Source: an optimization exercise on an open RTL-to-GDS flow (aim: small area and a short achievable clock period). Production flows keep margins and buffers that such runs may drop. RTL that was checked went through simulation tests only; none was proved equivalent to the original. Not every run is shown, and edits may drop behaviour that the tests do not exercise. For runs 2 to 4, only the layout was checked, not whether the RTL still works. The clock port is modelled as an ideal driver; clocking choices that lean on that would not hold on a real chip.

--- flow/design.v ---
module vedic_mult_reg(clk, a, b, result);
	input clk;
	input [15:0] a;
	input [15:0] b;
	output reg [31:0] result;
	reg [15:0] a_q;
	reg [15:0] b_q;
	wire [31:0] product;
	vedicmult_16bit mult(
		.a(a_q),
		.b(b_q),
		.result(product));
	always @(posedge clk) begin
		a_q <= a;
		b_q <= b;
		result <= product;
	end
endmodule

module concatenate(a, out);
	parameter M = 8;
	parameter O = 8;
	input [M-7:0]a;
	output [O-5:0]out;
	assign out = {2'b00, a};
endmodule
module concatenate_reverse(a, out);
	parameter M = 8;
	parameter O = 8;
	input [M-7:0]a;
	output [O-5:0]out;
	assign out = {a, 2'b00};
endmodule
module concatenate_4bit(a, out);
	parameter M = 8;
	parameter O = 8;
	input [M-7:0]a;
	output [O-5:0]out;
	assign out = {4'b0000, a};
endmodule
module concatenate_reverse_4bit(a, out);
	parameter M = 8;
	parameter O = 8;
	input [M-7:0]a;
	output [O-5:0]out;
	assign out = {a, 4'b0000};
endmodule
module concatenate_8bit(a, out);
	parameter M = 8;
	parameter O = 8;
	input [M-7:0]a;
	output [O-5:0]out;
	assign out = {8'b00000000, a};
endmodule
module concatenate_reverse_8bit(a, out);
	parameter M = 8;
	parameter O = 8;
	input [M-7:0]a;
	output [O-5:0]out;
	assign out = {a, 8'b00000000};
endmodule
module concatenate_16bit_z(a, out);
	parameter M = 16;
	parameter O = 32;
	input [M-1:0]a;
	output [O-1:0]out;
	assign out = {16'b0000000000000000, a};
endmodule
module big_concatenator (stack_in, PC_in, rom_in, stack_out, PC_out, rom_out);
	input [15:0]stack_in, PC_in, rom_in;
	output [31:0]stack_out, PC_out, rom_out;
	assign stack_out = {16'b0000000000000000, stack_in}; 
	assign PC_out = {16'b0000000000000000, PC_in};
	assign rom_out = {16'b0000000000000000, rom_in};
endmodule
module HA(a, b, Sum, Cout);
	input a, b;
	output Sum, Cout;
	assign Sum = a ^ b;
	assign Cout = a & b;
endmodule
module adder4(a, b, sum);
	input [3:0] a, b;
	output [3:0] sum;
	assign sum = a + b;
endmodule
module adder6(a, b, sum);
	input [5:0] a, b;
	output [5:0] sum;
	assign sum = a + b;
endmodule
module adder8(a, b, sum);
	input [7:0] a, b;
	output [7:0] sum;
	assign sum = a + b;
endmodule
module adder12(a, b, sum);
	input [11:0] a, b;
	output [11:0] sum;
	assign sum = a + b;
endmodule
module adder16(a, b, sum);
	input [15:0] a, b;
	output [15:0] sum;
	assign sum = a + b;
endmodule
module adder24(a, b, sum);
	input [23:0] a, b;
	output [23:0] sum;
	assign sum = a + b;
endmodule
module vedicmult_2bit(
	a,
	b,
	result
);
input wire	[1:0] a;
input wire	[1:0] b;
output wire	[3:0] result;
wire	[3:0] result_ALTERA_SYNTHESIZED;
wire	SYNTHESIZED_WIRE_0;
wire	SYNTHESIZED_WIRE_1;
wire	SYNTHESIZED_WIRE_2;
wire	SYNTHESIZED_WIRE_3;
assign	result_ALTERA_SYNTHESIZED[0] = a[0] & b[0];
assign	SYNTHESIZED_WIRE_0 = a[1] & b[0];
assign	SYNTHESIZED_WIRE_1 = a[0] & b[1];
assign	SYNTHESIZED_WIRE_2 = a[1] & b[1];
HA	b2v_inst4(
	.a(SYNTHESIZED_WIRE_0),
	.b(SYNTHESIZED_WIRE_1),
	.Sum(result_ALTERA_SYNTHESIZED[1]),
	.Cout(SYNTHESIZED_WIRE_3));
HA	b2v_inst5(
	.a(SYNTHESIZED_WIRE_2),
	.b(SYNTHESIZED_WIRE_3),
	.Sum(result_ALTERA_SYNTHESIZED[2]),
	.Cout(result_ALTERA_SYNTHESIZED[3]));
assign	result = result_ALTERA_SYNTHESIZED;
endmodule
module vedicmult_4bit(
	a,
	b,
	result
);
input wire	[3:0] a;
input wire	[3:0] b;
output wire	[7:0] result;
wire	out0;
wire	out1;
wire	out2;
wire	out20;
wire	out21;
wire	out22;
wire	out23;
wire	out24;
wire	out25;
wire	out3;
wire	out30;
wire	out31;
wire	out32;
wire	out33;
wire	out34;
wire	out35;
wire	[5:0] out4;
wire	[3:0] q0;
wire	[3:0] q1;
wire	[3:0] q2;
wire	[3:0] q3;
wire	[7:0] result_ALTERA_SYNTHESIZED;
wire	[3:0] sum00;
wire	[5:0] SYNTHESIZED_WIRE_0;
wire	[5:0] GDFX_TEMP_SIGNAL_2;
wire	[5:0] GDFX_TEMP_SIGNAL_4;
wire	[5:0] GDFX_TEMP_SIGNAL_1;
wire	[5:0] GDFX_TEMP_SIGNAL_5;
wire	[3:0] GDFX_TEMP_SIGNAL_0;
wire	[3:0] GDFX_TEMP_SIGNAL_3;
assign	out35 = GDFX_TEMP_SIGNAL_2[5];
assign	out34 = GDFX_TEMP_SIGNAL_2[4];
assign	out33 = GDFX_TEMP_SIGNAL_2[3];
assign	out32 = GDFX_TEMP_SIGNAL_2[2];
assign	out31 = GDFX_TEMP_SIGNAL_2[1];
assign	out30 = GDFX_TEMP_SIGNAL_2[0];
assign	GDFX_TEMP_SIGNAL_4 = {out35,out34,out33,out32,out31,out30};
assign	out25 = GDFX_TEMP_SIGNAL_1[5];
assign	out24 = GDFX_TEMP_SIGNAL_1[4];
assign	out23 = GDFX_TEMP_SIGNAL_1[3];
assign	out22 = GDFX_TEMP_SIGNAL_1[2];
assign	out21 = GDFX_TEMP_SIGNAL_1[1];
assign	out20 = GDFX_TEMP_SIGNAL_1[0];
assign	GDFX_TEMP_SIGNAL_5 = {out25,out24,out23,out22,out21,out20};
assign	out3 = GDFX_TEMP_SIGNAL_0[3];
assign	out2 = GDFX_TEMP_SIGNAL_0[2];
assign	out1 = GDFX_TEMP_SIGNAL_0[1];
assign	out0 = GDFX_TEMP_SIGNAL_0[0];
assign	GDFX_TEMP_SIGNAL_3 = {out3,out2,out1,out0};
vedicmult_2bit	b2v_inst(
	.a(a[1:0]),
	.b(b[1:0]),
	.result(q0));
vedicmult_2bit	b2v_inst1(
	.a(a[3:2]),
	.b(b[1:0]),
	.result(q1));
concatenate	b2v_inst11(
	.a(q0[3:2]),
	.out(GDFX_TEMP_SIGNAL_0));
	defparam	b2v_inst11.M = 8;
	defparam	b2v_inst11.O = 8;
concatenate	b2v_inst12(
	.a(sum00),
	.out(GDFX_TEMP_SIGNAL_1));
	defparam	b2v_inst12.M = 10;
	defparam	b2v_inst12.O = 10;
concatenate	b2v_inst13(
	.a(q2),
	.out(GDFX_TEMP_SIGNAL_2));
	defparam	b2v_inst13.M = 10;
	defparam	b2v_inst13.O = 10;
assign	result_ALTERA_SYNTHESIZED[1] = q0[1];
assign	result_ALTERA_SYNTHESIZED[0] = q0[0];
concatenate_reverse	b2v_inst18(
	.a(q3),
	.out(out4));
	defparam	b2v_inst18.M = 10;
	defparam	b2v_inst18.O = 10;
vedicmult_2bit	b2v_inst2(
	.a(a[1:0]),
	.b(b[3:2]),
	.result(q2));
vedicmult_2bit	b2v_inst3(
	.a(a[3:2]),
	.b(b[3:2]),
	.result(q3));
adder4	b2v_inst4(
	.a(q1),
	.b(GDFX_TEMP_SIGNAL_3),
	.sum(sum00));
adder6	b2v_inst5(
	.a(GDFX_TEMP_SIGNAL_4),
	.b(out4),
	.sum(SYNTHESIZED_WIRE_0));
adder6	b2v_inst6(
	.a(GDFX_TEMP_SIGNAL_5),
	.b(SYNTHESIZED_WIRE_0),
	.sum(result_ALTERA_SYNTHESIZED[7:2]));
assign	result = result_ALTERA_SYNTHESIZED;
endmodule
module vedicmult_8bit(
	a,
	b,
	result
);
input wire	[7:0] a;
input wire	[7:0] b;
output wire	[15:0] result;
wire	[7:0] con_q0;
wire	[11:0] con_q2;
wire	[11:0] con_q3;
wire	[11:0] con_sum;
wire	[7:0] q0;
wire	[7:0] q1;
wire	[7:0] q2;
wire	[7:0] q3;
wire	[15:0] result_ALTERA_SYNTHESIZED;
wire	[7:0] sum000;
wire	[11:0] SYNTHESIZED_WIRE_0;
vedicmult_4bit	b2v_inst(
	.a(a[3:0]),
	.b(b[3:0]),
	.result(q0));
vedicmult_4bit	b2v_inst1(
	.a(a[7:4]),
	.b(b[3:0]),
	.result(q1));
assign	result_ALTERA_SYNTHESIZED[0] = q0[0];
assign	result_ALTERA_SYNTHESIZED[1] = q0[1];
assign	result_ALTERA_SYNTHESIZED[2] = q0[2];
assign	result_ALTERA_SYNTHESIZED[3] = q0[3];
concatenate_4bit	b2v_inst14(
	.a(q2),
	.out(con_q2));
	defparam	b2v_inst14.M = 14;
	defparam	b2v_inst14.O = 16;
concatenate_4bit	b2v_inst15(
	.a(sum000),
	.out(con_sum));
	defparam	b2v_inst15.M = 14;
	defparam	b2v_inst15.O = 16;
vedicmult_4bit	b2v_inst2(
	.a(a[3:0]),
	.b(b[7:4]),
	.result(q2));
vedicmult_4bit	b2v_inst3(
	.a(a[7:4]),
	.b(b[7:4]),
	.result(q3));
adder8	b2v_inst4(
	.a(con_q0),
	.b(q1),
	.sum(sum000));
adder12	b2v_inst5(
	.a(con_q2),
	.b(con_q3),
	.sum(SYNTHESIZED_WIRE_0));
adder12	b2v_inst6(
	.a(con_sum),
	.b(SYNTHESIZED_WIRE_0),
	.sum(result_ALTERA_SYNTHESIZED[15:4]));
concatenate_4bit	b2v_inst8(
	.a(q0[7:4]),
	.out(con_q0));
	defparam	b2v_inst8.M = 10;
	defparam	b2v_inst8.O = 12;
concatenate_reverse_4bit	b2v_inst9(
	.a(q3),
	.out(con_q3));
	defparam	b2v_inst9.M = 14;
	defparam	b2v_inst9.O = 16;
assign	result = result_ALTERA_SYNTHESIZED;
endmodule
module vedicmult_16bit(
	a,
	b,
	result
);
input wire	[15:0] a;
input wire	[15:0] b;
output wire	[31:0] result;
wire	[15:0] con_q0;
wire	[23:0] con_q2;
wire	[23:0] con_q3;
wire	[23:0] con_sum000;
wire	[15:0] q0;
wire	[15:0] q1;
wire	[15:0] q2;
wire	[15:0] q3;
wire	[31:0] result_ALTERA_SYNTHESIZED;
wire	[15:0] sum000;
wire	[23:0] SYNTHESIZED_WIRE_0;
assign	result_ALTERA_SYNTHESIZED[3] = q0[3];
vedicmult_8bit	b2v_inst(
	.a(a[7:0]),
	.b(b[7:0]),
	.result(q0));
vedicmult_8bit	b2v_inst1(
	.a(a[15:8]),
	.b(b[7:0]),
	.result(q1));
assign	result_ALTERA_SYNTHESIZED[4] = q0[4];
assign	result_ALTERA_SYNTHESIZED[5] = q0[5];
assign	result_ALTERA_SYNTHESIZED[6] = q0[6];
assign	result_ALTERA_SYNTHESIZED[7] = q0[7];
assign	result_ALTERA_SYNTHESIZED[1] = q0[1];
assign	result_ALTERA_SYNTHESIZED[0] = q0[0];
concatenate_reverse_8bit	b2v_inst16(
	.a(q3),
	.out(con_q3));
	defparam	b2v_inst16.M = 22;
	defparam	b2v_inst16.O = 28;
concatenate_8bit	b2v_inst17(
	.a(q2),
	.out(con_q2));
	defparam	b2v_inst17.M = 22;
	defparam	b2v_inst17.O = 28;
concatenate_8bit	b2v_inst18(
	.a(sum000),
	.out(con_sum000));
	defparam	b2v_inst18.M = 22;
	defparam	b2v_inst18.O = 28;
vedicmult_8bit	b2v_inst2(
	.a(a[7:0]),
	.b(b[15:8]),
	.result(q2));
vedicmult_8bit	b2v_inst3(
	.a(a[15:8]),
	.b(b[15:8]),
	.result(q3));
adder16	b2v_inst4(
	.a(con_q0),
	.b(q1),
	.sum(sum000));
adder24	b2v_inst5(
	.a(con_q2),
	.b(con_q3),
	.sum(SYNTHESIZED_WIRE_0));
adder24	b2v_inst6(
	.a(con_sum000),
	.b(SYNTHESIZED_WIRE_0),
	.sum(result_ALTERA_SYNTHESIZED[31:8]));
assign	result_ALTERA_SYNTHESIZED[2] = q0[2];
concatenate_8bit	b2v_inst9(
	.a(q0[15:8]),
	.out(con_q0));
	defparam	b2v_inst9.M = 14;
	defparam	b2v_inst9.O = 20;
assign	result = result_ALTERA_SYNTHESIZED;
endmodule
--- flow/run.sh ---
#!/bin/bash
# synth_recipe.tcl (not shown) runs the flow's synth.tcl, then flattens the netlist and writes it again
# the make line also repeats each setting of config.mk as NAME=value (left out here)
make -C /OpenROAD-flow-scripts/flow DESIGN_CONFIG=/design/flow/config.mk WORK_HOME=/design/flow/orfs CLKGATE_MAP_FILE= SYNTH_SCRIPT=/design/flow/synth_recipe.tcl finish
--- flow/config.mk ---
export PLATFORM = sky130hd
export DESIGN_NAME = vedic_mult_reg
export DESIGN_NICKNAME = vedic_mult_reg
export VERILOG_FILES = /design/flow/design.v
export SDC_FILE = /design/flow/constraint.sdc
export NUM_CORES = 8
export LEC_CHECK = 0
export CAP_MARGIN = 20
export CORE_MARGIN = 2
export CORE_UTILIZATION = 40
export SLEW_MARGIN = 20
--- flow/constraint.sdc ---
create_clock -name core_clock -period 9.0 [get_ports {clk}]
set_input_delay 1.8000 -clock core_clock [delete_from_list [all_inputs] [get_ports {clk}]]
set_output_delay 1.8000 -clock core_clock [all_outputs]
set_load 0.01 [all_outputs]
Run 1, logic cells by family:
Scale bar: 50 um.
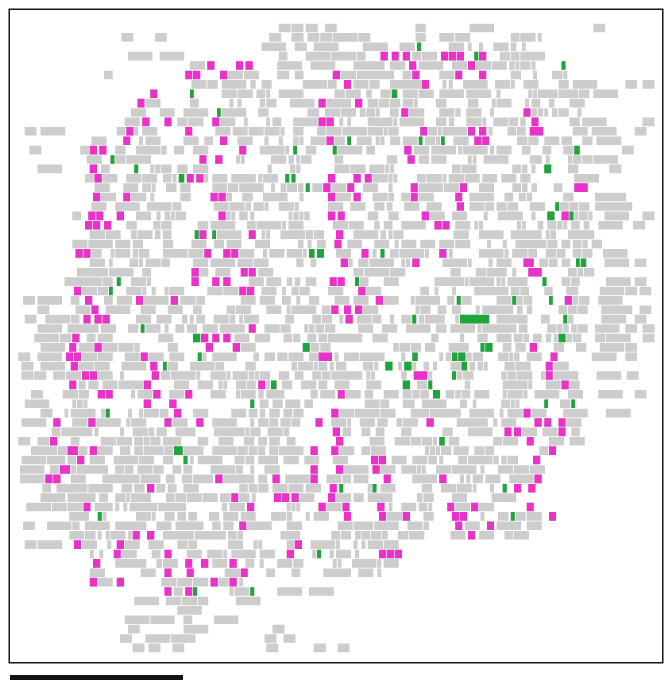
[green] NAND gates | cells: 73 | most used: nand2_1
[magenta] AND and OR gates | cells: 250 | most used: and2_1 | where: all over the die

Run 1, placement view:
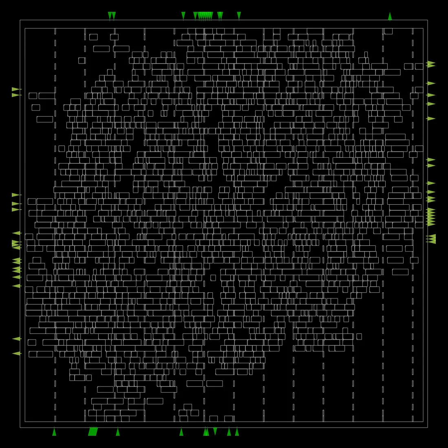
num tapcells: 448
end-of-flow core utilization: 48.1%
fill count: 3212

Run 1, the metal 1 layer:
Scale bar: 50 um.
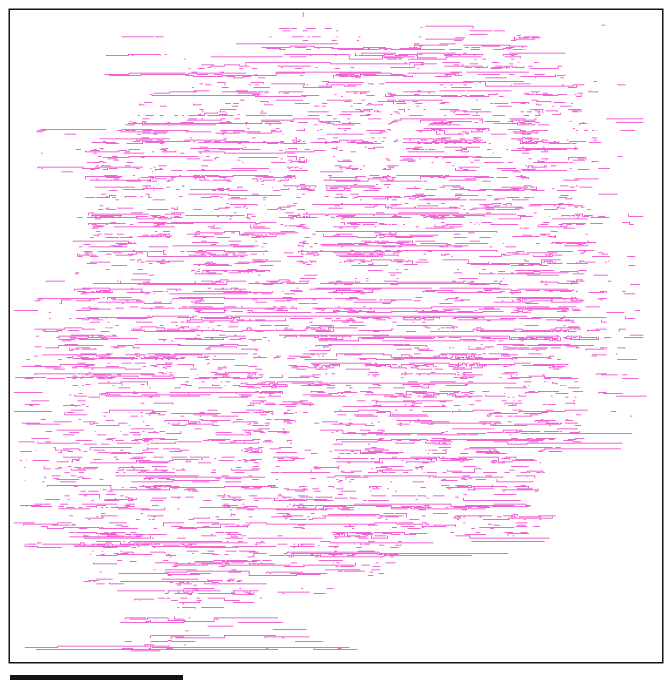
share of all routed wire: 48%
main direction: horizontal
longest straight run: 84.6 um

Run 1, register map, names as in the netlist:
Scale bar: 50 um. Other sequential cells in the stronger gray, the rest of the logic in the fainter gray.
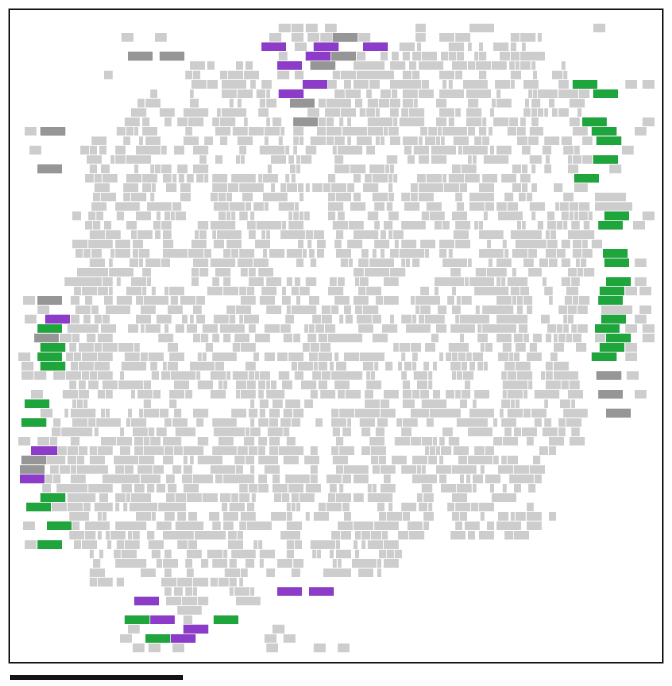
[green] result | flops: 32 | where: all over the die
[purple] b_q | flops: 16
not colored: 16

==> run_summary.xml, run 1 <==
<?xml version="1.0" encoding="UTF-8"?>
<metrics>
  <group name="worst_setup_path">
    <metric name="worst_setup_path_start" unit="">a_q[1]$_DFF_P_</metric>
    <metric name="r2r-start" unit="">a_q[1]$_DFF_P_</metric>
    <metric name="r2r_endpoint" unit="">result[24]$_DFF_P_</metric>
    <metric name="timing.critical_path.slowest_cell_delay" unit="ns">0.58</metric>
    <metric name="worstSetupEndpointType" unit="">flop</metric>
  </group>
  <group name="layout">
    <metric name="final.clkbuf_count" unit="">9</metric>
    <metric name="antennaDiodeCount" unit="">0</metric>
    <metric name="num-nets-final" unit="">2123</metric>
    <metric name="non_clock_buffer_area_share" unit="%">7.72</metric>
    <metric name="multi_input_area" unit="sq um">12000</metric>
  </group>
  <group name="drt">
    <metric name="wl_per_cell" unit="um">15.1</metric>
    <metric name="top_layer" unit="">met4</metric>
  </group>
  <group name="timing">
    <metric name="clock.fmax" unit="GHz">0.115</metric>
    <metric name="fin_setup_tns" unit="ns">0</metric>
  </group>
  <group name="run_status">
    <metric name="status" unit="">finished clean</metric>
  </group>
  <group name="logic_synthesis">
    <metric name="ys_warns" unit="">1</metric>
    <metric name="synth_compound_area_share" unit="%">10.5</metric>
    <metric name="synth_top_family_by_area" unit="">adder cells</metric>
    <metric name="synthMostInstantiatedCell" unit="">sky130_fd_sc_hd__ha_1</metric>
    <metric name="postSynthAreaPerCell" unit="sq um">9.00</metric>
    <metric name="post_synth_most_frequent_cells" unit="">352 x sky130_fd_sc_hd__ha_1, 240 x sky130_fd_sc_hd__and2_1, 191 x sky130_fd_sc_hd__inv_1, 115 x sky130_fd_sc_hd__xnor2_1, 98 x sky130_fd_sc_hd__fa_1</metric>
  </group>
  <group name="cts">
    <metric name="post-cts-setup-buffer-count" unit="">0</metric>
  </group>
</metrics>
Run 1, metal layers overlaid:
Scale bar: 50 um.
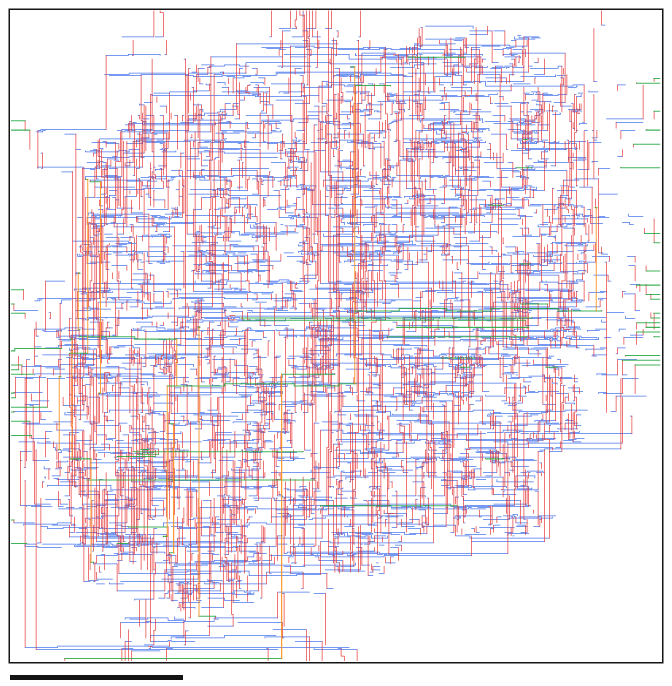

==> inputs of run 2 (changes only) <==
==> flow/design.v (replaced) <==
module vedic_mult_reg(clk, a, b, result);
	input clk;
	input [15:0] a;
	input [15:0] b;
	output reg [31:0] result;
	reg [15:0] a_q;
	reg [15:0] b_q;
	wire [31:0] product;
	vedicmult_16bit mult(
		.a(a_q),
		.b(b_q),
		.result(product));
	always @(posedge clk) begin
		a_q <= a;
		b_q <= b;
		result <= product;
	end
endmodule

module vedicmult_16bit(a, b, result);
	input wire [15:0] a;
	input wire [15:0] b;
	output wire [31:0] result;
	assign result = a * b;
endmodule
Run 2, metal layers overlaid:
Scale bar: 50 um.
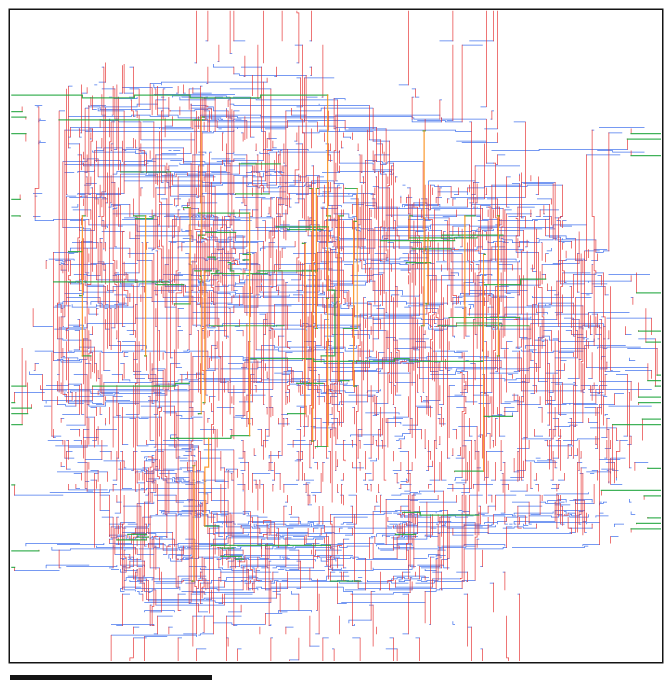
[red] met2 | wire length: 12800 um
[orange] met4 | wire length: 823 um
[green] met3 | wire length: 855 um
[blue] met1 | wire length: 9340 um

Run 2, placement view:
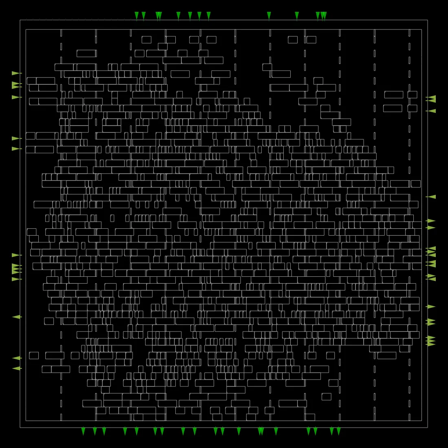
end-of-flow core utilization: 45.7%
Seq cells: 64
num tapcells: 324
number of cell rows: 57
fraction of standard cell area that is sequential: 11.5%

Run 2, register map, names as in the netlist:
Scale bar: 50 um. Other sequential cells in the stronger gray, the rest of the logic in the fainter gray.
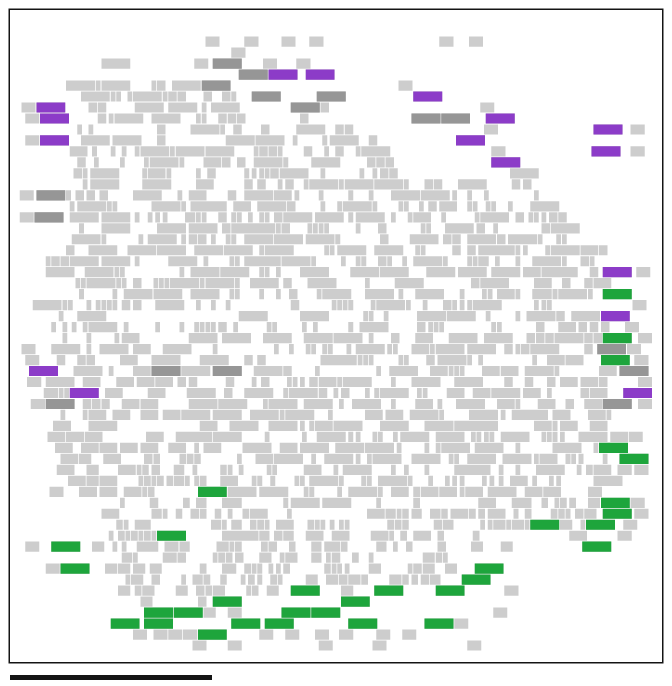
[green] result | flops: 32
[purple] b_q | flops: 16
not colored: 16

==> run 2 against run 1 <==
Effect of this change: clock-buffer cell count grew 3; fmax grew 40%; largest cell class unchanged; routed wire length fell by 24%; utilization decreased by 2.4 points; highest routed layer unchanged; first-iteration DRC count increased by 19%; synthesized cell count is 29% lower; non-clock buffer count fell by 81; sequential share of layout area up 3.6 points; area after synthesis decreased by 27%; clock skew grew 0.0031 ns.
==> run_summary.xml, run 2 <==
<?xml version="1.0" encoding="UTF-8"?>
<metrics>
  <group name="run_status">
    <metric name="status" unit="">finished clean</metric>
  </group>
  <group name="floorplanning">
    <metric name="initial_utilization" unit="%">40.8</metric>
    <metric name="top_level_i_o_count" unit="">65</metric>
  </group>
  <group name="worst_hold_path">
    <metric name="holdPathEnd" unit="">result[0]$_DFF_P_</metric>
  </group>
  <group name="drt">
    <metric name="top_layer" unit="">met4</metric>
    <metric name="wl_per_cell" unit="um">16.5</metric>
    <metric name="vias" unit="">7255</metric>
  </group>
  <group name="layout">
    <metric name="num-nets-final" unit="">1441</metric>
    <metric name="final.clkbuf_count" unit="">12</metric>
    <metric name="antennaDiodeCount" unit="">0</metric>
    <metric name="multi_input_area" unit="sq um">7590</metric>
    <metric name="non_clock_buffer_area_share" unit="%">5.76</metric>
    <metric name="fin_cells" unit="">1439</metric>
    <metric name="fill_count" unit="">2370</metric>
  </group>
  <group name="logic_synthesis">
    <metric name="post_synth_most_frequent_cells" unit="">230 x sky130_fd_sc_hd__inv_1, 194 x sky130_fd_sc_hd__fa_1, 156 x sky130_fd_sc_hd__nand2_1, 124 x sky130_fd_sc_hd__and2_1, 104 x sky130_fd_sc_hd__ha_1</metric>
    <metric name="postSynthAreaPerCell" unit="sq um">9.22</metric>
    <metric name="synth_top_family_by_area" unit="">adder cells</metric>
    <metric name="synth_compound_area_share" unit="%">5.31</metric>
    <metric name="synthMostInstantiatedCell" unit="">sky130_fd_sc_hd__inv_1</metric>
    <metric name="ys_warns" unit="">1</metric>
    <metric name="synth_adder_area_share" unit="%">52.2</metric>
  </group>
  <group name="worst_setup_path">
    <metric name="timing.critical_path.slowest_cell_delay" unit="ns">0.82</metric>
    <metric name="r2r-start" unit="">b_q[2]$_DFF_P_</metric>
    <metric name="worstSetupEndpointType" unit="">flop</metric>
    <metric name="worst_setup_path_start" unit="">b_q[2]$_DFF_P_</metric>
  </group>
  <group name="timing">
    <metric name="clock.fmax" unit="GHz">0.160</metric>
    <metric name="rsz0062_at_grt" unit="">no</metric>
    <metric name="fin_setup_tns" unit="ns">0</metric>
  </group>
  <group name="global_routing">
    <metric name="grt_max_degree" unit="">17</metric>
    <metric name="global_route_met2_usage" unit="%">34.6</metric>
  </group>
</metrics>
Run 2, logic cells by family:
Scale bar: 50 um.
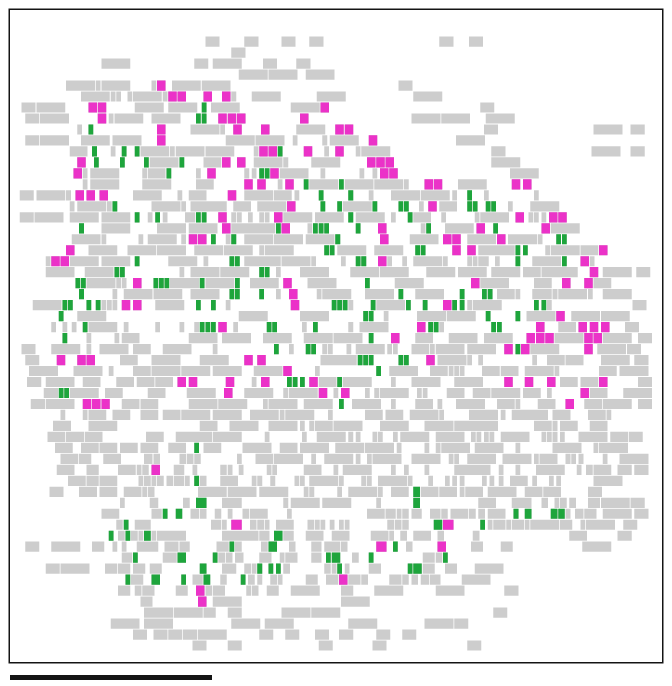

==> run 3: a larger rewrite; changed files in full <==
==> flow/design.v <==
module vedic_mult_reg(clk, a, b, result);
	input clk;
	input [15:0] a;
	input [15:0] b;
	output reg [31:0] result;
	reg [15:0] a_q;
	reg [15:0] b_q;
	wire [31:0] product;
	vedicmult_16bit mult(
		.a(a_q),
		.b(b_q),
		.result(product));
	always @(posedge clk) begin
		a_q <= a;
		b_q <= b;
		result <= product;
	end
endmodule

module vedicmult_16bit(a, b, result);
	input wire [15:0] a;
	input wire [15:0] b;
	output wire [31:0] result;
wire e1;
wire e2;
wire p3;
wire p4;
wire p5;
wire p6;
wire p7;
wire p8;
wire p9;
wire p10;
wire p11;
wire p12;
wire p13;
wire p14;
wire p15;
wire p16;
wire p17;
wire p18;
wire p19;
wire n20;
wire e21;
wire e22;
wire p23;
wire p24;
wire p25;
wire p26;
wire p27;
wire p28;
wire p29;
wire p30;
wire p31;
wire p32;
wire p33;
wire p34;
wire p35;
wire p36;
wire p37;
wire p38;
wire p39;
wire n40;
wire e41;
wire e42;
wire p43;
wire p44;
wire p45;
wire p46;
wire p47;
wire p48;
wire p49;
wire p50;
wire p51;
wire p52;
wire p53;
wire p54;
wire p55;
wire p56;
wire p57;
wire p58;
wire p59;
wire n60;
wire e61;
wire e62;
wire p63;
wire p64;
wire p65;
wire p66;
wire p67;
wire p68;
wire p69;
wire p70;
wire p71;
wire p72;
wire p73;
wire p74;
wire p75;
wire p76;
wire p77;
wire p78;
wire p79;
wire n80;
wire e81;
wire e82;
wire p83;
wire p84;
wire p85;
wire p86;
wire p87;
wire p88;
wire p89;
wire p90;
wire p91;
wire p92;
wire p93;
wire p94;
wire p95;
wire p96;
wire p97;
wire p98;
wire p99;
wire n100;
wire e101;
wire e102;
wire p103;
wire p104;
wire p105;
wire p106;
wire p107;
wire p108;
wire p109;
wire p110;
wire p111;
wire p112;
wire p113;
wire p114;
wire p115;
wire p116;
wire p117;
wire p118;
wire p119;
wire n120;
wire e121;
wire e122;
wire p123;
wire p124;
wire p125;
wire p126;
wire p127;
wire p128;
wire p129;
wire p130;
wire p131;
wire p132;
wire p133;
wire p134;
wire p135;
wire p136;
wire p137;
wire p138;
wire p139;
wire n140;
wire e141;
wire e142;
wire p143;
wire p144;
wire p145;
wire p146;
wire p147;
wire p148;
wire p149;
wire p150;
wire p151;
wire p152;
wire p153;
wire p154;
wire p155;
wire p156;
wire p157;
wire p158;
wire p159;
wire n160;
wire p161;
wire p162;
wire p163;
wire p164;
wire p165;
wire p166;
wire p167;
wire p168;
wire p169;
wire p170;
wire p171;
wire p172;
wire p173;
wire p174;
wire p175;
wire p176;
wire s177;
wire c178;
wire s179;
wire c180;
wire s181;
wire c182;
wire s183;
wire c184;
wire s185;
wire c186;
wire s187;
wire c188;
wire s189;
wire c190;
wire s191;
wire c192;
wire s193;
wire c194;
wire s195;
wire c196;
wire s197;
wire c198;
wire s199;
wire c200;
wire s201;
wire c202;
wire s203;
wire c204;
wire s205;
wire c206;
wire s207;
wire c208;
wire s209;
wire c210;
wire s211;
wire c212;
wire s213;
wire c214;
wire s215;
wire c216;
wire s217;
wire c218;
wire s219;
wire c220;
wire s221;
wire c222;
wire s223;
wire c224;
wire s225;
wire c226;
wire s227;
wire c228;
wire s229;
wire c230;
wire s231;
wire c232;
wire s233;
wire c234;
wire s235;
wire c236;
wire s237;
wire c238;
wire s239;
wire c240;
wire s241;
wire c242;
wire s243;
wire c244;
wire s245;
wire c246;
wire s247;
wire c248;
wire s249;
wire c250;
wire s251;
wire c252;
wire s253;
wire c254;
wire s255;
wire c256;
wire s257;
wire c258;
wire s259;
wire c260;
wire s261;
wire c262;
wire s263;
wire c264;
wire s265;
wire c266;
wire s267;
wire c268;
wire s269;
wire c270;
wire s271;
wire c272;
wire s273;
wire c274;
wire s275;
wire c276;
wire s277;
wire c278;
wire s279;
wire c280;
wire s281;
wire c282;
wire s283;
wire c284;
wire s285;
wire c286;
wire s287;
wire c288;
wire s289;
wire c290;
wire s291;
wire c292;
wire s293;
wire c294;
wire s295;
wire c296;
wire s297;
wire c298;
wire s299;
wire c300;
wire s301;
wire c302;
wire s303;
wire c304;
wire s305;
wire c306;
wire s307;
wire c308;
wire s309;
wire c310;
wire s311;
wire c312;
wire s313;
wire c314;
wire s315;
wire c316;
wire s317;
wire c318;
wire s319;
wire c320;
wire s321;
wire c322;
wire s323;
wire c324;
wire s325;
wire c326;
wire s327;
wire c328;
wire s329;
wire c330;
wire s331;
wire c332;
wire s333;
wire c334;
wire s335;
wire c336;
wire s337;
wire c338;
wire s339;
wire c340;
wire s341;
wire c342;
wire s343;
wire c344;
wire s345;
wire c346;
wire s347;
wire c348;
wire s349;
wire c350;
wire s351;
wire c352;
wire s353;
wire c354;
wire s355;
wire c356;
wire s357;
wire c358;
wire s359;
wire c360;
wire s361;
wire c362;
wire s363;
wire c364;
wire s365;
wire c366;
wire s367;
wire c368;
wire s369;
wire c370;
wire s371;
wire c372;
wire s373;
wire c374;
wire s375;
wire c376;
wire s377;
wire c378;
wire s379;
wire c380;
wire s381;
wire c382;
wire s383;
wire c384;
wire s385;
wire c386;
wire s387;
wire c388;
wire s389;
wire c390;
wire s391;
wire c392;
wire s393;
wire c394;
wire s395;
wire c396;
wire s397;
wire c398;
wire s399;
wire c400;
wire s401;
wire c402;
wire s403;
wire c404;
wire s405;
wire c406;
wire s407;
wire c408;
wire s409;
wire c410;
wire s411;
wire c412;
wire s413;
wire c414;
wire s415;
wire c416;
wire s417;
wire c418;
wire s419;
wire c420;
wire s421;
wire c422;
wire s423;
wire c424;
wire s425;
wire c426;
wire s427;
wire c428;
wire s429;
wire c430;
wire s431;
wire c432;
wire s433;
wire c434;
wire s435;
wire c436;
wire s437;
wire c438;
wire s439;
wire c440;
wire s441;
wire c442;
wire s443;
wire c444;
wire g445;
wire x446;
wire g447;
wire x448;
wire g449;
wire x450;
wire g451;
wire x452;
wire g453;
wire x454;
wire g455;
wire x456;
wire g457;
wire x458;
wire g459;
wire x460;
wire g461;
wire x462;
wire g463;
wire x464;
wire g465;
wire x466;
wire g467;
wire x468;
wire g469;
wire x470;
wire g471;
wire x472;
wire g473;
wire x474;
wire g475;
wire x476;
wire g477;
wire x478;
wire g479;
wire x480;
wire g481;
wire x482;
wire g483;
wire x484;
wire g485;
wire x486;
wire g487;
wire x488;
wire g489;
wire x490;
wire g491;
wire x492;
wire g493;
wire x494;
wire g495;
wire x496;
wire g497;
wire x498;
wire g499;
wire x500;
wire g501;
wire x502;
wire g503;
wire x504;
wire g505;
wire x506;
wire q507;
wire q508;
wire q509;
wire q510;
wire q511;
wire q512;
wire q513;
wire q514;
wire q515;
wire q516;
wire q517;
wire q518;
wire q519;
wire q520;
wire q521;
wire q522;
wire q523;
wire q524;
wire q525;
wire q526;
wire q527;
wire q528;
wire q529;
wire q530;
wire q531;
wire q532;
wire q533;
wire q534;
wire q535;
wire q536;
wire q537;
wire q538;
wire q539;
wire q540;
wire q541;
wire q542;
wire q543;
wire q544;
wire q545;
wire q546;
wire q547;
wire q548;
wire q549;
wire q550;
wire q551;
wire q552;
wire q553;
wire q554;
wire q555;
wire q556;
wire q557;
wire q558;
wire q559;
wire q560;
wire q561;
wire q562;
wire q563;
wire q564;
wire q565;
wire q566;
wire q567;
wire q568;
wire q569;
wire q570;
wire q571;
wire q572;
wire q573;
wire q574;
wire q575;
wire q576;
wire q577;
wire q578;
wire q579;
wire q580;
wire q581;
wire q582;
wire q583;
wire q584;
wire q585;
wire q586;
wire q587;
wire q588;
wire q589;
wire q590;
wire q591;
wire q592;
wire q593;
wire q594;
wire q595;
wire q596;
wire q597;
wire q598;
wire q599;
wire q600;
wire q601;
wire q602;
wire q603;
wire q604;
wire q605;
wire q606;
wire q607;
wire q608;
wire q609;
wire q610;
wire q611;
wire q612;
wire q613;
wire q614;
wire q615;
wire q616;
wire q617;
wire q618;
wire q619;
wire q620;
wire q621;
wire q622;
wire q623;
wire q624;
wire q625;
wire q626;
wire q627;
wire q628;
wire q629;
wire q630;
wire q631;
wire q632;
wire q633;
wire q634;
wire q635;
wire q636;
wire q637;
wire q638;
wire q639;
wire q640;
wire q641;
wire q642;
wire q643;
wire q644;
wire q645;
wire q646;
wire q647;
wire q648;
wire q649;
wire q650;
wire q651;
wire q652;
wire q653;
wire q654;
wire q655;
wire q656;
wire q657;
wire q658;
wire q659;
wire q660;
wire q661;
wire q662;
wire q663;
wire q664;
wire q665;
wire q666;
wire o667;
wire o668;
wire o669;
wire o670;
wire o671;
wire o672;
wire o673;
wire o674;
wire o675;
wire o676;
wire o677;
wire o678;
wire o679;
wire o680;
wire o681;
wire o682;
wire o683;
wire o684;
wire o685;
wire o686;
wire o687;
wire o688;
wire o689;
wire o690;
wire o691;
wire o692;
wire o693;
wire o694;
wire o695;
wire o696;
wire o697;
assign e1 = b[0];
assign e2 = b[1] & ~b[0];
assign p3 = ((e1 & a[0])) ^ b[1];
assign p4 = ((e1 & a[1]) | (e2 & a[0])) ^ b[1];
assign p5 = ((e1 & a[2]) | (e2 & a[1])) ^ b[1];
assign p6 = ((e1 & a[3]) | (e2 & a[2])) ^ b[1];
assign p7 = ((e1 & a[4]) | (e2 & a[3])) ^ b[1];
assign p8 = ((e1 & a[5]) | (e2 & a[4])) ^ b[1];
assign p9 = ((e1 & a[6]) | (e2 & a[5])) ^ b[1];
assign p10 = ((e1 & a[7]) | (e2 & a[6])) ^ b[1];
assign p11 = ((e1 & a[8]) | (e2 & a[7])) ^ b[1];
assign p12 = ((e1 & a[9]) | (e2 & a[8])) ^ b[1];
assign p13 = ((e1 & a[10]) | (e2 & a[9])) ^ b[1];
assign p14 = ((e1 & a[11]) | (e2 & a[10])) ^ b[1];
assign p15 = ((e1 & a[12]) | (e2 & a[11])) ^ b[1];
assign p16 = ((e1 & a[13]) | (e2 & a[12])) ^ b[1];
assign p17 = ((e1 & a[14]) | (e2 & a[13])) ^ b[1];
assign p18 = ((e1 & a[15]) | (e2 & a[14])) ^ b[1];
assign p19 = ((e2 & a[15])) ^ b[1];
assign n20 = ~b[1];
assign e21 = b[2] ^ b[1];
assign e22 = (b[3] & ~b[2] & ~b[1]) | (~b[3] & b[2] & b[1]);
assign p23 = ((e21 & a[0])) ^ b[3];
assign p24 = ((e21 & a[1]) | (e22 & a[0])) ^ b[3];
assign p25 = ((e21 & a[2]) | (e22 & a[1])) ^ b[3];
assign p26 = ((e21 & a[3]) | (e22 & a[2])) ^ b[3];
assign p27 = ((e21 & a[4]) | (e22 & a[3])) ^ b[3];
assign p28 = ((e21 & a[5]) | (e22 & a[4])) ^ b[3];
assign p29 = ((e21 & a[6]) | (e22 & a[5])) ^ b[3];
assign p30 = ((e21 & a[7]) | (e22 & a[6])) ^ b[3];
assign p31 = ((e21 & a[8]) | (e22 & a[7])) ^ b[3];
assign p32 = ((e21 & a[9]) | (e22 & a[8])) ^ b[3];
assign p33 = ((e21 & a[10]) | (e22 & a[9])) ^ b[3];
assign p34 = ((e21 & a[11]) | (e22 & a[10])) ^ b[3];
assign p35 = ((e21 & a[12]) | (e22 & a[11])) ^ b[3];
assign p36 = ((e21 & a[13]) | (e22 & a[12])) ^ b[3];
assign p37 = ((e21 & a[14]) | (e22 & a[13])) ^ b[3];
assign p38 = ((e21 & a[15]) | (e22 & a[14])) ^ b[3];
assign p39 = ((e22 & a[15])) ^ b[3];
assign n40 = ~b[3];
assign e41 = b[4] ^ b[3];
assign e42 = (b[5] & ~b[4] & ~b[3]) | (~b[5] & b[4] & b[3]);
assign p43 = ((e41 & a[0])) ^ b[5];
assign p44 = ((e41 & a[1]) | (e42 & a[0])) ^ b[5];
assign p45 = ((e41 & a[2]) | (e42 & a[1])) ^ b[5];
assign p46 = ((e41 & a[3]) | (e42 & a[2])) ^ b[5];
assign p47 = ((e41 & a[4]) | (e42 & a[3])) ^ b[5];
assign p48 = ((e41 & a[5]) | (e42 & a[4])) ^ b[5];
assign p49 = ((e41 & a[6]) | (e42 & a[5])) ^ b[5];
assign p50 = ((e41 & a[7]) | (e42 & a[6])) ^ b[5];
assign p51 = ((e41 & a[8]) | (e42 & a[7])) ^ b[5];
assign p52 = ((e41 & a[9]) | (e42 & a[8])) ^ b[5];
assign p53 = ((e41 & a[10]) | (e42 & a[9])) ^ b[5];
assign p54 = ((e41 & a[11]) | (e42 & a[10])) ^ b[5];
assign p55 = ((e41 & a[12]) | (e42 & a[11])) ^ b[5];
assign p56 = ((e41 & a[13]) | (e42 & a[12])) ^ b[5];
assign p57 = ((e41 & a[14]) | (e42 & a[13])) ^ b[5];
assign p58 = ((e41 & a[15]) | (e42 & a[14])) ^ b[5];
assign p59 = ((e42 & a[15])) ^ b[5];
assign n60 = ~b[5];
assign e61 = b[6] ^ b[5];
assign e62 = (b[7] & ~b[6] & ~b[5]) | (~b[7] & b[6] & b[5]);
assign p63 = ((e61 & a[0])) ^ b[7];
assign p64 = ((e61 & a[1]) | (e62 & a[0])) ^ b[7];
assign p65 = ((e61 & a[2]) | (e62 & a[1])) ^ b[7];
assign p66 = ((e61 & a[3]) | (e62 & a[2])) ^ b[7];
assign p67 = ((e61 & a[4]) | (e62 & a[3])) ^ b[7];
assign p68 = ((e61 & a[5]) | (e62 & a[4])) ^ b[7];
assign p69 = ((e61 & a[6]) | (e62 & a[5])) ^ b[7];
assign p70 = ((e61 & a[7]) | (e62 & a[6])) ^ b[7];
assign p71 = ((e61 & a[8]) | (e62 & a[7])) ^ b[7];
assign p72 = ((e61 & a[9]) | (e62 & a[8])) ^ b[7];
assign p73 = ((e61 & a[10]) | (e62 & a[9])) ^ b[7];
assign p74 = ((e61 & a[11]) | (e62 & a[10])) ^ b[7];
assign p75 = ((e61 & a[12]) | (e62 & a[11])) ^ b[7];
assign p76 = ((e61 & a[13]) | (e62 & a[12])) ^ b[7];
assign p77 = ((e61 & a[14]) | (e62 & a[13])) ^ b[7];
assign p78 = ((e61 & a[15]) | (e62 & a[14])) ^ b[7];
assign p79 = ((e62 & a[15])) ^ b[7];
assign n80 = ~b[7];
assign e81 = b[8] ^ b[7];
assign e82 = (b[9] & ~b[8] & ~b[7]) | (~b[9] & b[8] & b[7]);
assign p83 = ((e81 & a[0])) ^ b[9];
assign p84 = ((e81 & a[1]) | (e82 & a[0])) ^ b[9];
assign p85 = ((e81 & a[2]) | (e82 & a[1])) ^ b[9];
assign p86 = ((e81 & a[3]) | (e82 & a[2])) ^ b[9];
assign p87 = ((e81 & a[4]) | (e82 & a[3])) ^ b[9];
assign p88 = ((e81 & a[5]) | (e82 & a[4])) ^ b[9];
assign p89 = ((e81 & a[6]) | (e82 & a[5])) ^ b[9];
assign p90 = ((e81 & a[7]) | (e82 & a[6])) ^ b[9];
assign p91 = ((e81 & a[8]) | (e82 & a[7])) ^ b[9];
assign p92 = ((e81 & a[9]) | (e82 & a[8])) ^ b[9];
assign p93 = ((e81 & a[10]) | (e82 & a[9])) ^ b[9];
assign p94 = ((e81 & a[11]) | (e82 & a[10])) ^ b[9];
assign p95 = ((e81 & a[12]) | (e82 & a[11])) ^ b[9];
assign p96 = ((e81 & a[13]) | (e82 & a[12])) ^ b[9];
assign p97 = ((e81 & a[14]) | (e82 & a[13])) ^ b[9];
assign p98 = ((e81 & a[15]) | (e82 & a[14])) ^ b[9];
assign p99 = ((e82 & a[15])) ^ b[9];
assign n100 = ~b[9];
assign e101 = b[10] ^ b[9];
assign e102 = (b[11] & ~b[10] & ~b[9]) | (~b[11] & b[10] & b[9]);
assign p103 = ((e101 & a[0])) ^ b[11];
assign p104 = ((e101 & a[1]) | (e102 & a[0])) ^ b[11];
assign p105 = ((e101 & a[2]) | (e102 & a[1])) ^ b[11];
assign p106 = ((e101 & a[3]) | (e102 & a[2])) ^ b[11];
assign p107 = ((e101 & a[4]) | (e102 & a[3])) ^ b[11];
assign p108 = ((e101 & a[5]) | (e102 & a[4])) ^ b[11];
assign p109 = ((e101 & a[6]) | (e102 & a[5])) ^ b[11];
assign p110 = ((e101 & a[7]) | (e102 & a[6])) ^ b[11];
assign p111 = ((e101 & a[8]) | (e102 & a[7])) ^ b[11];
assign p112 = ((e101 & a[9]) | (e102 & a[8])) ^ b[11];
assign p113 = ((e101 & a[10]) | (e102 & a[9])) ^ b[11];
assign p114 = ((e101 & a[11]) | (e102 & a[10])) ^ b[11];
assign p115 = ((e101 & a[12]) | (e102 & a[11])) ^ b[11];
assign p116 = ((e101 & a[13]) | (e102 & a[12])) ^ b[11];
assign p117 = ((e101 & a[14]) | (e102 & a[13])) ^ b[11];
assign p118 = ((e101 & a[15]) | (e102 & a[14])) ^ b[11];
assign p119 = ((e102 & a[15])) ^ b[11];
assign n120 = ~b[11];
assign e121 = b[12] ^ b[11];
assign e122 = (b[13] & ~b[12] & ~b[11]) | (~b[13] & b[12] & b[11]);
assign p123 = ((e121 & a[0])) ^ b[13];
assign p124 = ((e121 & a[1]) | (e122 & a[0])) ^ b[13];
assign p125 = ((e121 & a[2]) | (e122 & a[1])) ^ b[13];
assign p126 = ((e121 & a[3]) | (e122 & a[2])) ^ b[13];
assign p127 = ((e121 & a[4]) | (e122 & a[3])) ^ b[13];
assign p128 = ((e121 & a[5]) | (e122 & a[4])) ^ b[13];
assign p129 = ((e121 & a[6]) | (e122 & a[5])) ^ b[13];
assign p130 = ((e121 & a[7]) | (e122 & a[6])) ^ b[13];
assign p131 = ((e121 & a[8]) | (e122 & a[7])) ^ b[13];
assign p132 = ((e121 & a[9]) | (e122 & a[8])) ^ b[13];
assign p133 = ((e121 & a[10]) | (e122 & a[9])) ^ b[13];
assign p134 = ((e121 & a[11]) | (e122 & a[10])) ^ b[13];
assign p135 = ((e121 & a[12]) | (e122 & a[11])) ^ b[13];
assign p136 = ((e121 & a[13]) | (e122 & a[12])) ^ b[13];
assign p137 = ((e121 & a[14]) | (e122 & a[13])) ^ b[13];
assign p138 = ((e121 & a[15]) | (e122 & a[14])) ^ b[13];
assign p139 = ((e122 & a[15])) ^ b[13];
assign n140 = ~b[13];
assign e141 = b[14] ^ b[13];
assign e142 = (b[15] & ~b[14] & ~b[13]) | (~b[15] & b[14] & b[13]);
assign p143 = ((e141 & a[0])) ^ b[15];
assign p144 = ((e141 & a[1]) | (e142 & a[0])) ^ b[15];
assign p145 = ((e141 & a[2]) | (e142 & a[1])) ^ b[15];
assign p146 = ((e141 & a[3]) | (e142 & a[2])) ^ b[15];
assign p147 = ((e141 & a[4]) | (e142 & a[3])) ^ b[15];
assign p148 = ((e141 & a[5]) | (e142 & a[4])) ^ b[15];
assign p149 = ((e141 & a[6]) | (e142 & a[5])) ^ b[15];
assign p150 = ((e141 & a[7]) | (e142 & a[6])) ^ b[15];
assign p151 = ((e141 & a[8]) | (e142 & a[7])) ^ b[15];
assign p152 = ((e141 & a[9]) | (e142 & a[8])) ^ b[15];
assign p153 = ((e141 & a[10]) | (e142 & a[9])) ^ b[15];
assign p154 = ((e141 & a[11]) | (e142 & a[10])) ^ b[15];
assign p155 = ((e141 & a[12]) | (e142 & a[11])) ^ b[15];
assign p156 = ((e141 & a[13]) | (e142 & a[12])) ^ b[15];
assign p157 = ((e141 & a[14]) | (e142 & a[13])) ^ b[15];
assign p158 = ((e141 & a[15]) | (e142 & a[14])) ^ b[15];
assign p159 = ((e142 & a[15])) ^ b[15];
assign n160 = ~b[15];
assign p161 = a[0] & b[15];
assign p162 = a[1] & b[15];
assign p163 = a[2] & b[15];
assign p164 = a[3] & b[15];
assign p165 = a[4] & b[15];
assign p166 = a[5] & b[15];
assign p167 = a[6] & b[15];
assign p168 = a[7] & b[15];
assign p169 = a[8] & b[15];
assign p170 = a[9] & b[15];
assign p171 = a[10] & b[15];
assign p172 = a[11] & b[15];
assign p173 = a[12] & b[15];
assign p174 = a[13] & b[15];
assign p175 = a[14] & b[15];
assign p176 = a[15] & b[15];
assign s177 = b[3] ^ p5;
assign c178 = b[3] & p5;
assign s179 = p6 ^ p24;
assign c180 = p6 & p24;
assign s181 = b[5] ^ p7 ^ p25;
assign c182 = (b[5] & p7) | (b[5] & p25) | (p7 & p25);
assign s183 = p43 ^ c180;
assign c184 = p43 & c180;
assign s185 = p8 ^ p26 ^ p44;
assign c186 = (p8 & p26) | (p8 & p44) | (p26 & p44);
assign s187 = c182 ^ c184;
assign c188 = c182 & c184;
assign s189 = b[7] ^ p9 ^ p27;
assign c190 = (b[7] & p9) | (b[7] & p27) | (p9 & p27);
assign s191 = p45 ^ p63 ^ c186;
assign c192 = (p45 & p63) | (p45 & c186) | (p63 & c186);
assign s193 = s189 ^ c188;
assign c194 = s189 & c188;
assign s195 = p10 ^ p28 ^ p46;
assign c196 = (p10 & p28) | (p10 & p46) | (p28 & p46);
assign s197 = p64 ^ c190 ^ s195;
assign c198 = (p64 & c190) | (p64 & s195) | (c190 & s195);
assign s199 = c192 ^ c194;
assign c200 = c192 & c194;
assign s201 = b[9] ^ p11 ^ p29;
assign c202 = (b[9] & p11) | (b[9] & p29) | (p11 & p29);
assign s203 = p47 ^ p65 ^ p83;
assign c204 = (p47 & p65) | (p47 & p83) | (p65 & p83);
assign s205 = c196 ^ s201 ^ s203;
assign c206 = (c196 & s201) | (c196 & s203) | (s201 & s203);
assign s207 = c198 ^ s205;
assign c208 = c198 & s205;
assign s209 = p12 ^ p30 ^ p48;
assign c210 = (p12 & p30) | (p12 & p48) | (p30 & p48);
assign s211 = p66 ^ p84 ^ c202;
assign c212 = (p66 & p84) | (p66 & c202) | (p84 & c202);
assign s213 = c204 ^ s209 ^ c206;
assign c214 = (c204 & s209) | (c204 & c206) | (s209 & c206);
assign s215 = s211 ^ c208;
assign c216 = s211 & c208;
assign s217 = b[11] ^ p13 ^ p31;
assign c218 = (b[11] & p13) | (b[11] & p31) | (p13 & p31);
assign s219 = p49 ^ p67 ^ p85;
assign c220 = (p49 & p67) | (p49 & p85) | (p67 & p85);
assign s221 = p103 ^ c210 ^ s217;
assign c222 = (p103 & c210) | (p103 & s217) | (c210 & s217);
assign s223 = s219 ^ c212 ^ s221;
assign c224 = (s219 & c212) | (s219 & s221) | (c212 & s221);
assign s225 = c214 ^ c216;
assign c226 = c214 & c216;
assign s227 = p14 ^ p32 ^ p50;
assign c228 = (p14 & p32) | (p14 & p50) | (p32 & p50);
assign s229 = p68 ^ p86 ^ p104;
assign c230 = (p68 & p86) | (p68 & p104) | (p86 & p104);
assign s231 = c218 ^ c220 ^ s227;
assign c232 = (c218 & c220) | (c218 & s227) | (c220 & s227);
assign s233 = s229 ^ c222 ^ s231;
assign c234 = (s229 & c222) | (s229 & s231) | (c222 & s231);
assign s235 = c224 ^ s233;
assign c236 = c224 & s233;
assign s237 = b[13] ^ p15 ^ p33;
assign c238 = (b[13] & p15) | (b[13] & p33) | (p15 & p33);
assign s239 = p51 ^ p69 ^ p87;
assign c240 = (p51 & p69) | (p51 & p87) | (p69 & p87);
assign s241 = p105 ^ p123 ^ c228;
assign c242 = (p105 & p123) | (p105 & c228) | (p123 & c228);
assign s243 = c230 ^ s237 ^ s239;
assign c244 = (c230 & s237) | (c230 & s239) | (s237 & s239);
assign s245 = c232 ^ s241 ^ s243;
assign c246 = (c232 & s241) | (c232 & s243) | (s241 & s243);
assign s247 = c234 ^ s245;
assign c248 = c234 & s245;
assign s249 = p16 ^ p34 ^ p52;
assign c250 = (p16 & p34) | (p16 & p52) | (p34 & p52);
assign s251 = p70 ^ p88 ^ p106;
assign c252 = (p70 & p88) | (p70 & p106) | (p88 & p106);
assign s253 = p124 ^ c238 ^ c240;
assign c254 = (p124 & c238) | (p124 & c240) | (c238 & c240);
assign s255 = s249 ^ s251 ^ c242;
assign c256 = (s249 & s251) | (s249 & c242) | (s251 & c242);
assign s257 = c244 ^ s253 ^ s255;
assign c258 = (c244 & s253) | (c244 & s255) | (s253 & s255);
assign s259 = c246 ^ c248;
assign c260 = c246 & c248;
assign s261 = b[15] ^ p17 ^ p35;
assign c262 = (b[15] & p17) | (b[15] & p35) | (p17 & p35);
assign s263 = p53 ^ p71 ^ p89;
assign c264 = (p53 & p71) | (p53 & p89) | (p71 & p89);
assign s265 = p107 ^ p125 ^ p143;
assign c266 = (p107 & p125) | (p107 & p143) | (p125 & p143);
assign s267 = c250 ^ c252 ^ s261;
assign c268 = (c250 & c252) | (c250 & s261) | (c252 & s261);
assign s269 = s263 ^ s265 ^ c254;
assign c270 = (s263 & s265) | (s263 & c254) | (s265 & c254);
assign s271 = s267 ^ c256 ^ s269;
assign c272 = (s267 & c256) | (s267 & s269) | (c256 & s269);
assign s273 = c258 ^ s271;
assign c274 = c258 & s271;
assign s275 = p18 ^ p36 ^ p54;
assign c276 = (p18 & p36) | (p18 & p54) | (p36 & p54);
assign s277 = p72 ^ p90 ^ p108;
assign c278 = (p72 & p90) | (p72 & p108) | (p90 & p108);
assign s279 = p126 ^ p144 ^ c262;
assign c280 = (p126 & p144) | (p126 & c262) | (p144 & c262);
assign s281 = c264 ^ c266 ^ s275;
assign c282 = (c264 & c266) | (c264 & s275) | (c266 & s275);
assign s283 = s277 ^ c268 ^ s279;
assign c284 = (s277 & c268) | (s277 & s279) | (c268 & s279);
assign s285 = s281 ^ c270 ^ s283;
assign c286 = (s281 & c270) | (s281 & s283) | (c270 & s283);
assign s287 = c272 ^ s285;
assign c288 = c272 & s285;
assign s289 = p161 ^ p19 ^ p37;
assign c290 = (p161 & p19) | (p161 & p37) | (p19 & p37);
assign s291 = p55 ^ p73 ^ p91;
assign c292 = (p55 & p73) | (p55 & p91) | (p73 & p91);
assign s293 = p109 ^ p127 ^ p145;
assign c294 = (p109 & p127) | (p109 & p145) | (p127 & p145);
assign s295 = c276 ^ c278 ^ s289;
assign c296 = (c276 & c278) | (c276 & s289) | (c278 & s289);
assign s297 = s291 ^ s293 ^ c280;
assign c298 = (s291 & s293) | (s291 & c280) | (s293 & c280);
assign s299 = c282 ^ s295 ^ c284;
assign c300 = (c282 & s295) | (c282 & c284) | (s295 & c284);
assign s301 = s297 ^ c286 ^ s299;
assign c302 = (s297 & c286) | (s297 & s299) | (c286 & s299);
assign s303 = ~(n20 ^ p162);
assign c304 = n20 | p162;
assign s305 = s303 ^ p38 ^ p56;
assign c306 = (s303 & p38) | (s303 & p56) | (p38 & p56);
assign s307 = p74 ^ p92 ^ p110;
assign c308 = (p74 & p92) | (p74 & p110) | (p92 & p110);
assign s309 = p128 ^ p146 ^ c290;
assign c310 = (p128 & p146) | (p128 & c290) | (p146 & c290);
assign s311 = c292 ^ c294 ^ s305;
assign c312 = (c292 & c294) | (c292 & s305) | (c294 & s305);
assign s313 = s307 ^ c296 ^ s309;
assign c314 = (s307 & c296) | (s307 & s309) | (c296 & s309);
assign s315 = s311 ^ c298 ^ s313;
assign c316 = (s311 & c298) | (s311 & s313) | (c298 & s313);
assign s317 = c300 ^ s315;
assign c318 = c300 & s315;
assign s319 = ~(p163 ^ c304);
assign c320 = p163 | c304;
assign s321 = p39 ^ p57 ^ p75;
assign c322 = (p39 & p57) | (p39 & p75) | (p57 & p75);
assign s323 = p93 ^ p111 ^ p129;
assign c324 = (p93 & p111) | (p93 & p129) | (p111 & p129);
assign s325 = p147 ^ s319 ^ c306;
assign c326 = (p147 & s319) | (p147 & c306) | (s319 & c306);
assign s327 = c308 ^ s321 ^ s323;
assign c328 = (c308 & s321) | (c308 & s323) | (s321 & s323);
assign s329 = c310 ^ c312 ^ s325;
assign c330 = (c310 & c312) | (c310 & s325) | (c312 & s325);
assign s331 = s327 ^ c314 ^ s329;
assign c332 = (s327 & c314) | (s327 & s329) | (c314 & s329);
assign s333 = c316 ^ s331;
assign c334 = c316 & s331;
assign s335 = n40 ^ p164 ^ p58;
assign c336 = (n40 & p164) | (n40 & p58) | (p164 & p58);
assign s337 = p76 ^ p94 ^ p112;
assign c338 = (p76 & p94) | (p76 & p112) | (p94 & p112);
assign s339 = p130 ^ p148 ^ c320;
assign c340 = (p130 & p148) | (p130 & c320) | (p148 & c320);
assign s341 = c322 ^ c324 ^ s335;
assign c342 = (c322 & c324) | (c322 & s335) | (c324 & s335);
assign s343 = s337 ^ s339 ^ c326;
assign c344 = (s337 & s339) | (s337 & c326) | (s339 & c326);
assign s345 = c328 ^ s341 ^ c330;
assign c346 = (c328 & s341) | (c328 & c330) | (s341 & c330);
assign s347 = s343 ^ c332 ^ s345;
assign c348 = (s343 & c332) | (s343 & s345) | (c332 & s345);
assign s349 = ~(p165 ^ p59);
assign c350 = p165 | p59;
assign s351 = p77 ^ p95 ^ p113;
assign c352 = (p77 & p95) | (p77 & p113) | (p95 & p113);
assign s353 = p131 ^ p149 ^ s349;
assign c354 = (p131 & p149) | (p131 & s349) | (p149 & s349);
assign s355 = c336 ^ c338 ^ c340;
assign c356 = (c336 & c338) | (c336 & c340) | (c338 & c340);
assign s357 = s351 ^ s353 ^ c342;
assign c358 = (s351 & s353) | (s351 & c342) | (s353 & c342);
assign s359 = s355 ^ c344 ^ s357;
assign c360 = (s355 & c344) | (s355 & s357) | (c344 & s357);
assign s361 = c346 ^ s359;
assign c362 = c346 & s359;
assign s363 = n60 ^ p166 ^ p78;
assign c364 = (n60 & p166) | (n60 & p78) | (p166 & p78);
assign s365 = p96 ^ p114 ^ p132;
assign c366 = (p96 & p114) | (p96 & p132) | (p114 & p132);
assign s367 = p150 ^ c350 ^ c352;
assign c368 = (p150 & c350) | (p150 & c352) | (c350 & c352);
assign s369 = s363 ^ s365 ^ c354;
assign c370 = (s363 & s365) | (s363 & c354) | (s365 & c354);
assign s371 = c356 ^ s367 ^ s369;
assign c372 = (c356 & s367) | (c356 & s369) | (s367 & s369);
assign s373 = c358 ^ s371 ^ c360;
assign c374 = (c358 & s371) | (c358 & c360) | (s371 & c360);
assign s375 = ~(p167 ^ p79);
assign c376 = p167 | p79;
assign s377 = p97 ^ p115 ^ p133;
assign c378 = (p97 & p115) | (p97 & p133) | (p115 & p133);
assign s379 = p151 ^ s375 ^ c364;
assign c380 = (p151 & s375) | (p151 & c364) | (s375 & c364);
assign s381 = c366 ^ s377 ^ c368;
assign c382 = (c366 & s377) | (c366 & c368) | (s377 & c368);
assign s383 = s379 ^ c370 ^ s381;
assign c384 = (s379 & c370) | (s379 & s381) | (c370 & s381);
assign s385 = c372 ^ s383;
assign c386 = c372 & s383;
assign s387 = n80 ^ p168 ^ p98;
assign c388 = (n80 & p168) | (n80 & p98) | (p168 & p98);
assign s389 = p116 ^ p134 ^ p152;
assign c390 = (p116 & p134) | (p116 & p152) | (p134 & p152);
assign s391 = c376 ^ c378 ^ s387;
assign c392 = (c376 & c378) | (c376 & s387) | (c378 & s387);
assign s393 = s389 ^ c380 ^ s391;
assign c394 = (s389 & c380) | (s389 & s391) | (c380 & s391);
assign s395 = c382 ^ s393 ^ c384;
assign c396 = (c382 & s393) | (c382 & c384) | (s393 & c384);
assign s397 = ~(p169 ^ p99);
assign c398 = p169 | p99;
assign s399 = p117 ^ p135 ^ p153;
assign c400 = (p117 & p135) | (p117 & p153) | (p135 & p153);
assign s401 = s397 ^ c388 ^ c390;
assign c402 = (s397 & c388) | (s397 & c390) | (c388 & c390);
assign s403 = s399 ^ c392 ^ s401;
assign c404 = (s399 & c392) | (s399 & s401) | (c392 & s401);
assign s405 = c394 ^ s403;
assign c406 = c394 & s403;
assign s407 = n100 ^ p170 ^ p118;
assign c408 = (n100 & p170) | (n100 & p118) | (p170 & p118);
assign s409 = p136 ^ p154 ^ c398;
assign c410 = (p136 & p154) | (p136 & c398) | (p154 & c398);
assign s411 = c400 ^ s407 ^ s409;
assign c412 = (c400 & s407) | (c400 & s409) | (s407 & s409);
assign s413 = c402 ^ s411 ^ c404;
assign c414 = (c402 & s411) | (c402 & c404) | (s411 & c404);
assign s415 = ~(p171 ^ p119);
assign c416 = p171 | p119;
assign s417 = p137 ^ p155 ^ s415;
assign c418 = (p137 & p155) | (p137 & s415) | (p155 & s415);
assign s419 = c408 ^ c410 ^ s417;
assign c420 = (c408 & c410) | (c408 & s417) | (c410 & s417);
assign s421 = c412 ^ s419;
assign c422 = c412 & s419;
assign s423 = n120 ^ p172 ^ p138;
assign c424 = (n120 & p172) | (n120 & p138) | (p172 & p138);
assign s425 = p156 ^ c416 ^ s423;
assign c426 = (p156 & c416) | (p156 & s423) | (c416 & s423);
assign s427 = c418 ^ s425 ^ c420;
assign c428 = (c418 & s425) | (c418 & c420) | (s425 & c420);
assign s429 = ~(p173 ^ p139);
assign c430 = p173 | p139;
assign s431 = p157 ^ s429 ^ c424;
assign c432 = (p157 & s429) | (p157 & c424) | (s429 & c424);
assign s433 = c426 ^ s431;
assign c434 = c426 & s431;
assign s435 = n140 ^ p174 ^ p158;
assign c436 = (n140 & p174) | (n140 & p158) | (p174 & p158);
assign s437 = c430 ^ s435 ^ c432;
assign c438 = (c430 & s435) | (c430 & c432) | (s435 & c432);
assign s439 = ~(p175 ^ p159);
assign c440 = p175 | p159;
assign s441 = s439 ^ c436;
assign c442 = s439 & c436;
assign s443 = n160 ^ p176 ^ c440;
assign c444 = (n160 & p176) | (n160 & c440) | (p176 & c440);
assign g445 = p3 & b[1];
assign x446 = p3 ^ b[1];
assign g447 = p23 & s177;
assign x448 = p23 ^ s177;
assign g449 = c178 & s179;
assign x450 = c178 ^ s179;
assign g451 = s181 & s183;
assign x452 = s181 ^ s183;
assign g453 = s185 & s187;
assign x454 = s185 ^ s187;
assign g455 = s191 & s193;
assign x456 = s191 ^ s193;
assign g457 = s197 & s199;
assign x458 = s197 ^ s199;
assign g459 = c200 & s207;
assign x460 = c200 ^ s207;
assign g461 = s213 & s215;
assign x462 = s213 ^ s215;
assign g463 = s223 & s225;
assign x464 = s223 ^ s225;
assign g465 = c226 & s235;
assign x466 = c226 ^ s235;
assign g467 = c236 & s247;
assign x468 = c236 ^ s247;
assign g469 = s257 & s259;
assign x470 = s257 ^ s259;
assign g471 = c260 & s273;
assign x472 = c260 ^ s273;
assign g473 = c274 & s287;
assign x474 = c274 ^ s287;
assign g475 = c288 & s301;
assign x476 = c288 ^ s301;
assign g477 = c302 & s317;
assign x478 = c302 ^ s317;
assign g479 = c318 & s333;
assign x480 = c318 ^ s333;
assign g481 = c334 & s347;
assign x482 = c334 ^ s347;
assign g483 = c348 & s361;
assign x484 = c348 ^ s361;
assign g485 = c362 & s373;
assign x486 = c362 ^ s373;
assign g487 = c374 & s385;
assign x488 = c374 ^ s385;
assign g489 = c386 & s395;
assign x490 = c386 ^ s395;
assign g491 = c396 & s405;
assign x492 = c396 ^ s405;
assign g493 = c406 & s413;
assign x494 = c406 ^ s413;
assign g495 = c414 & s421;
assign x496 = c414 ^ s421;
assign g497 = c422 & s427;
assign x498 = c422 ^ s427;
assign g499 = c428 & s433;
assign x500 = c428 ^ s433;
assign g501 = c434 & s437;
assign x502 = c434 ^ s437;
assign g503 = c438 & s441;
assign x504 = c438 ^ s441;
assign g505 = c442 & s443;
assign x506 = c442 ^ s443;
assign q507 = p4 & g445;
assign q508 = p4 & x446;
assign q509 = g449 | (x450 & g447);
assign q510 = x450 & x448;
assign q511 = g453 | (x454 & g451);
assign q512 = x454 & x452;
assign q513 = g457 | (x458 & g455);
assign q514 = x458 & x456;
assign q515 = g461 | (x462 & g459);
assign q516 = x462 & x460;
assign q517 = g465 | (x466 & g463);
assign q518 = x466 & x464;
assign q519 = g469 | (x470 & g467);
assign q520 = x470 & x468;
assign q521 = g473 | (x474 & g471);
assign q522 = x474 & x472;
assign q523 = g477 | (x478 & g475);
assign q524 = x478 & x476;
assign q525 = g481 | (x482 & g479);
assign q526 = x482 & x480;
assign q527 = g485 | (x486 & g483);
assign q528 = x486 & x484;
assign q529 = g489 | (x490 & g487);
assign q530 = x490 & x488;
assign q531 = g493 | (x494 & g491);
assign q532 = x494 & x492;
assign q533 = g497 | (x498 & g495);
assign q534 = x498 & x496;
assign q535 = g501 | (x502 & g499);
assign q536 = x502 & x500;
assign q537 = g505 | (x506 & g503);
assign q538 = x506 & x504;
assign q539 = g447 | (x448 & q507);
assign q540 = x448 & q508;
assign q541 = q509 | (q510 & q507);
assign q542 = q510 & q508;
assign q543 = g455 | (x456 & q511);
assign q544 = x456 & q512;
assign q545 = q513 | (q514 & q511);
assign q546 = q514 & q512;
assign q547 = g463 | (x464 & q515);
assign q548 = x464 & q516;
assign q549 = q517 | (q518 & q515);
assign q550 = q518 & q516;
assign q551 = g471 | (x472 & q519);
assign q552 = x472 & q520;
assign q553 = q521 | (q522 & q519);
assign q554 = q522 & q520;
assign q555 = g479 | (x480 & q523);
assign q556 = x480 & q524;
assign q557 = q525 | (q526 & q523);
assign q558 = q526 & q524;
assign q559 = g487 | (x488 & q527);
assign q560 = x488 & q528;
assign q561 = q529 | (q530 & q527);
assign q562 = q530 & q528;
assign q563 = g495 | (x496 & q531);
assign q564 = x496 & q532;
assign q565 = q533 | (q534 & q531);
assign q566 = q534 & q532;
assign q567 = g503 | (x504 & q535);
assign q568 = x504 & q536;
assign q569 = q537 | (q538 & q535);
assign q570 = q538 & q536;
assign q571 = g451 | (x452 & q541);
assign q572 = x452 & q542;
assign q573 = q511 | (q512 & q541);
assign q574 = q512 & q542;
assign q575 = q543 | (q544 & q541);
assign q576 = q544 & q542;
assign q577 = q545 | (q546 & q541);
assign q578 = q546 & q542;
assign q579 = g467 | (x468 & q549);
assign q580 = x468 & q550;
assign q581 = q519 | (q520 & q549);
assign q582 = q520 & q550;
assign q583 = q551 | (q552 & q549);
assign q584 = q552 & q550;
assign q585 = q553 | (q554 & q549);
assign q586 = q554 & q550;
assign q587 = g483 | (x484 & q557);
assign q588 = x484 & q558;
assign q589 = q527 | (q528 & q557);
assign q590 = q528 & q558;
assign q591 = q559 | (q560 & q557);
assign q592 = q560 & q558;
assign q593 = q561 | (q562 & q557);
assign q594 = q562 & q558;
assign q595 = g499 | (x500 & q565);
assign q596 = x500 & q566;
assign q597 = q535 | (q536 & q565);
assign q598 = q536 & q566;
assign q599 = q567 | (q568 & q565);
assign q600 = q568 & q566;
assign q601 = q569 | (q570 & q565);
assign q602 = q570 & q566;
assign q603 = g459 | (x460 & q577);
assign q604 = x460 & q578;
assign q605 = q515 | (q516 & q577);
assign q606 = q516 & q578;
assign q607 = q547 | (q548 & q577);
assign q608 = q548 & q578;
assign q609 = q549 | (q550 & q577);
assign q610 = q550 & q578;
assign q611 = q579 | (q580 & q577);
assign q612 = q580 & q578;
assign q613 = q581 | (q582 & q577);
assign q614 = q582 & q578;
assign q615 = q583 | (q584 & q577);
assign q616 = q584 & q578;
assign q617 = q585 | (q586 & q577);
assign q618 = q586 & q578;
assign q619 = g491 | (x492 & q593);
assign q620 = x492 & q594;
assign q621 = q531 | (q532 & q593);
assign q622 = q532 & q594;
assign q623 = q563 | (q564 & q593);
assign q624 = q564 & q594;
assign q625 = q565 | (q566 & q593);
assign q626 = q566 & q594;
assign q627 = q595 | (q596 & q593);
assign q628 = q596 & q594;
assign q629 = q597 | (q598 & q593);
assign q630 = q598 & q594;
assign q631 = q599 | (q600 & q593);
assign q632 = q600 & q594;
assign q633 = q601 | (q602 & q593);
assign q634 = q602 & q594;
assign q635 = g475 | (x476 & q617);
assign q636 = x476 & q618;
assign q637 = q523 | (q524 & q617);
assign q638 = q524 & q618;
assign q639 = q555 | (q556 & q617);
assign q640 = q556 & q618;
assign q641 = q557 | (q558 & q617);
assign q642 = q558 & q618;
assign q643 = q587 | (q588 & q617);
assign q644 = q588 & q618;
assign q645 = q589 | (q590 & q617);
assign q646 = q590 & q618;
assign q647 = q591 | (q592 & q617);
assign q648 = q592 & q618;
assign q649 = q593 | (q594 & q617);
assign q650 = q594 & q618;
assign q651 = q619 | (q620 & q617);
assign q652 = q620 & q618;
assign q653 = q621 | (q622 & q617);
assign q654 = q622 & q618;
assign q655 = q623 | (q624 & q617);
assign q656 = q624 & q618;
assign q657 = q625 | (q626 & q617);
assign q658 = q626 & q618;
assign q659 = q627 | (q628 & q617);
assign q660 = q628 & q618;
assign q661 = q629 | (q630 & q617);
assign q662 = q630 & q618;
assign q663 = q631 | (q632 & q617);
assign q664 = q632 & q618;
assign q665 = q633 | (q634 & q617);
assign q666 = q634 & q618;
assign o667 = p4 ^ g445;
assign o668 = x448 ^ q507;
assign o669 = x450 ^ q539;
assign o670 = x452 ^ q541;
assign o671 = x454 ^ q571;
assign o672 = x456 ^ q573;
assign o673 = x458 ^ q575;
assign o674 = x460 ^ q577;
assign o675 = x462 ^ q603;
assign o676 = x464 ^ q605;
assign o677 = x466 ^ q607;
assign o678 = x468 ^ q609;
assign o679 = x470 ^ q611;
assign o680 = x472 ^ q613;
assign o681 = x474 ^ q615;
assign o682 = x476 ^ q617;
assign o683 = x478 ^ q635;
assign o684 = x480 ^ q637;
assign o685 = x482 ^ q639;
assign o686 = x484 ^ q641;
assign o687 = x486 ^ q643;
assign o688 = x488 ^ q645;
assign o689 = x490 ^ q647;
assign o690 = x492 ^ q649;
assign o691 = x494 ^ q651;
assign o692 = x496 ^ q653;
assign o693 = x498 ^ q655;
assign o694 = x500 ^ q657;
assign o695 = x502 ^ q659;
assign o696 = x504 ^ q661;
assign o697 = x506 ^ q663;
assign result[0] = x446;
assign result[1] = o667;
assign result[2] = o668;
assign result[3] = o669;
assign result[4] = o670;
assign result[5] = o671;
assign result[6] = o672;
assign result[7] = o673;
assign result[8] = o674;
assign result[9] = o675;
assign result[10] = o676;
assign result[11] = o677;
assign result[12] = o678;
assign result[13] = o679;
assign result[14] = o680;
assign result[15] = o681;
assign result[16] = o682;
assign result[17] = o683;
assign result[18] = o684;
assign result[19] = o685;
assign result[20] = o686;
assign result[21] = o687;
assign result[22] = o688;
assign result[23] = o689;
assign result[24] = o690;
assign result[25] = o691;
assign result[26] = o692;
assign result[27] = o693;
assign result[28] = o694;
assign result[29] = o695;
assign result[30] = o696;
assign result[31] = o697;
endmodule
Run 3, logic cells by family:
Scale bar: 50 um.
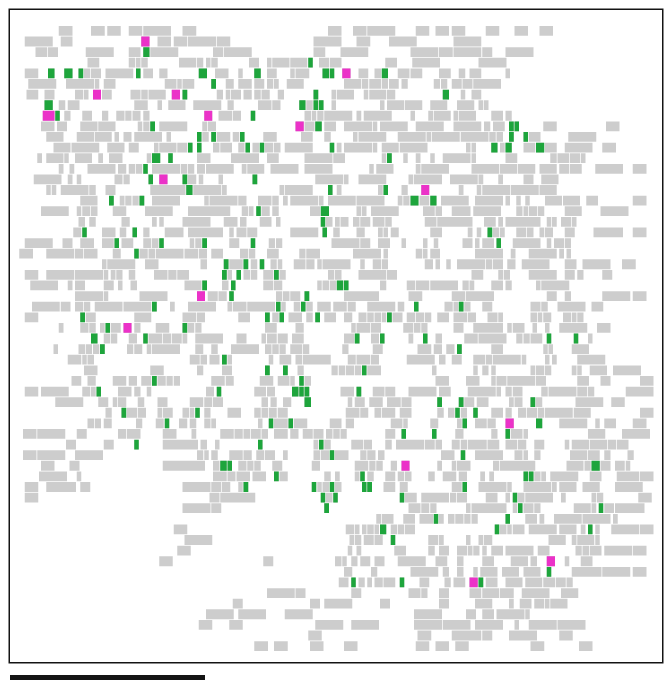
[green] NAND gates | cells: 161 | most used: nand2_1
[magenta] AND and OR gates | cells: 15 | most used: and2_1

Run 3, placement view:
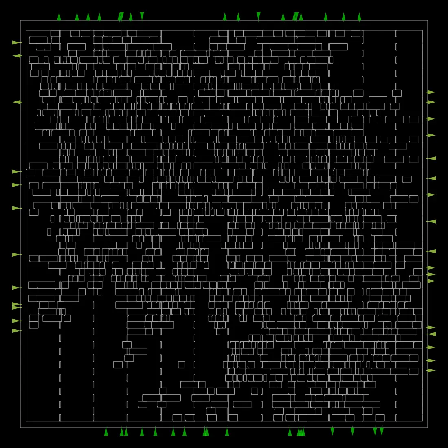
num tapcells: 335
number of cell rows: 59
fill count: 2650
fraction of standard cell area that is sequential: 11.0%
Core Footprint: 26100 sq um

==> run 3 against run 2 <==
Effect of this change: final cell count increased by 19%; fmax decreased by 3.3%; non-clock buffer count increased by 37; clock skew increased by 0.00072 ns; global-route usage increased by 4.1 points; critical path depth increased by 3; sequential share of layout area decreased by 0.54 points; critical endpoint is now result[31]$_DFF_P_; highest routed layer unchanged.
==> run_summary.xml, run 3 <==
<?xml version="1.0" encoding="UTF-8"?>
<metrics>
  <group name="drt">
    <metric name="met3_wirelength" unit="um">2550</metric>
    <metric name="wl_per_cell" unit="um">19.0</metric>
    <metric name="vias" unit="">10200</metric>
    <metric name="top_layer" unit="">met4</metric>
    <metric name="drc_marker_count_from_the_first_detailed_route_iteration" unit="">1122</metric>
    <metric name="met2WireLength" unit="um">15200</metric>
    <metric name="drt_via_density" unit="">5.95</metric>
  </group>
  <group name="logic_synthesis">
    <metric name="post_synth_most_frequent_cells" unit="">176 x sky130_fd_sc_hd__a21oi_1, 139 x sky130_fd_sc_hd__inv_1, 134 x sky130_fd_sc_hd__nand2_1, 119 x sky130_fd_sc_hd__clkbuf_1, 107 x sky130_fd_sc_hd__fa_1</metric>
    <metric name="synth_adder_area_share" unit="%">31.4</metric>
    <metric name="synth_top_family_by_area" unit="">adder cells</metric>
    <metric name="synth_ff_type" unit="">sky130_fd_sc_hd__dfxtp_1</metric>
    <metric name="synth_compound_area_share" unit="%">29.0</metric>
    <metric name="yosys.area_share.simple" unit="%">12.2</metric>
    <metric name="ys_warns" unit="">1</metric>
    <metric name="synthMostInstantiatedCell" unit="">sky130_fd_sc_hd__a21oi_1</metric>
    <metric name="sequential_area_share_after_synthesis" unit="%">12.0</metric>
    <metric name="postSynthAreaPerCell" unit="sq um">7.53</metric>
  </group>
  <group name="layout">
    <metric name="design.seq.count" unit="">64</metric>
    <metric name="area_share_clock_buf_inv" unit="%">2.85</metric>
    <metric name="num-nets-final" unit="">1569</metric>
    <metric name="final.clkbuf_count" unit="">14</metric>
    <metric name="multi_input_area" unit="sq um">8240</metric>
    <metric name="utilization" unit="%">44.9</metric>
    <metric name="final_design_area_no_fill" unit="sq um">11700</metric>
    <metric name="fin_cells" unit="">1708</metric>
    <metric name="antennaDiodeCount" unit="">0</metric>
    <metric name="top_register" unit="">result</metric>
    <metric name="sequential_cell_area" unit="sq um">1290</metric>
    <metric name="final_common_cell" unit="">sky130_fd_sc_hd__a21oi_1</metric>
    <metric name="non_clock_buffer_area_share" unit="%">7.83</metric>
  </group>
  <group name="floorplanning">
    <metric name="initial_utilization" unit="%">40.8</metric>
    <metric name="design.die.area" unit="sq um">28000</metric>
    <metric name="top_level_i_o_count" unit="">65</metric>
  </group>
  <group name="cts">
    <metric name="postCtsResizedCells" unit="">0</metric>
  </group>
  <group name="worst_setup_path">
    <metric name="worstSetupEndpointType" unit="">flop</metric>
    <metric name="crit_cells" unit="">20</metric>
    <metric name="worst_setup_path_start" unit="">b_q[11]$_DFF_P_</metric>
    <metric name="r2r-start" unit="">b_q[11]$_DFF_P_</metric>
    <metric name="timing.critical_path.slowest_cell_delay" unit="ns">0.75</metric>
  </group>
  <group name="timing">
    <metric name="finalCriticalPeriod" unit="ns">6.45</metric>
    <metric name="clock.fmax" unit="GHz">0.155</metric>
    <metric name="fin_setup_tns" unit="ns">0</metric>
    <metric name="rsz0062_at_grt" unit="">no</metric>
  </group>
  <group name="run_status">
    <metric name="status" unit="">finished clean</metric>
  </group>
  <group name="worst_hold_path">
    <metric name="holdPathEnd" unit="">result[0]$_DFF_P_</metric>
    <metric name="hold_path_class" unit="">reg -&gt; reg</metric>
    <metric name="source_of_the_worst_hold_timing_path" unit="">b_q[1]$_DFF_P_</metric>
  </group>
  <group name="global_routing">
    <metric name="grt_max_degree" unit="">88</metric>
  </group>
</metrics>
Run 3, the metal 1 layer:
Scale bar: 50 um.
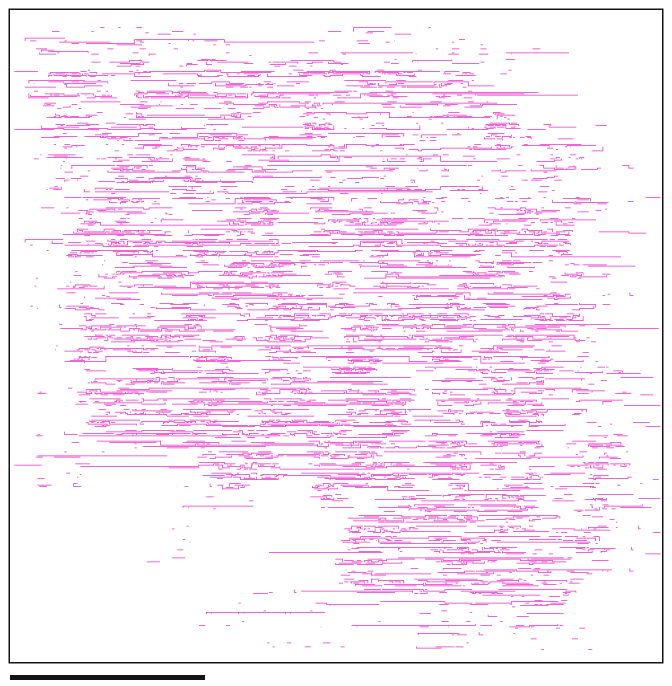
nets with wire on the layer: 1428
share of all routed wire: 42%

Run 3, metal layers overlaid:
Scale bar: 50 um.
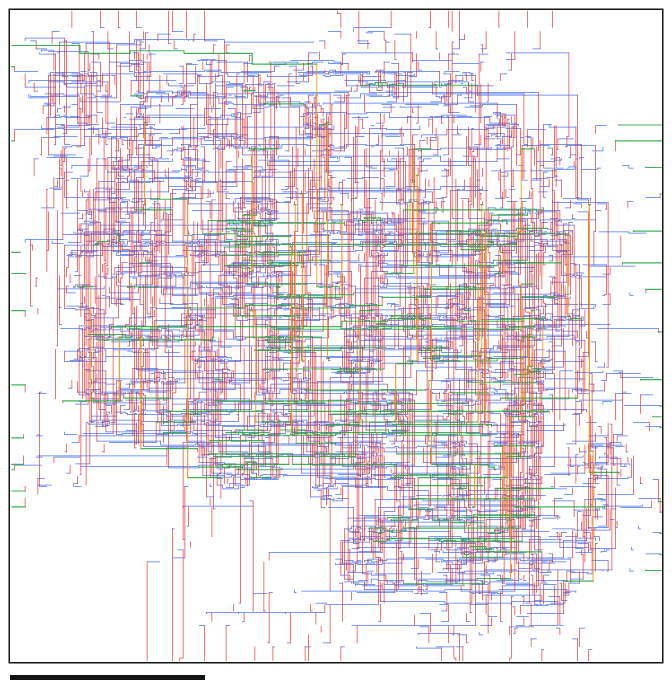

## Run 4: large edit since run 3, in outline
flow/design.v: 1450 -> 1886 lines; modules unchanged: 1
  vedicmult_16bit: edited, 1431 -> 1867 lines
Run 4, metal layers overlaid:
Scale bar: 50 um.
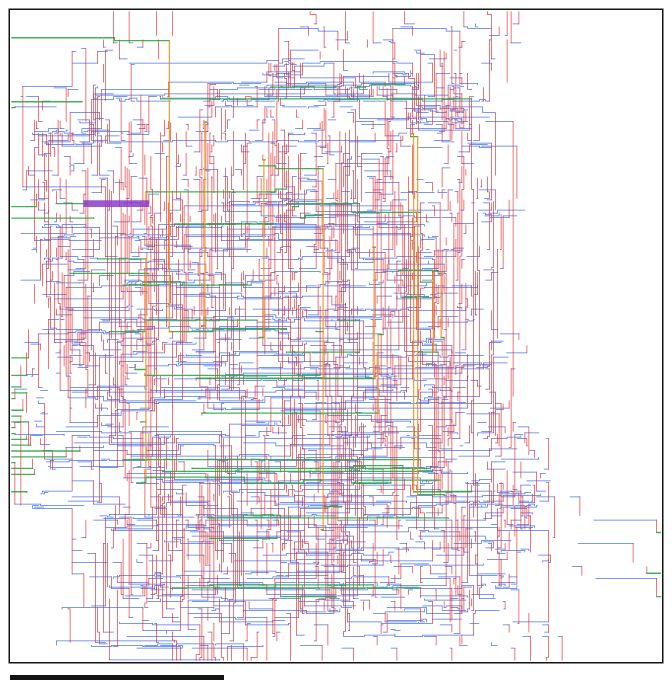
[green] met3 | wire length: 1170 um
[blue] met1 | wire length: 9230 um
[purple] met5 | wire length: 13.8 um
[orange] met4 | wire length: 545 um
[red] met2 | wire length: 10100 um

Run 4, placement view:
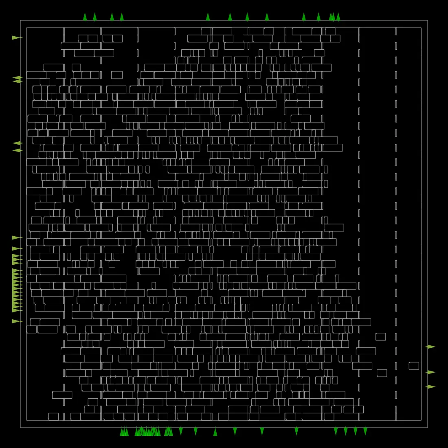
Core Footprint: 21700 sq um
fill count: 2045
fraction of standard cell area that is sequential: 12.9%
num tapcells: 280
number of cell rows: 54

Run 4, register map, names as in the netlist:
Scale bar: 50 um. Other sequential cells in the stronger gray, the rest of the logic in the fainter gray.
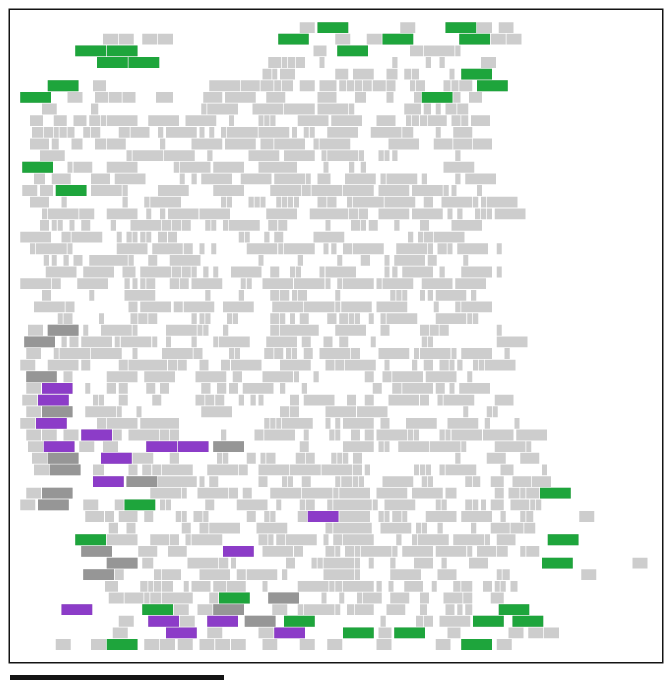
[purple] b_q | flops: 16
[green] result | flops: 32 | where: all over the die

==> run 4 against run 3 <==
Effect of this change: first-iteration DRC count shrank 66%; register-to-register slack gained 0.40 ns; non-clock buffer count shrank 35; highest routed layer is now met5; worst hold slack lost 0.073 ns; die area shrank 17%; clock-buffer cell count shrank 4; sequential share of layout area grew 1.9 points; still clean on timing, DRC and antenna; critical path type unchanged; via count shrank 41%; sequential cell count is the same; largest cell class unchanged.
==> run_summary.xml, run 4 <==
<?xml version="1.0" encoding="UTF-8"?>
<metrics>
  <group name="run_status">
    <metric name="status" unit="">finished clean</metric>
  </group>
  <group name="worst_setup_path">
    <metric name="r2r-start" unit="">b_q[12]$_DFF_P_</metric>
    <metric name="crit_cells" unit="">19</metric>
    <metric name="timing.critical_path.slowest_cell_delay" unit="ns">0.71</metric>
  </group>
  <group name="layout">
    <metric name="non_clock_buffer_area_share" unit="%">6.58</metric>
    <metric name="final_common_cell" unit="">sky130_fd_sc_hd__fa_1</metric>
    <metric name="fin_cells" unit="">1238</metric>
    <metric name="sequential_cell_area" unit="sq um">1280</metric>
    <metric name="final.clkbuf_count" unit="">10</metric>
    <metric name="antennaDiodeCount" unit="">1</metric>
    <metric name="final_design_area_no_fill" unit="sq um">9960</metric>
    <metric name="area_share_clock_buf_inv" unit="%">2.84</metric>
  </group>
  <group name="drt">
    <metric name="met2WireLength" unit="um">10100</metric>
    <metric name="met3_wirelength" unit="um">1170</metric>
    <metric name="drc_marker_count_from_the_first_detailed_route_iteration" unit="">379</metric>
    <metric name="top_layer" unit="">met5</metric>
    <metric name="drt_via_density" unit="">4.82</metric>
  </group>
  <group name="timing">
    <metric name="fin_setup_tns" unit="ns">0</metric>
    <metric name="finalCriticalPeriod" unit="ns">6.04</metric>
    <metric name="clock.fmax" unit="GHz">0.166</metric>
  </group>
  <group name="worst_hold_path">
    <metric name="source_of_the_worst_hold_timing_path" unit="">a_q[0]$_DFF_P_</metric>
    <metric name="hold_path_class" unit="">reg -&gt; reg</metric>
  </group>
  <group name="floorplanning">
    <metric name="initial_utilization" unit="%">40.6</metric>
    <metric name="top_level_i_o_count" unit="">65</metric>
    <metric name="design.die.area" unit="sq um">23200</metric>
  </group>
  <group name="logic_synthesis">
    <metric name="synth_compound_area_share" unit="%">3.89</metric>
    <metric name="ys_warns" unit="">1</metric>
    <metric name="sequential_area_share_after_synthesis" unit="%">14.6</metric>
    <metric name="synth_top_family_by_area" unit="">adder cells</metric>
    <metric name="synth_ff_type" unit="">sky130_fd_sc_hd__dfxtp_1</metric>
  </group>
  <group name="cts">
    <metric name="postCtsResizedCells" unit="">0</metric>
  </group>
  <group name="global_routing">
    <metric name="grt_max_degree" unit="">17</metric>
  </group>
</metrics>
Run 4, logic cells by family:
Scale bar: 50 um.
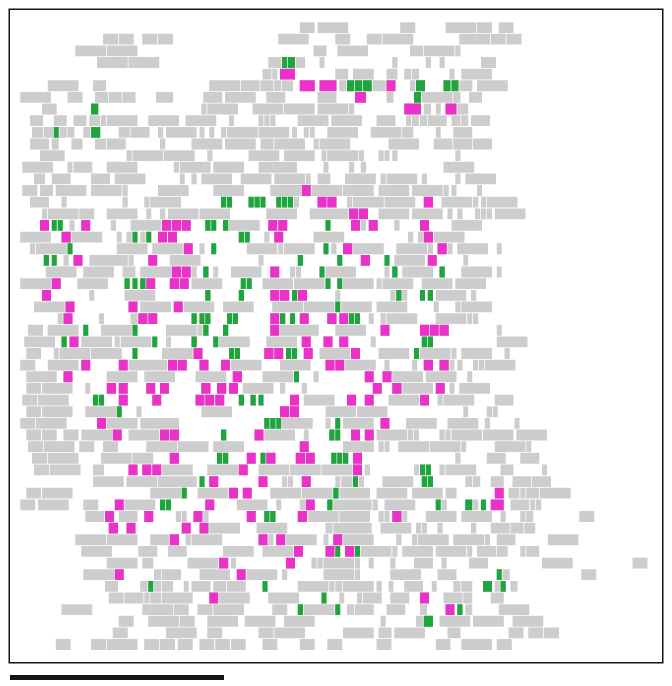

## Run 5: large edit since run 4, in outline
flow/design.v: 1886 -> 830 lines; modules unchanged: 1
  vedicmult_16bit: edited, 1867 -> 760 lines
  vm_and2: new, 5 lines
  vm_aoi21: new, 5 lines
  vm_fa: new, 6 lines
  vm_inv: new, 5 lines
  vm_nand2: new, 5 lines
  vm_nor2: new, 5 lines
  vm_oai21: new, 5 lines
  vm_or2: new, 5 lines
  vm_xnor2: new, 5 lines
  vm_xor2: new, 5 lines
==> module vm_or2 as of run 5 <==
module vm_or2(a, b, y);
	input a, b;
	output y;
	assign y = a | b;
endmodule
==> module vm_oai21 as of run 5 <==
module vm_oai21(a, b, c, y);
	input a, b, c;
	output y;
	assign y = ~(a & (b | c));
endmodule
==> module vm_fa as of run 5 <==
module vm_fa(a, b, c, s, co);
	input a, b, c;
	output s, co;
	assign s = a ^ b ^ c;
	assign co = (a & b) | (a & c) | (b & c);
endmodule
==> module vm_aoi21 as of run 5 <==
module vm_aoi21(a, b, c, y);
	input a, b, c;
	output y;
	assign y = ~(a | (b & c));
endmodule
==> module vm_xor2 as of run 5 <==
module vm_xor2(a, b, y);
	input a, b;
	output y;
	assign y = a ^ b;
endmodule
==> module vm_nand2 as of run 5 <==
module vm_nand2(a, b, y);
	input a, b;
	output y;
	assign y = ~(a & b);
endmodule
==> module vm_inv as of run 5 <==
module vm_inv(a, y);
	input a;
	output y;
	assign y = ~a;
endmodule
==> module vm_xnor2 as of run 5 <==
module vm_xnor2(a, b, y);
	input a, b;
	output y;
	assign y = ~(a ^ b);
endmodule
==> module vm_and2 as of run 5 <==
module vm_and2(a, b, y);
	input a, b;
	output y;
	assign y = a & b;
endmodule
==> module vm_nor2 as of run 5 <==
module vm_nor2(a, b, y);
	input a, b;
	output y;
	assign y = ~(a | b);
endmodule
--- a/flow/config.mk
+++ b/flow/config.mk
@@ -6,6 +6,8 @@
 export NUM_CORES = 8
 export LEC_CHECK = 0
+export ABC_CLOCK_PERIOD_IN_PS = 100000
 export CAP_MARGIN = 20
 export CORE_MARGIN = 2
 export CORE_UTILIZATION = 40
 export SLEW_MARGIN = 20
+export SYNTH_HIERARCHICAL = 1
Run 5, logic cells by family:
Scale bar: 50 um.
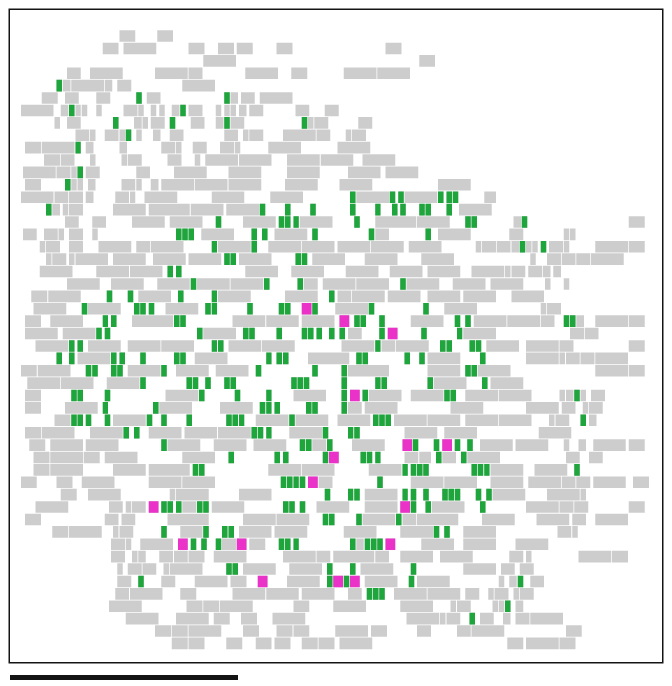
[magenta] AND and OR gates | cells: 16 | most used: or2_1
[green] NAND gates | cells: 281 | most used: nand2_1

Run 5, placement view:
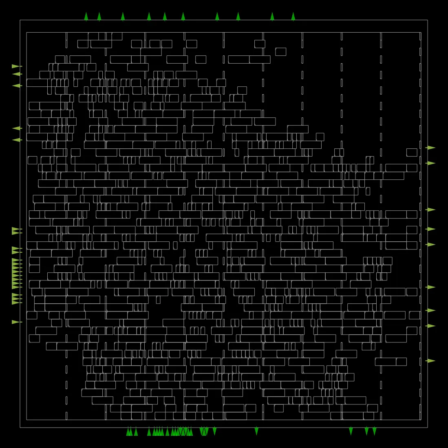
fill count: 1767
number of standard cells in the layout, taps in and fillers out: 1106
num tapcells: 260

==> run 5 against run 4 <==
Effect of this change: setup slack gained 0.57 ns; fmax grew 11%; clock skew shrank 0.0039 ns; area after synthesis shrank 12%; global-route usage grew 0.97 points; highest routed layer is now met4.
==> run_summary.xml, run 5 <==
<?xml version="1.0" encoding="UTF-8"?>
<metrics>
  <group name="drt">
    <metric name="met2WireLength" unit="um">9360</metric>
    <metric name="met3_wirelength" unit="um">1090</metric>
    <metric name="top_layer" unit="">met4</metric>
    <metric name="drt_via_density" unit="">5.05</metric>
  </group>
  <group name="layout">
    <metric name="sh_seq_area" unit="%">14.2</metric>
    <metric name="final.clkbuf_count" unit="">10</metric>
    <metric name="final_design_area_no_fill" unit="sq um">8990</metric>
    <metric name="final_common_cell" unit="">sky130_fd_sc_hd__nand2_1</metric>
    <metric name="area_share_clock_buf_inv" unit="%">3.14</metric>
  </group>
  <group name="worst_hold_path">
    <metric name="source_of_the_worst_hold_timing_path" unit="">a_q[0]$_DFF_P_</metric>
  </group>
  <group name="floorplanning">
    <metric name="design.die.area" unit="sq um">20500</metric>
    <metric name="initial_utilization" unit="%">41.1</metric>
    <metric name="fp-row-count" unit="">50</metric>
    <metric name="top_level_i_o_count" unit="">65</metric>
  </group>
  <group name="timing">
    <metric name="finalCriticalPeriod" unit="ns">5.47</metric>
    <metric name="clock.fmax" unit="GHz">0.183</metric>
  </group>
  <group name="worst_setup_path">
    <metric name="timing.critical_path.slowest_cell_delay" unit="ns">0.69</metric>
    <metric name="r2r-start" unit="">b_q[14]$_DFF_P_</metric>
  </group>
  <group name="global_routing">
    <metric name="grt_max_degree" unit="">17</metric>
  </group>
  <group name="logic_synthesis">
    <metric name="synth_compound_area_share" unit="%">6.44</metric>
    <metric name="sequential_area_share_after_synthesis" unit="%">16.6</metric>
    <metric name="synth_ff_type" unit="">sky130_fd_sc_hd__dfxtp_1</metric>
  </group>
  <group name="cts">
    <metric name="postCtsResizedCells" unit="">0</metric>
  </group>
  <group name="run_status">
    <metric name="status" unit="">finished clean</metric>
  </group>
</metrics>
Run 5, the metal 1 layer:
Scale bar: 50 um.
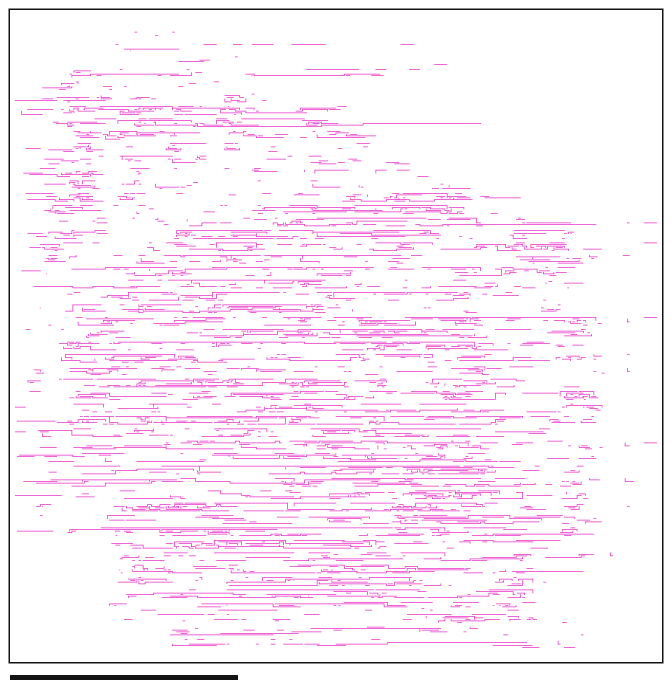
longest straight run: 65.3 um
wire length on this layer: 8060 um
nets with wire on the layer: 949

Run 5, register map, names as in the netlist:
Scale bar: 50 um. Other sequential cells in the stronger gray, the rest of the logic in the fainter gray.
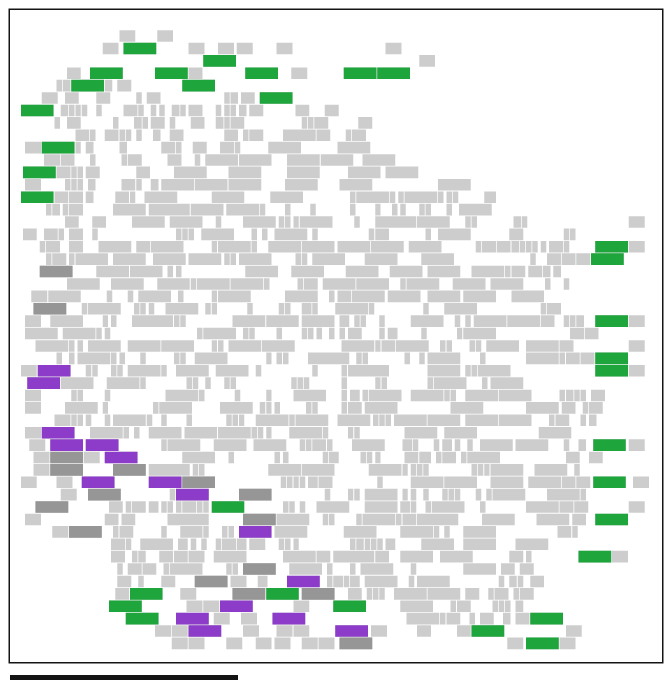

==> inputs of run 6 (changes only) <==
==> flow/flow/run.sh (new file) <==
#!/bin/bash
# Own layout flow: the standard synthesis and ORFS layout (standard.sh),
# with these changes:
#  - before floorplanning, gates that synthesis mapped to a larger drive
#    strength are set back to the smallest one (downsize.tcl); timing repair
#    later upsizes whatever needs it;
#  - the ports are buffered with small buffers (PORT_BUF) instead of the
#    delay cells buffer_ports picks by default;
#  - the global-route stage's timing repair aims at the same setup slack
#    (TARGET) as the skew.
# Each make run's output goes to its own log here; ORFS keeps one log per step
# under orfs/logs.
set -euo pipefail
F=$(cd "$(dirname "$0")" && pwd)
PORT_BUF=${PORT_BUF:-sky130_fd_sc_hd__buf_2}
export SKEW_TARGET=${TARGET:-5.0}
COMMON=("BUFFER_PORTS_ARGS=-buffer_cell $PORT_BUF" PRE_FLOORPLAN_TCL=$F/downsize.tcl POST_CTS_TCL=$F/skew.tcl)
bash standard.sh synth > synth.log 2>&1
bash standard.sh "${COMMON[@]}" cts > place_cts.log 2>&1
bash standard.sh "${COMMON[@]}" SETUP_SLACK_MARGIN=$SKEW_TARGET finish > route.log 2>&1
==> flow/flow/downsize.tcl (new file) <==
# Set combinational gates that synthesis mapped to drive strength 2 or 4 back
# to strength 1 when the library has it: the hierarchical synthesis maps each
# small module alone and upsizes for an assumed load.
set n 0
foreach inst [[ord::get_db_block] getInsts] {
  set m [[$inst getMaster] getName]
  if { [regexp {^(sky130_fd_sc_hd__(a21oi|o21ai|a22oi|nand2|nor2|xor2|xnor2|and2|or2|inv|a21o|o21a|nand3|nor3))_[24]$} $m -> base] } {
    set lc [get_lib_cells -quiet ${base}_1]
    if { $lc != {} } {
      replace_cell [get_cells [$inst getName]] $lc
      incr n
    }
  }
}
puts "downsize: $n gates set to drive strength 1"
==> flow/flow/skew.tcl (new file) <==

# delay classes: cells of the chain (leaf side first) and nominal delay in ns
set skew_classes {
  {{} 0.0}
  {{sky130_fd_sc_hd__clkdlybuf4s50_1} 0.62}
  {{sky130_fd_sc_hd__clkdlybuf4s50_1 sky130_fd_sc_hd__clkdlybuf4s25_1} 0.90}
  {{sky130_fd_sc_hd__clkdlybuf4s50_1 sky130_fd_sc_hd__clkdlybuf4s50_1} 1.15}
  {{sky130_fd_sc_hd__clkdlybuf4s50_1 sky130_fd_sc_hd__clkdlybuf4s50_1 sky130_fd_sc_hd__clkdlybuf4s25_1} 1.42}
}
set skew_last sky130_fd_sc_hd__clkbuf_4
set skew_hold_allow 0.5

estimate_parasitics -placement
set regs {}
for {set i 0} {$i < 32} {incr i} {
  set d [get_pins "result\\\[$i\\\]\$_DFF_P_/D"]
  set s [get_property $d slack_max]
  set h [get_property $d slack_min]
  set o [get_property [get_ports "result\[$i\]"] slack_max]
  lappend regs [list $i $s $o $h]
  puts [format "skew: result\[%d\] setup %.3f output %.3f hold %.3f" $i $s $o $h]
}

# SKEW_TARGET: the setup slack the layout aims at (the later timing repair
# aims at the same).  Each register gets the smallest delay class that brings
# its input path to the target while its output path keeps the target;
# failing that, the largest class its output path allows (timing repair then
# speeds up its input path).  Delays are also capped by the hold slack.
set target $::env(SKEW_TARGET)
set best {}
foreach r $regs {
  lassign $r i s o h
  set pick 0
  set c 0
  foreach cl $skew_classes {
    set d [lindex $cl 1]
    if { $o - $d < $target || $h - $d < -$skew_hold_allow } { break }
    set pick $c
    if { $s + $d >= $target } { break }
    incr c
  }
  lappend best [list $i $pick]
}
puts [format "skew: target slack %.2f" $target]

set groups [dict create]
foreach a $best {
  lassign $a i c
  if { $c == 0 } { continue }
  set pin [get_pins "result\\\[$i\\\]\$_DFF_P_/CLK"]
  set net [get_full_name [get_nets -of_objects $pin]]
  dict lappend groups [list $net $c] $pin
}
set dbu [[ord::get_db_block] getDbUnitsPerMicron]
set k 0
dict for {key pins} $groups {
  lassign $key net c
  set xs 0; set ys 0; set n 0
  foreach p $pins {
    set loc [[[sta::sta_to_db_pin $p] getInst] getLocation]
    set xs [expr {$xs + [lindex $loc 0]}]
    set ys [expr {$ys + [lindex $loc 1]}]
    incr n
  }
  set loc [list [expr {$xs / $n / double($dbu)}] [expr {$ys / $n / double($dbu)}]]
  set last [insert_buffer -buffer_cell $skew_last -net $net -load_pins $pins \
    -buffer_name skew_clkbuf_$k -location $loc]
  set j 0
  foreach cell [lreverse [lindex $skew_classes $c 0]] {
    set last [insert_buffer -buffer_cell $cell -net $net \
      -load_pins [get_pins [get_full_name $last]/A] \
      -buffer_name skew_dly_${k}_$j -location $loc]
    incr j
  }
  puts "skew: net $net class $c: [llength $pins] registers"
  incr k
}
detailed_placement
check_placement -verbose
estimate_parasitics -placement
report_worst_slack -max
report_worst_slack -min
==> flow/standard.sh (new file) <==
#!/bin/bash
# synth_recipe.tcl (not shown) runs the flow's synth.tcl, then flattens the netlist and writes it again
# the make line also repeats each setting of config.mk as NAME=value (left out here)
make -C /OpenROAD-flow-scripts/flow DESIGN_CONFIG=/design/flow/config.mk WORK_HOME=/design/flow/orfs CLKGATE_MAP_FILE= SYNTH_SCRIPT=/design/flow/synth_recipe.tcl "${@:-finish}"
--- a/flow/config.mk
+++ b/flow/config.mk
@@ -10,3 +10,3 @@
 export CORE_MARGIN = 2
-export CORE_UTILIZATION = 40
+export CORE_UTILIZATION = 60
 export SLEW_MARGIN = 20
removed: flow/run.sh
Run 6, register map, names as in the netlist:
Scale bar: 20 um. Other sequential cells in the stronger gray, the rest of the logic in the fainter gray.
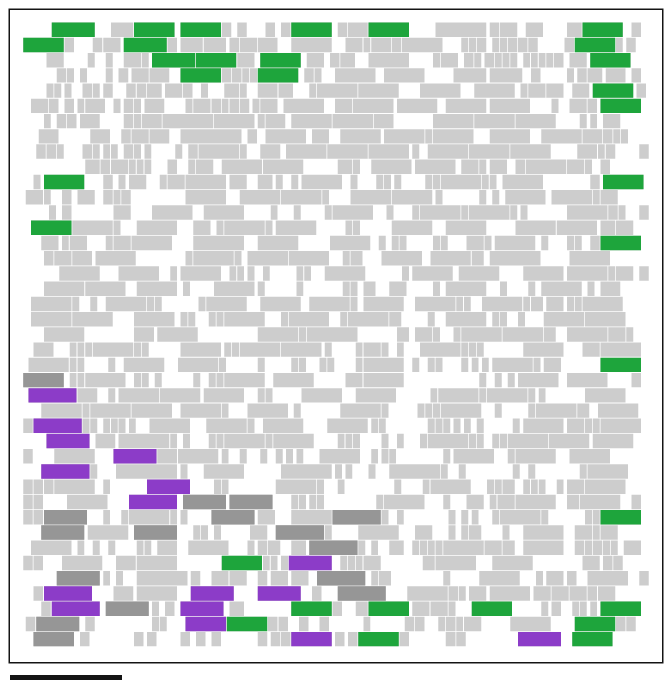
[green] result | flops: 32 | where: all over the die
[purple] b_q | flops: 16
not colored: 16

Run 6, the metal 1 layer:
Scale bar: 20 um.
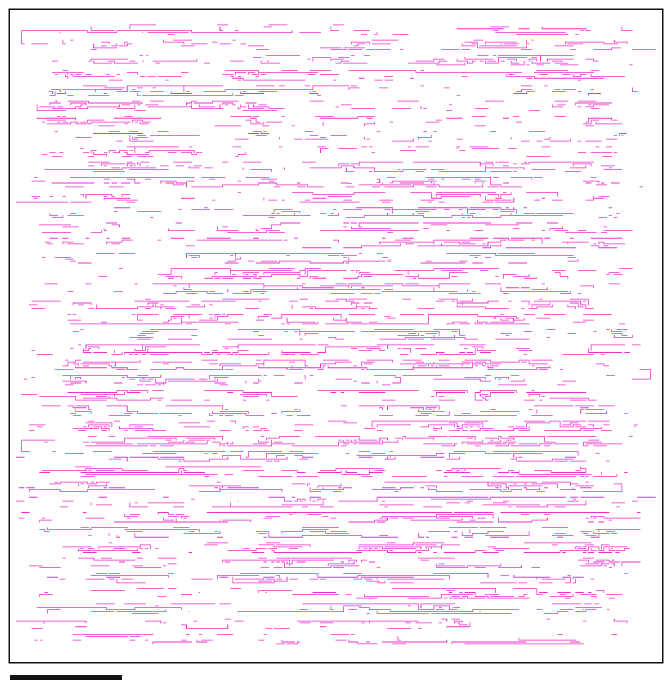
main direction: horizontal
longest straight run: 43.7 um
wire length on this layer: 6920 um

==> run 6 against run 5 <==
Effect of this change: worst hold slack got worse by 0.77 ns; final cell count decreased by 4.5%; largest cell class unchanged; sequential share of layout area increased by 0.87 points; still clean on timing, DRC and antenna.
==> run_summary.xml, run 6 <==
<?xml version="1.0" encoding="UTF-8"?>
<metrics>
  <group name="drt">
    <metric name="drt_via_density" unit="">5.46</metric>
    <metric name="drc_marker_count_from_the_first_detailed_route_iteration" unit="">260</metric>
    <metric name="drc_violations_left" unit="">0</metric>
    <metric name="wl_per_cell" unit="um">18.0</metric>
    <metric name="top_layer" unit="">met4</metric>
    <metric name="met2WireLength" unit="um">10500</metric>
    <metric name="met3_wirelength" unit="um">813</metric>
  </group>
  <group name="logic_synthesis">
    <metric name="ys_warns" unit="">7</metric>
    <metric name="syn_nets" unit="">993</metric>
    <metric name="syn_inst" unit="">765</metric>
  </group>
  <group name="layout">
    <metric name="final.signal_inverter_count" unit="">24</metric>
    <metric name="antennaDiodeCount" unit="">0</metric>
    <metric name="layout.area.top_class" unit="">multi-input combinational cells</metric>
    <metric name="fill_count" unit="">978</metric>
    <metric name="largest_register_ffs" unit="">32</metric>
    <metric name="sh_seq_area" unit="%">15.1</metric>
    <metric name="final_common_cell" unit="">sky130_fd_sc_hd__nand2_1</metric>
    <metric name="fraction_of_layout_instances_using_a_drive_strength_above_1" unit="%">14.3</metric>
    <metric name="final_design_area_no_fill" unit="sq um">8920</metric>
    <metric name="fraction_of_area_in_multi_input_gates" unit="%">69.9</metric>
    <metric name="utilization" unit="%">71.5</metric>
    <metric name="fin_cells" unit="">1056</metric>
  </group>
  <group name="floorplanning">
    <metric name="top_level_i_o_count" unit="">65</metric>
    <metric name="initial_utilization" unit="%">60.8</metric>
    <metric name="fp-row-count" unit="">41</metric>
    <metric name="design.die.area" unit="sq um">13500</metric>
    <metric name="core_region_area" unit="sq um">12500</metric>
    <metric name="tap_cells" unit="">172</metric>
  </group>
  <group name="worst_setup_path">
    <metric name="critical_path.endpoint" unit="">result[28]</metric>
    <metric name="required" unit="ns">7.20</metric>
    <metric name="r2r-start" unit="">a_q[0]$_DFF_P_</metric>
    <metric name="rrSetupSlack" unit="ns">5.17</metric>
    <metric name="timing.critical_path.slowest_cell_delay" unit="ns">0.32</metric>
    <metric name="cp_slowest_cell" unit="">sky130_fd_sc_hd__dfxtp_2</metric>
  </group>
  <group name="timing">
    <metric name="report.final.setup_viol" unit="">0</metric>
    <metric name="timing.hold.ws" unit="ns">0.0302</metric>
    <metric name="clock.fmax" unit="GHz">0.255</metric>
    <metric name="report.final.hold_viol_count" unit="">0</metric>
    <metric name="slew_headroom" unit="%">53.5</metric>
    <metric name="final_max_slew_viol_count" unit="">0</metric>
    <metric name="finalCriticalPeriod" unit="ns">3.92</metric>
  </group>
  <group name="global_routing">
    <metric name="grt_max_degree" unit="">17</metric>
    <metric name="overflow" unit="">0</metric>
    <metric name="first_global_vias" unit="">6451</metric>
  </group>
  <group name="worst_hold_path">
    <metric name="source_of_the_worst_hold_timing_path" unit="">a_q[13]$_DFF_P_</metric>
    <metric name="holdPathEnd" unit="">result[28]$_DFF_P_</metric>
    <metric name="hold_path_class" unit="">reg -&gt; reg</metric>
  </group>
  <group name="run_status">
    <metric name="status" unit="">finished clean</metric>
  </group>
  <group name="cts">
    <metric name="clk_pin_slew" unit="ns">0.09</metric>
    <metric name="number_of_sinks_handled_by_clock_tree_synthesis" unit="">64</metric>
  </group>
</metrics>
Run 6, metal layers overlaid:
Scale bar: 20 um.
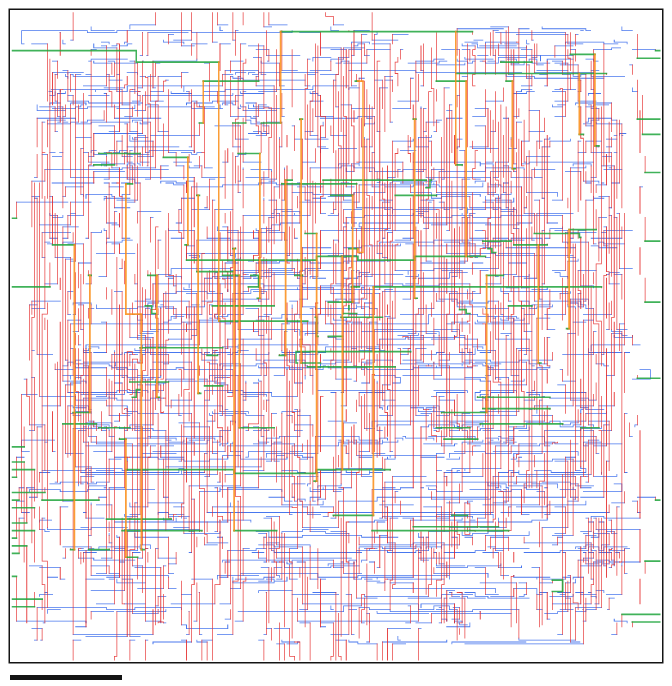
[blue] met1 | wire length: 6920 um
[red] met2 | wire length: 10500 um
[green] met3 | wire length: 813 um
[orange] met4 | wire length: 857 um

Run 6, placement view:
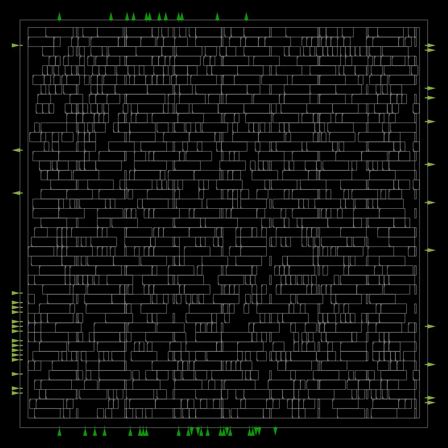

--- run 7: outline of the changes from run 6 ---
flow/design.v: 830 -> 769 lines; modules unchanged: 11
  vedicmult_16bit: edited, 760 -> 699 lines
==> flow/flow/run.sh (replaced) <==
#!/bin/bash
# Own layout flow: the standard synthesis and ORFS layout (standard.sh),
# with these changes:
#  - before floorplanning, gates that synthesis mapped to a larger drive
#    strength are set back to the smallest one (downsize.tcl); timing repair
#    later upsizes whatever needs it;
#  - the ports are buffered with small buffers (PORT_BUF, and buf_1 for the
#    inputs, inbuf.tcl) instead of the delay cells buffer_ports picks by
#    default;
#  - the global-route stage's timing repair aims at the same setup slack
#    (TARGET) as the skew.
# Each make run's output goes to its own log here; ORFS keeps one log per step
# under orfs/logs.
set -euo pipefail
F=$(cd "$(dirname "$0")" && pwd)
PORT_BUF=${PORT_BUF:-sky130_fd_sc_hd__buf_2}
export SKEW_TARGET=${TARGET:-4.85}
export SKEW_HOLD_ALLOW=${HOLD_ALLOW:-0.5}
HOLD_MARGIN=${HOLD_MARGIN:-0.1}
COMMON=("BUFFER_PORTS_ARGS=-buffer_cell $PORT_BUF" PRE_FLOORPLAN_TCL=$F/downsize.tcl POST_GLOBAL_PLACE_TCL=$F/inbuf.tcl POST_CTS_TCL=$F/skew.tcl)
bash standard.sh synth > synth.log 2>&1
bash standard.sh "${COMMON[@]}" cts > place_cts.log 2>&1
bash standard.sh "${COMMON[@]}" SETUP_SLACK_MARGIN=$SKEW_TARGET HOLD_SLACK_MARGIN=$HOLD_MARGIN finish > route.log 2>&1
==> flow/flow/inbuf.tcl (new file) <==
# The input ports only feed the operand registers, whose paths have ample
# slack: give their port buffers (named input* by buffer_ports) the smallest
# buffer.
set n 0
foreach inst [get_cells input*] {
  if { [get_property $inst ref_name] == "sky130_fd_sc_hd__buf_2" } {
    replace_cell $inst sky130_fd_sc_hd__buf_1
    incr n
  }
}
puts "inbuf: $n input buffers set to buf_1"
--- a/flow/flow/skew.tcl
+++ b/flow/flow/skew.tcl
@@ -9,5 +9,5 @@
 }
 set skew_last sky130_fd_sc_hd__clkbuf_4
-set skew_hold_allow 0.5
+set skew_hold_allow [expr {[info exists ::env(SKEW_HOLD_ALLOW)] ? $::env(SKEW_HOLD_ALLOW) : 0.5}]
 
 estimate_parasitics -placement
--- a/flow/config.mk
+++ b/flow/config.mk
@@ -10,4 +10,5 @@
 export CORE_MARGIN = 2
 export CORE_UTILIZATION = 60
+export CTS_BUF_LIST = sky130_fd_sc_hd__clkbuf_8
 export SLEW_MARGIN = 20
 export SYNTH_HIERARCHICAL = 1
Run 7, placement view:
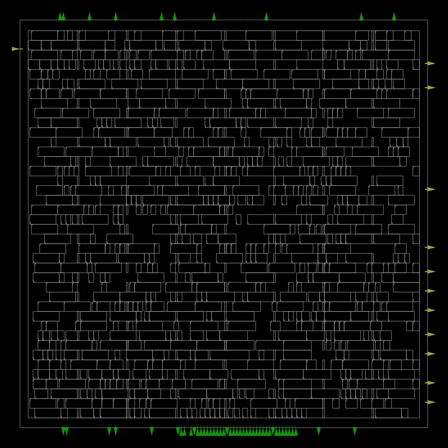
Core Footprint: 12000 sq um
end-of-flow core utilization: 70.4%

Run 7, logic cells by family:
Scale bar: 20 um.
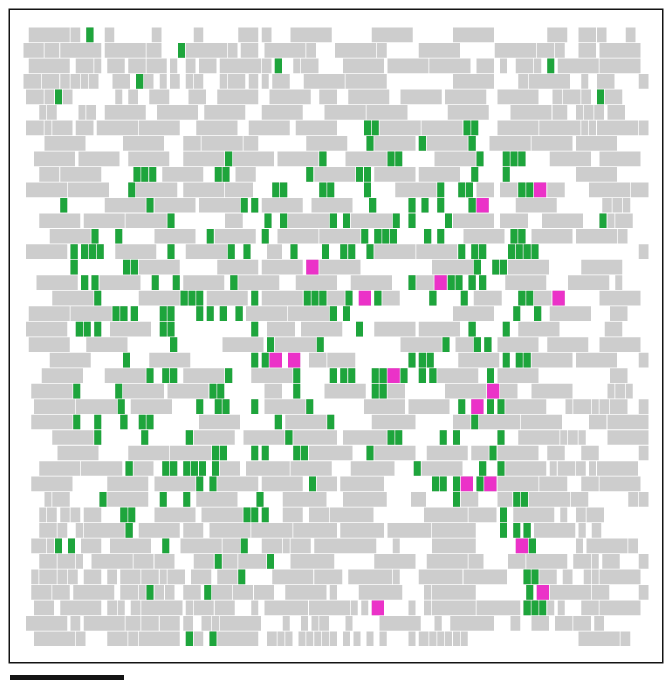
[green] NAND gates | cells: 266 | most used: nand2_1
[magenta] AND and OR gates | cells: 16 | most used: or2_1

==> run 7 against run 6 <==
Effect of this change: utilization down 1.1 points; sequential share of layout area rose by 0.49 points; via count is 4.1% lower; sequential cell count unchanged; final cell count fell by 7.8%; worst hold slack improved by 0.039 ns; largest cell class unchanged; highest routed layer unchanged.
==> run_summary.xml, run 7 <==
<?xml version="1.0" encoding="UTF-8"?>
<metrics>
  <group name="worst_setup_path">
    <metric name="cp_slowest_cell" unit="">sky130_fd_sc_hd__fa_1</metric>
    <metric name="timing.critical_path.slowest_cell_delay" unit="ns">0.59</metric>
    <metric name="rrSetupSlack" unit="ns">5.00</metric>
    <metric name="critical_path.endpoint" unit="">result[30]$_DFF_P_</metric>
  </group>
  <group name="cts">
    <metric name="clk_pin_slew" unit="ns">0.07</metric>
  </group>
  <group name="layout">
    <metric name="final_design_area_no_fill" unit="sq um">8420</metric>
    <metric name="largest_register_ffs" unit="">32</metric>
    <metric name="layout.area.top_class" unit="">multi-input combinational cells</metric>
    <metric name="fraction_of_area_in_multi_input_gates" unit="%">71.3</metric>
    <metric name="fin_cells" unit="">974</metric>
    <metric name="fill_count" unit="">921</metric>
  </group>
  <group name="global_routing">
    <metric name="grt_max_degree" unit="">17</metric>
    <metric name="first_global_vias" unit="">6165</metric>
  </group>
  <group name="timing">
    <metric name="report.final.hold_viol_count" unit="">0</metric>
    <metric name="final_max_slew_viol_count" unit="">0</metric>
    <metric name="report.final.setup_viol" unit="">0</metric>
    <metric name="clock.fmax" unit="GHz">0.250</metric>
  </group>
  <group name="drt">
    <metric name="drt_via_density" unit="">5.68</metric>
    <metric name="drc_violations_left" unit="">0</metric>
    <metric name="wl_per_cell" unit="um">19.1</metric>
    <metric name="top_layer" unit="">met4</metric>
  </group>
  <group name="run_status">
    <metric name="status" unit="">finished clean</metric>
  </group>
  <group name="worst_hold_path">
    <metric name="holdPathEnd" unit="">result[26]$_DFF_P_</metric>
    <metric name="source_of_the_worst_hold_timing_path" unit="">b_q[15]$_DFF_P_</metric>
    <metric name="hold_path_class" unit="">reg -&gt; reg</metric>
  </group>
  <group name="logic_synthesis">
    <metric name="syn_inst" unit="">707</metric>
    <metric name="ys_warns" unit="">7</metric>
  </group>
  <group name="floorplanning">
    <metric name="fp-row-count" unit="">40</metric>
    <metric name="initial_utilization" unit="%">61.3</metric>
  </group>
</metrics>
Run 7, metal layers overlaid:
Scale bar: 20 um.
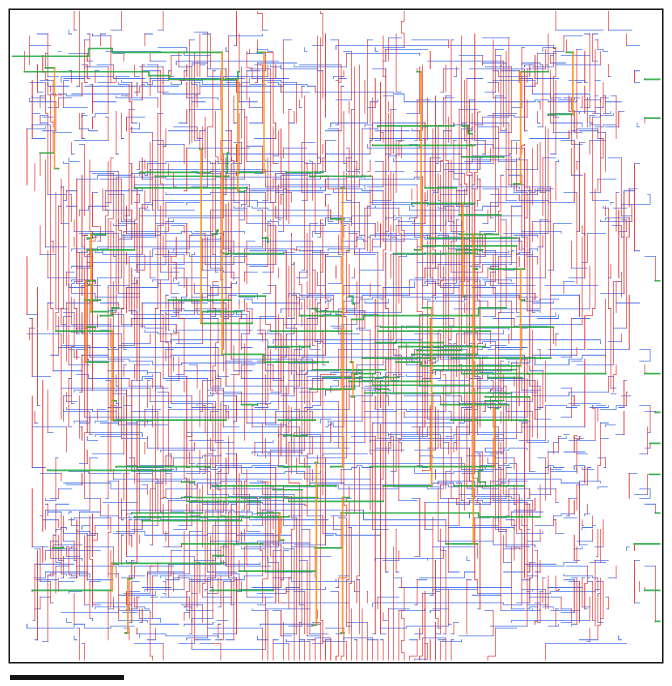
[orange] met4 | wire length: 503 um
[green] met3 | wire length: 1220 um
[red] met2 | wire length: 9730 um
[blue] met1 | wire length: 7160 um


==> screenshots <==
The metal 1 layer.
picture 1
Scale bar: 20 um.
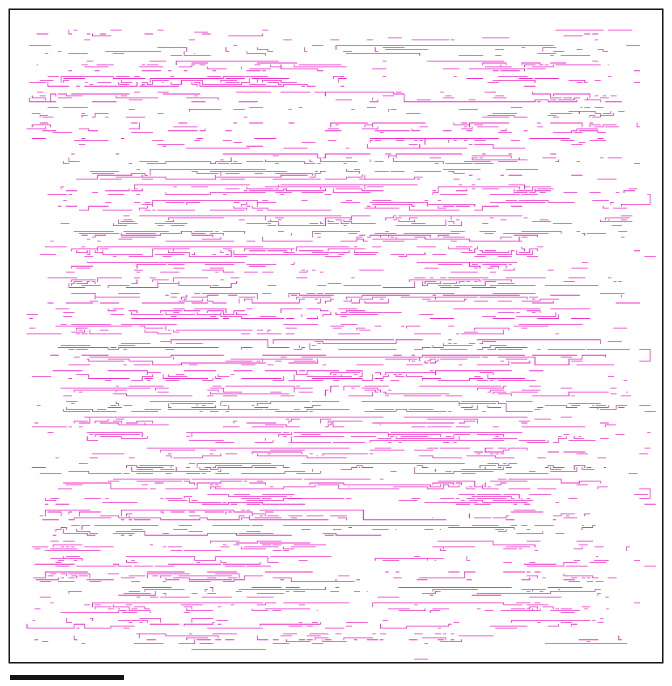
picture 2
Scale bar: 50 um.
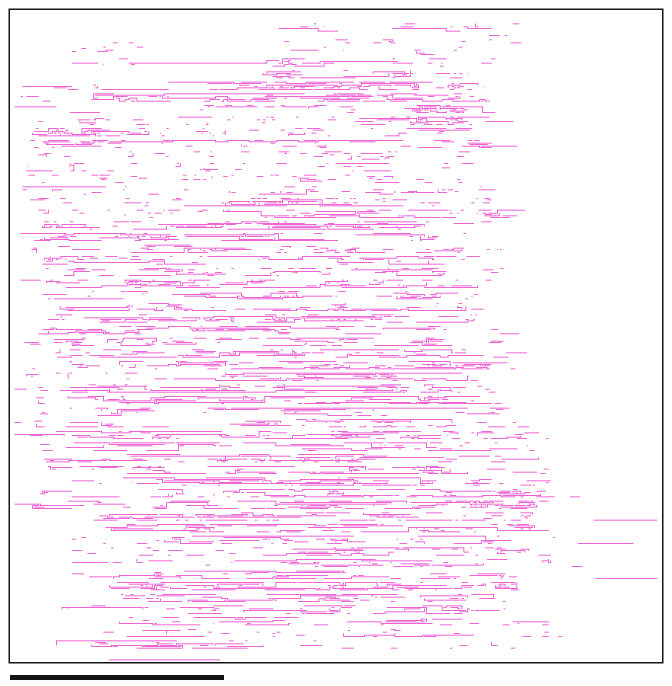
picture 3
Scale bar: 50 um.
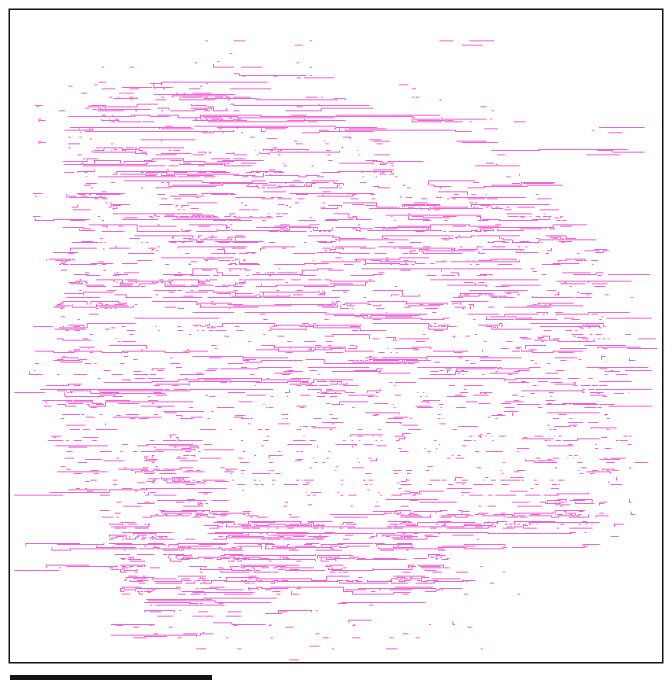
Of these, smallest die: picture 1
run 2 -> picture 3
run 4 -> picture 2
run 7 -> picture 1

==> what the ideal ports hide <==
How much do the figures lean on ideal ports? The routed layouts below were timed once more, with nothing changed but the port constraints. Step 1 sets driving cells, clkbuf_16 on the clock port and buf_2 on the other inputs (assumed; they add their load-dependent delay and slew). Step 2, shift: input delay + t, output delay - t, t = (earliest + latest rising clock arrival at the registers) / 2. This alone moves slack from input paths to output paths. a / b / c = no drivers / after step 1 / after step 2; a / b = the first two.
| run | t, ns | setup slack, ns | hold slack, ns | clock arrival spread, ns |
|---|---|---|---|---|
| run 1 | 0.413 | 0.290 / 0.290 / 0.290 | 0.610 / 0.610 / 0.610 | 0.011 / 0.011 |
| run 2 | 0.403 | 2.765 / 2.765 / 2.765 | 0.764 / 0.764 / 0.764 | 0.014 / 0.014 |
| run 3 | 0.400 | 2.553 / 2.553 / 2.553 | 0.816 / 0.816 / 0.816 | 0.015 / 0.015 |
| run 4 | 0.397 | 2.958 / 2.958 / 2.958 | 0.742 / 0.742 / 0.742 | 0.014 / 0.015 |
| run 5 | 0.386 | 3.532 / 3.532 / 3.532 | 0.805 / 0.805 / 0.805 | 0.010 / 0.010 |
| run 6 | 1.060 | 5.076 / 5.036 / 5.166 | 0.030 / 0.030 / 0.030 | 1.355 / 1.356 |
| run 7 | 1.072 | 4.998 / 4.998 / 4.998 | 0.069 / 0.069 / 0.069 | 1.374 / 1.374 |
In run 6 and run 7 the clock reaches the registers at very different times; t lies between them, and the last value is a rough guide only.
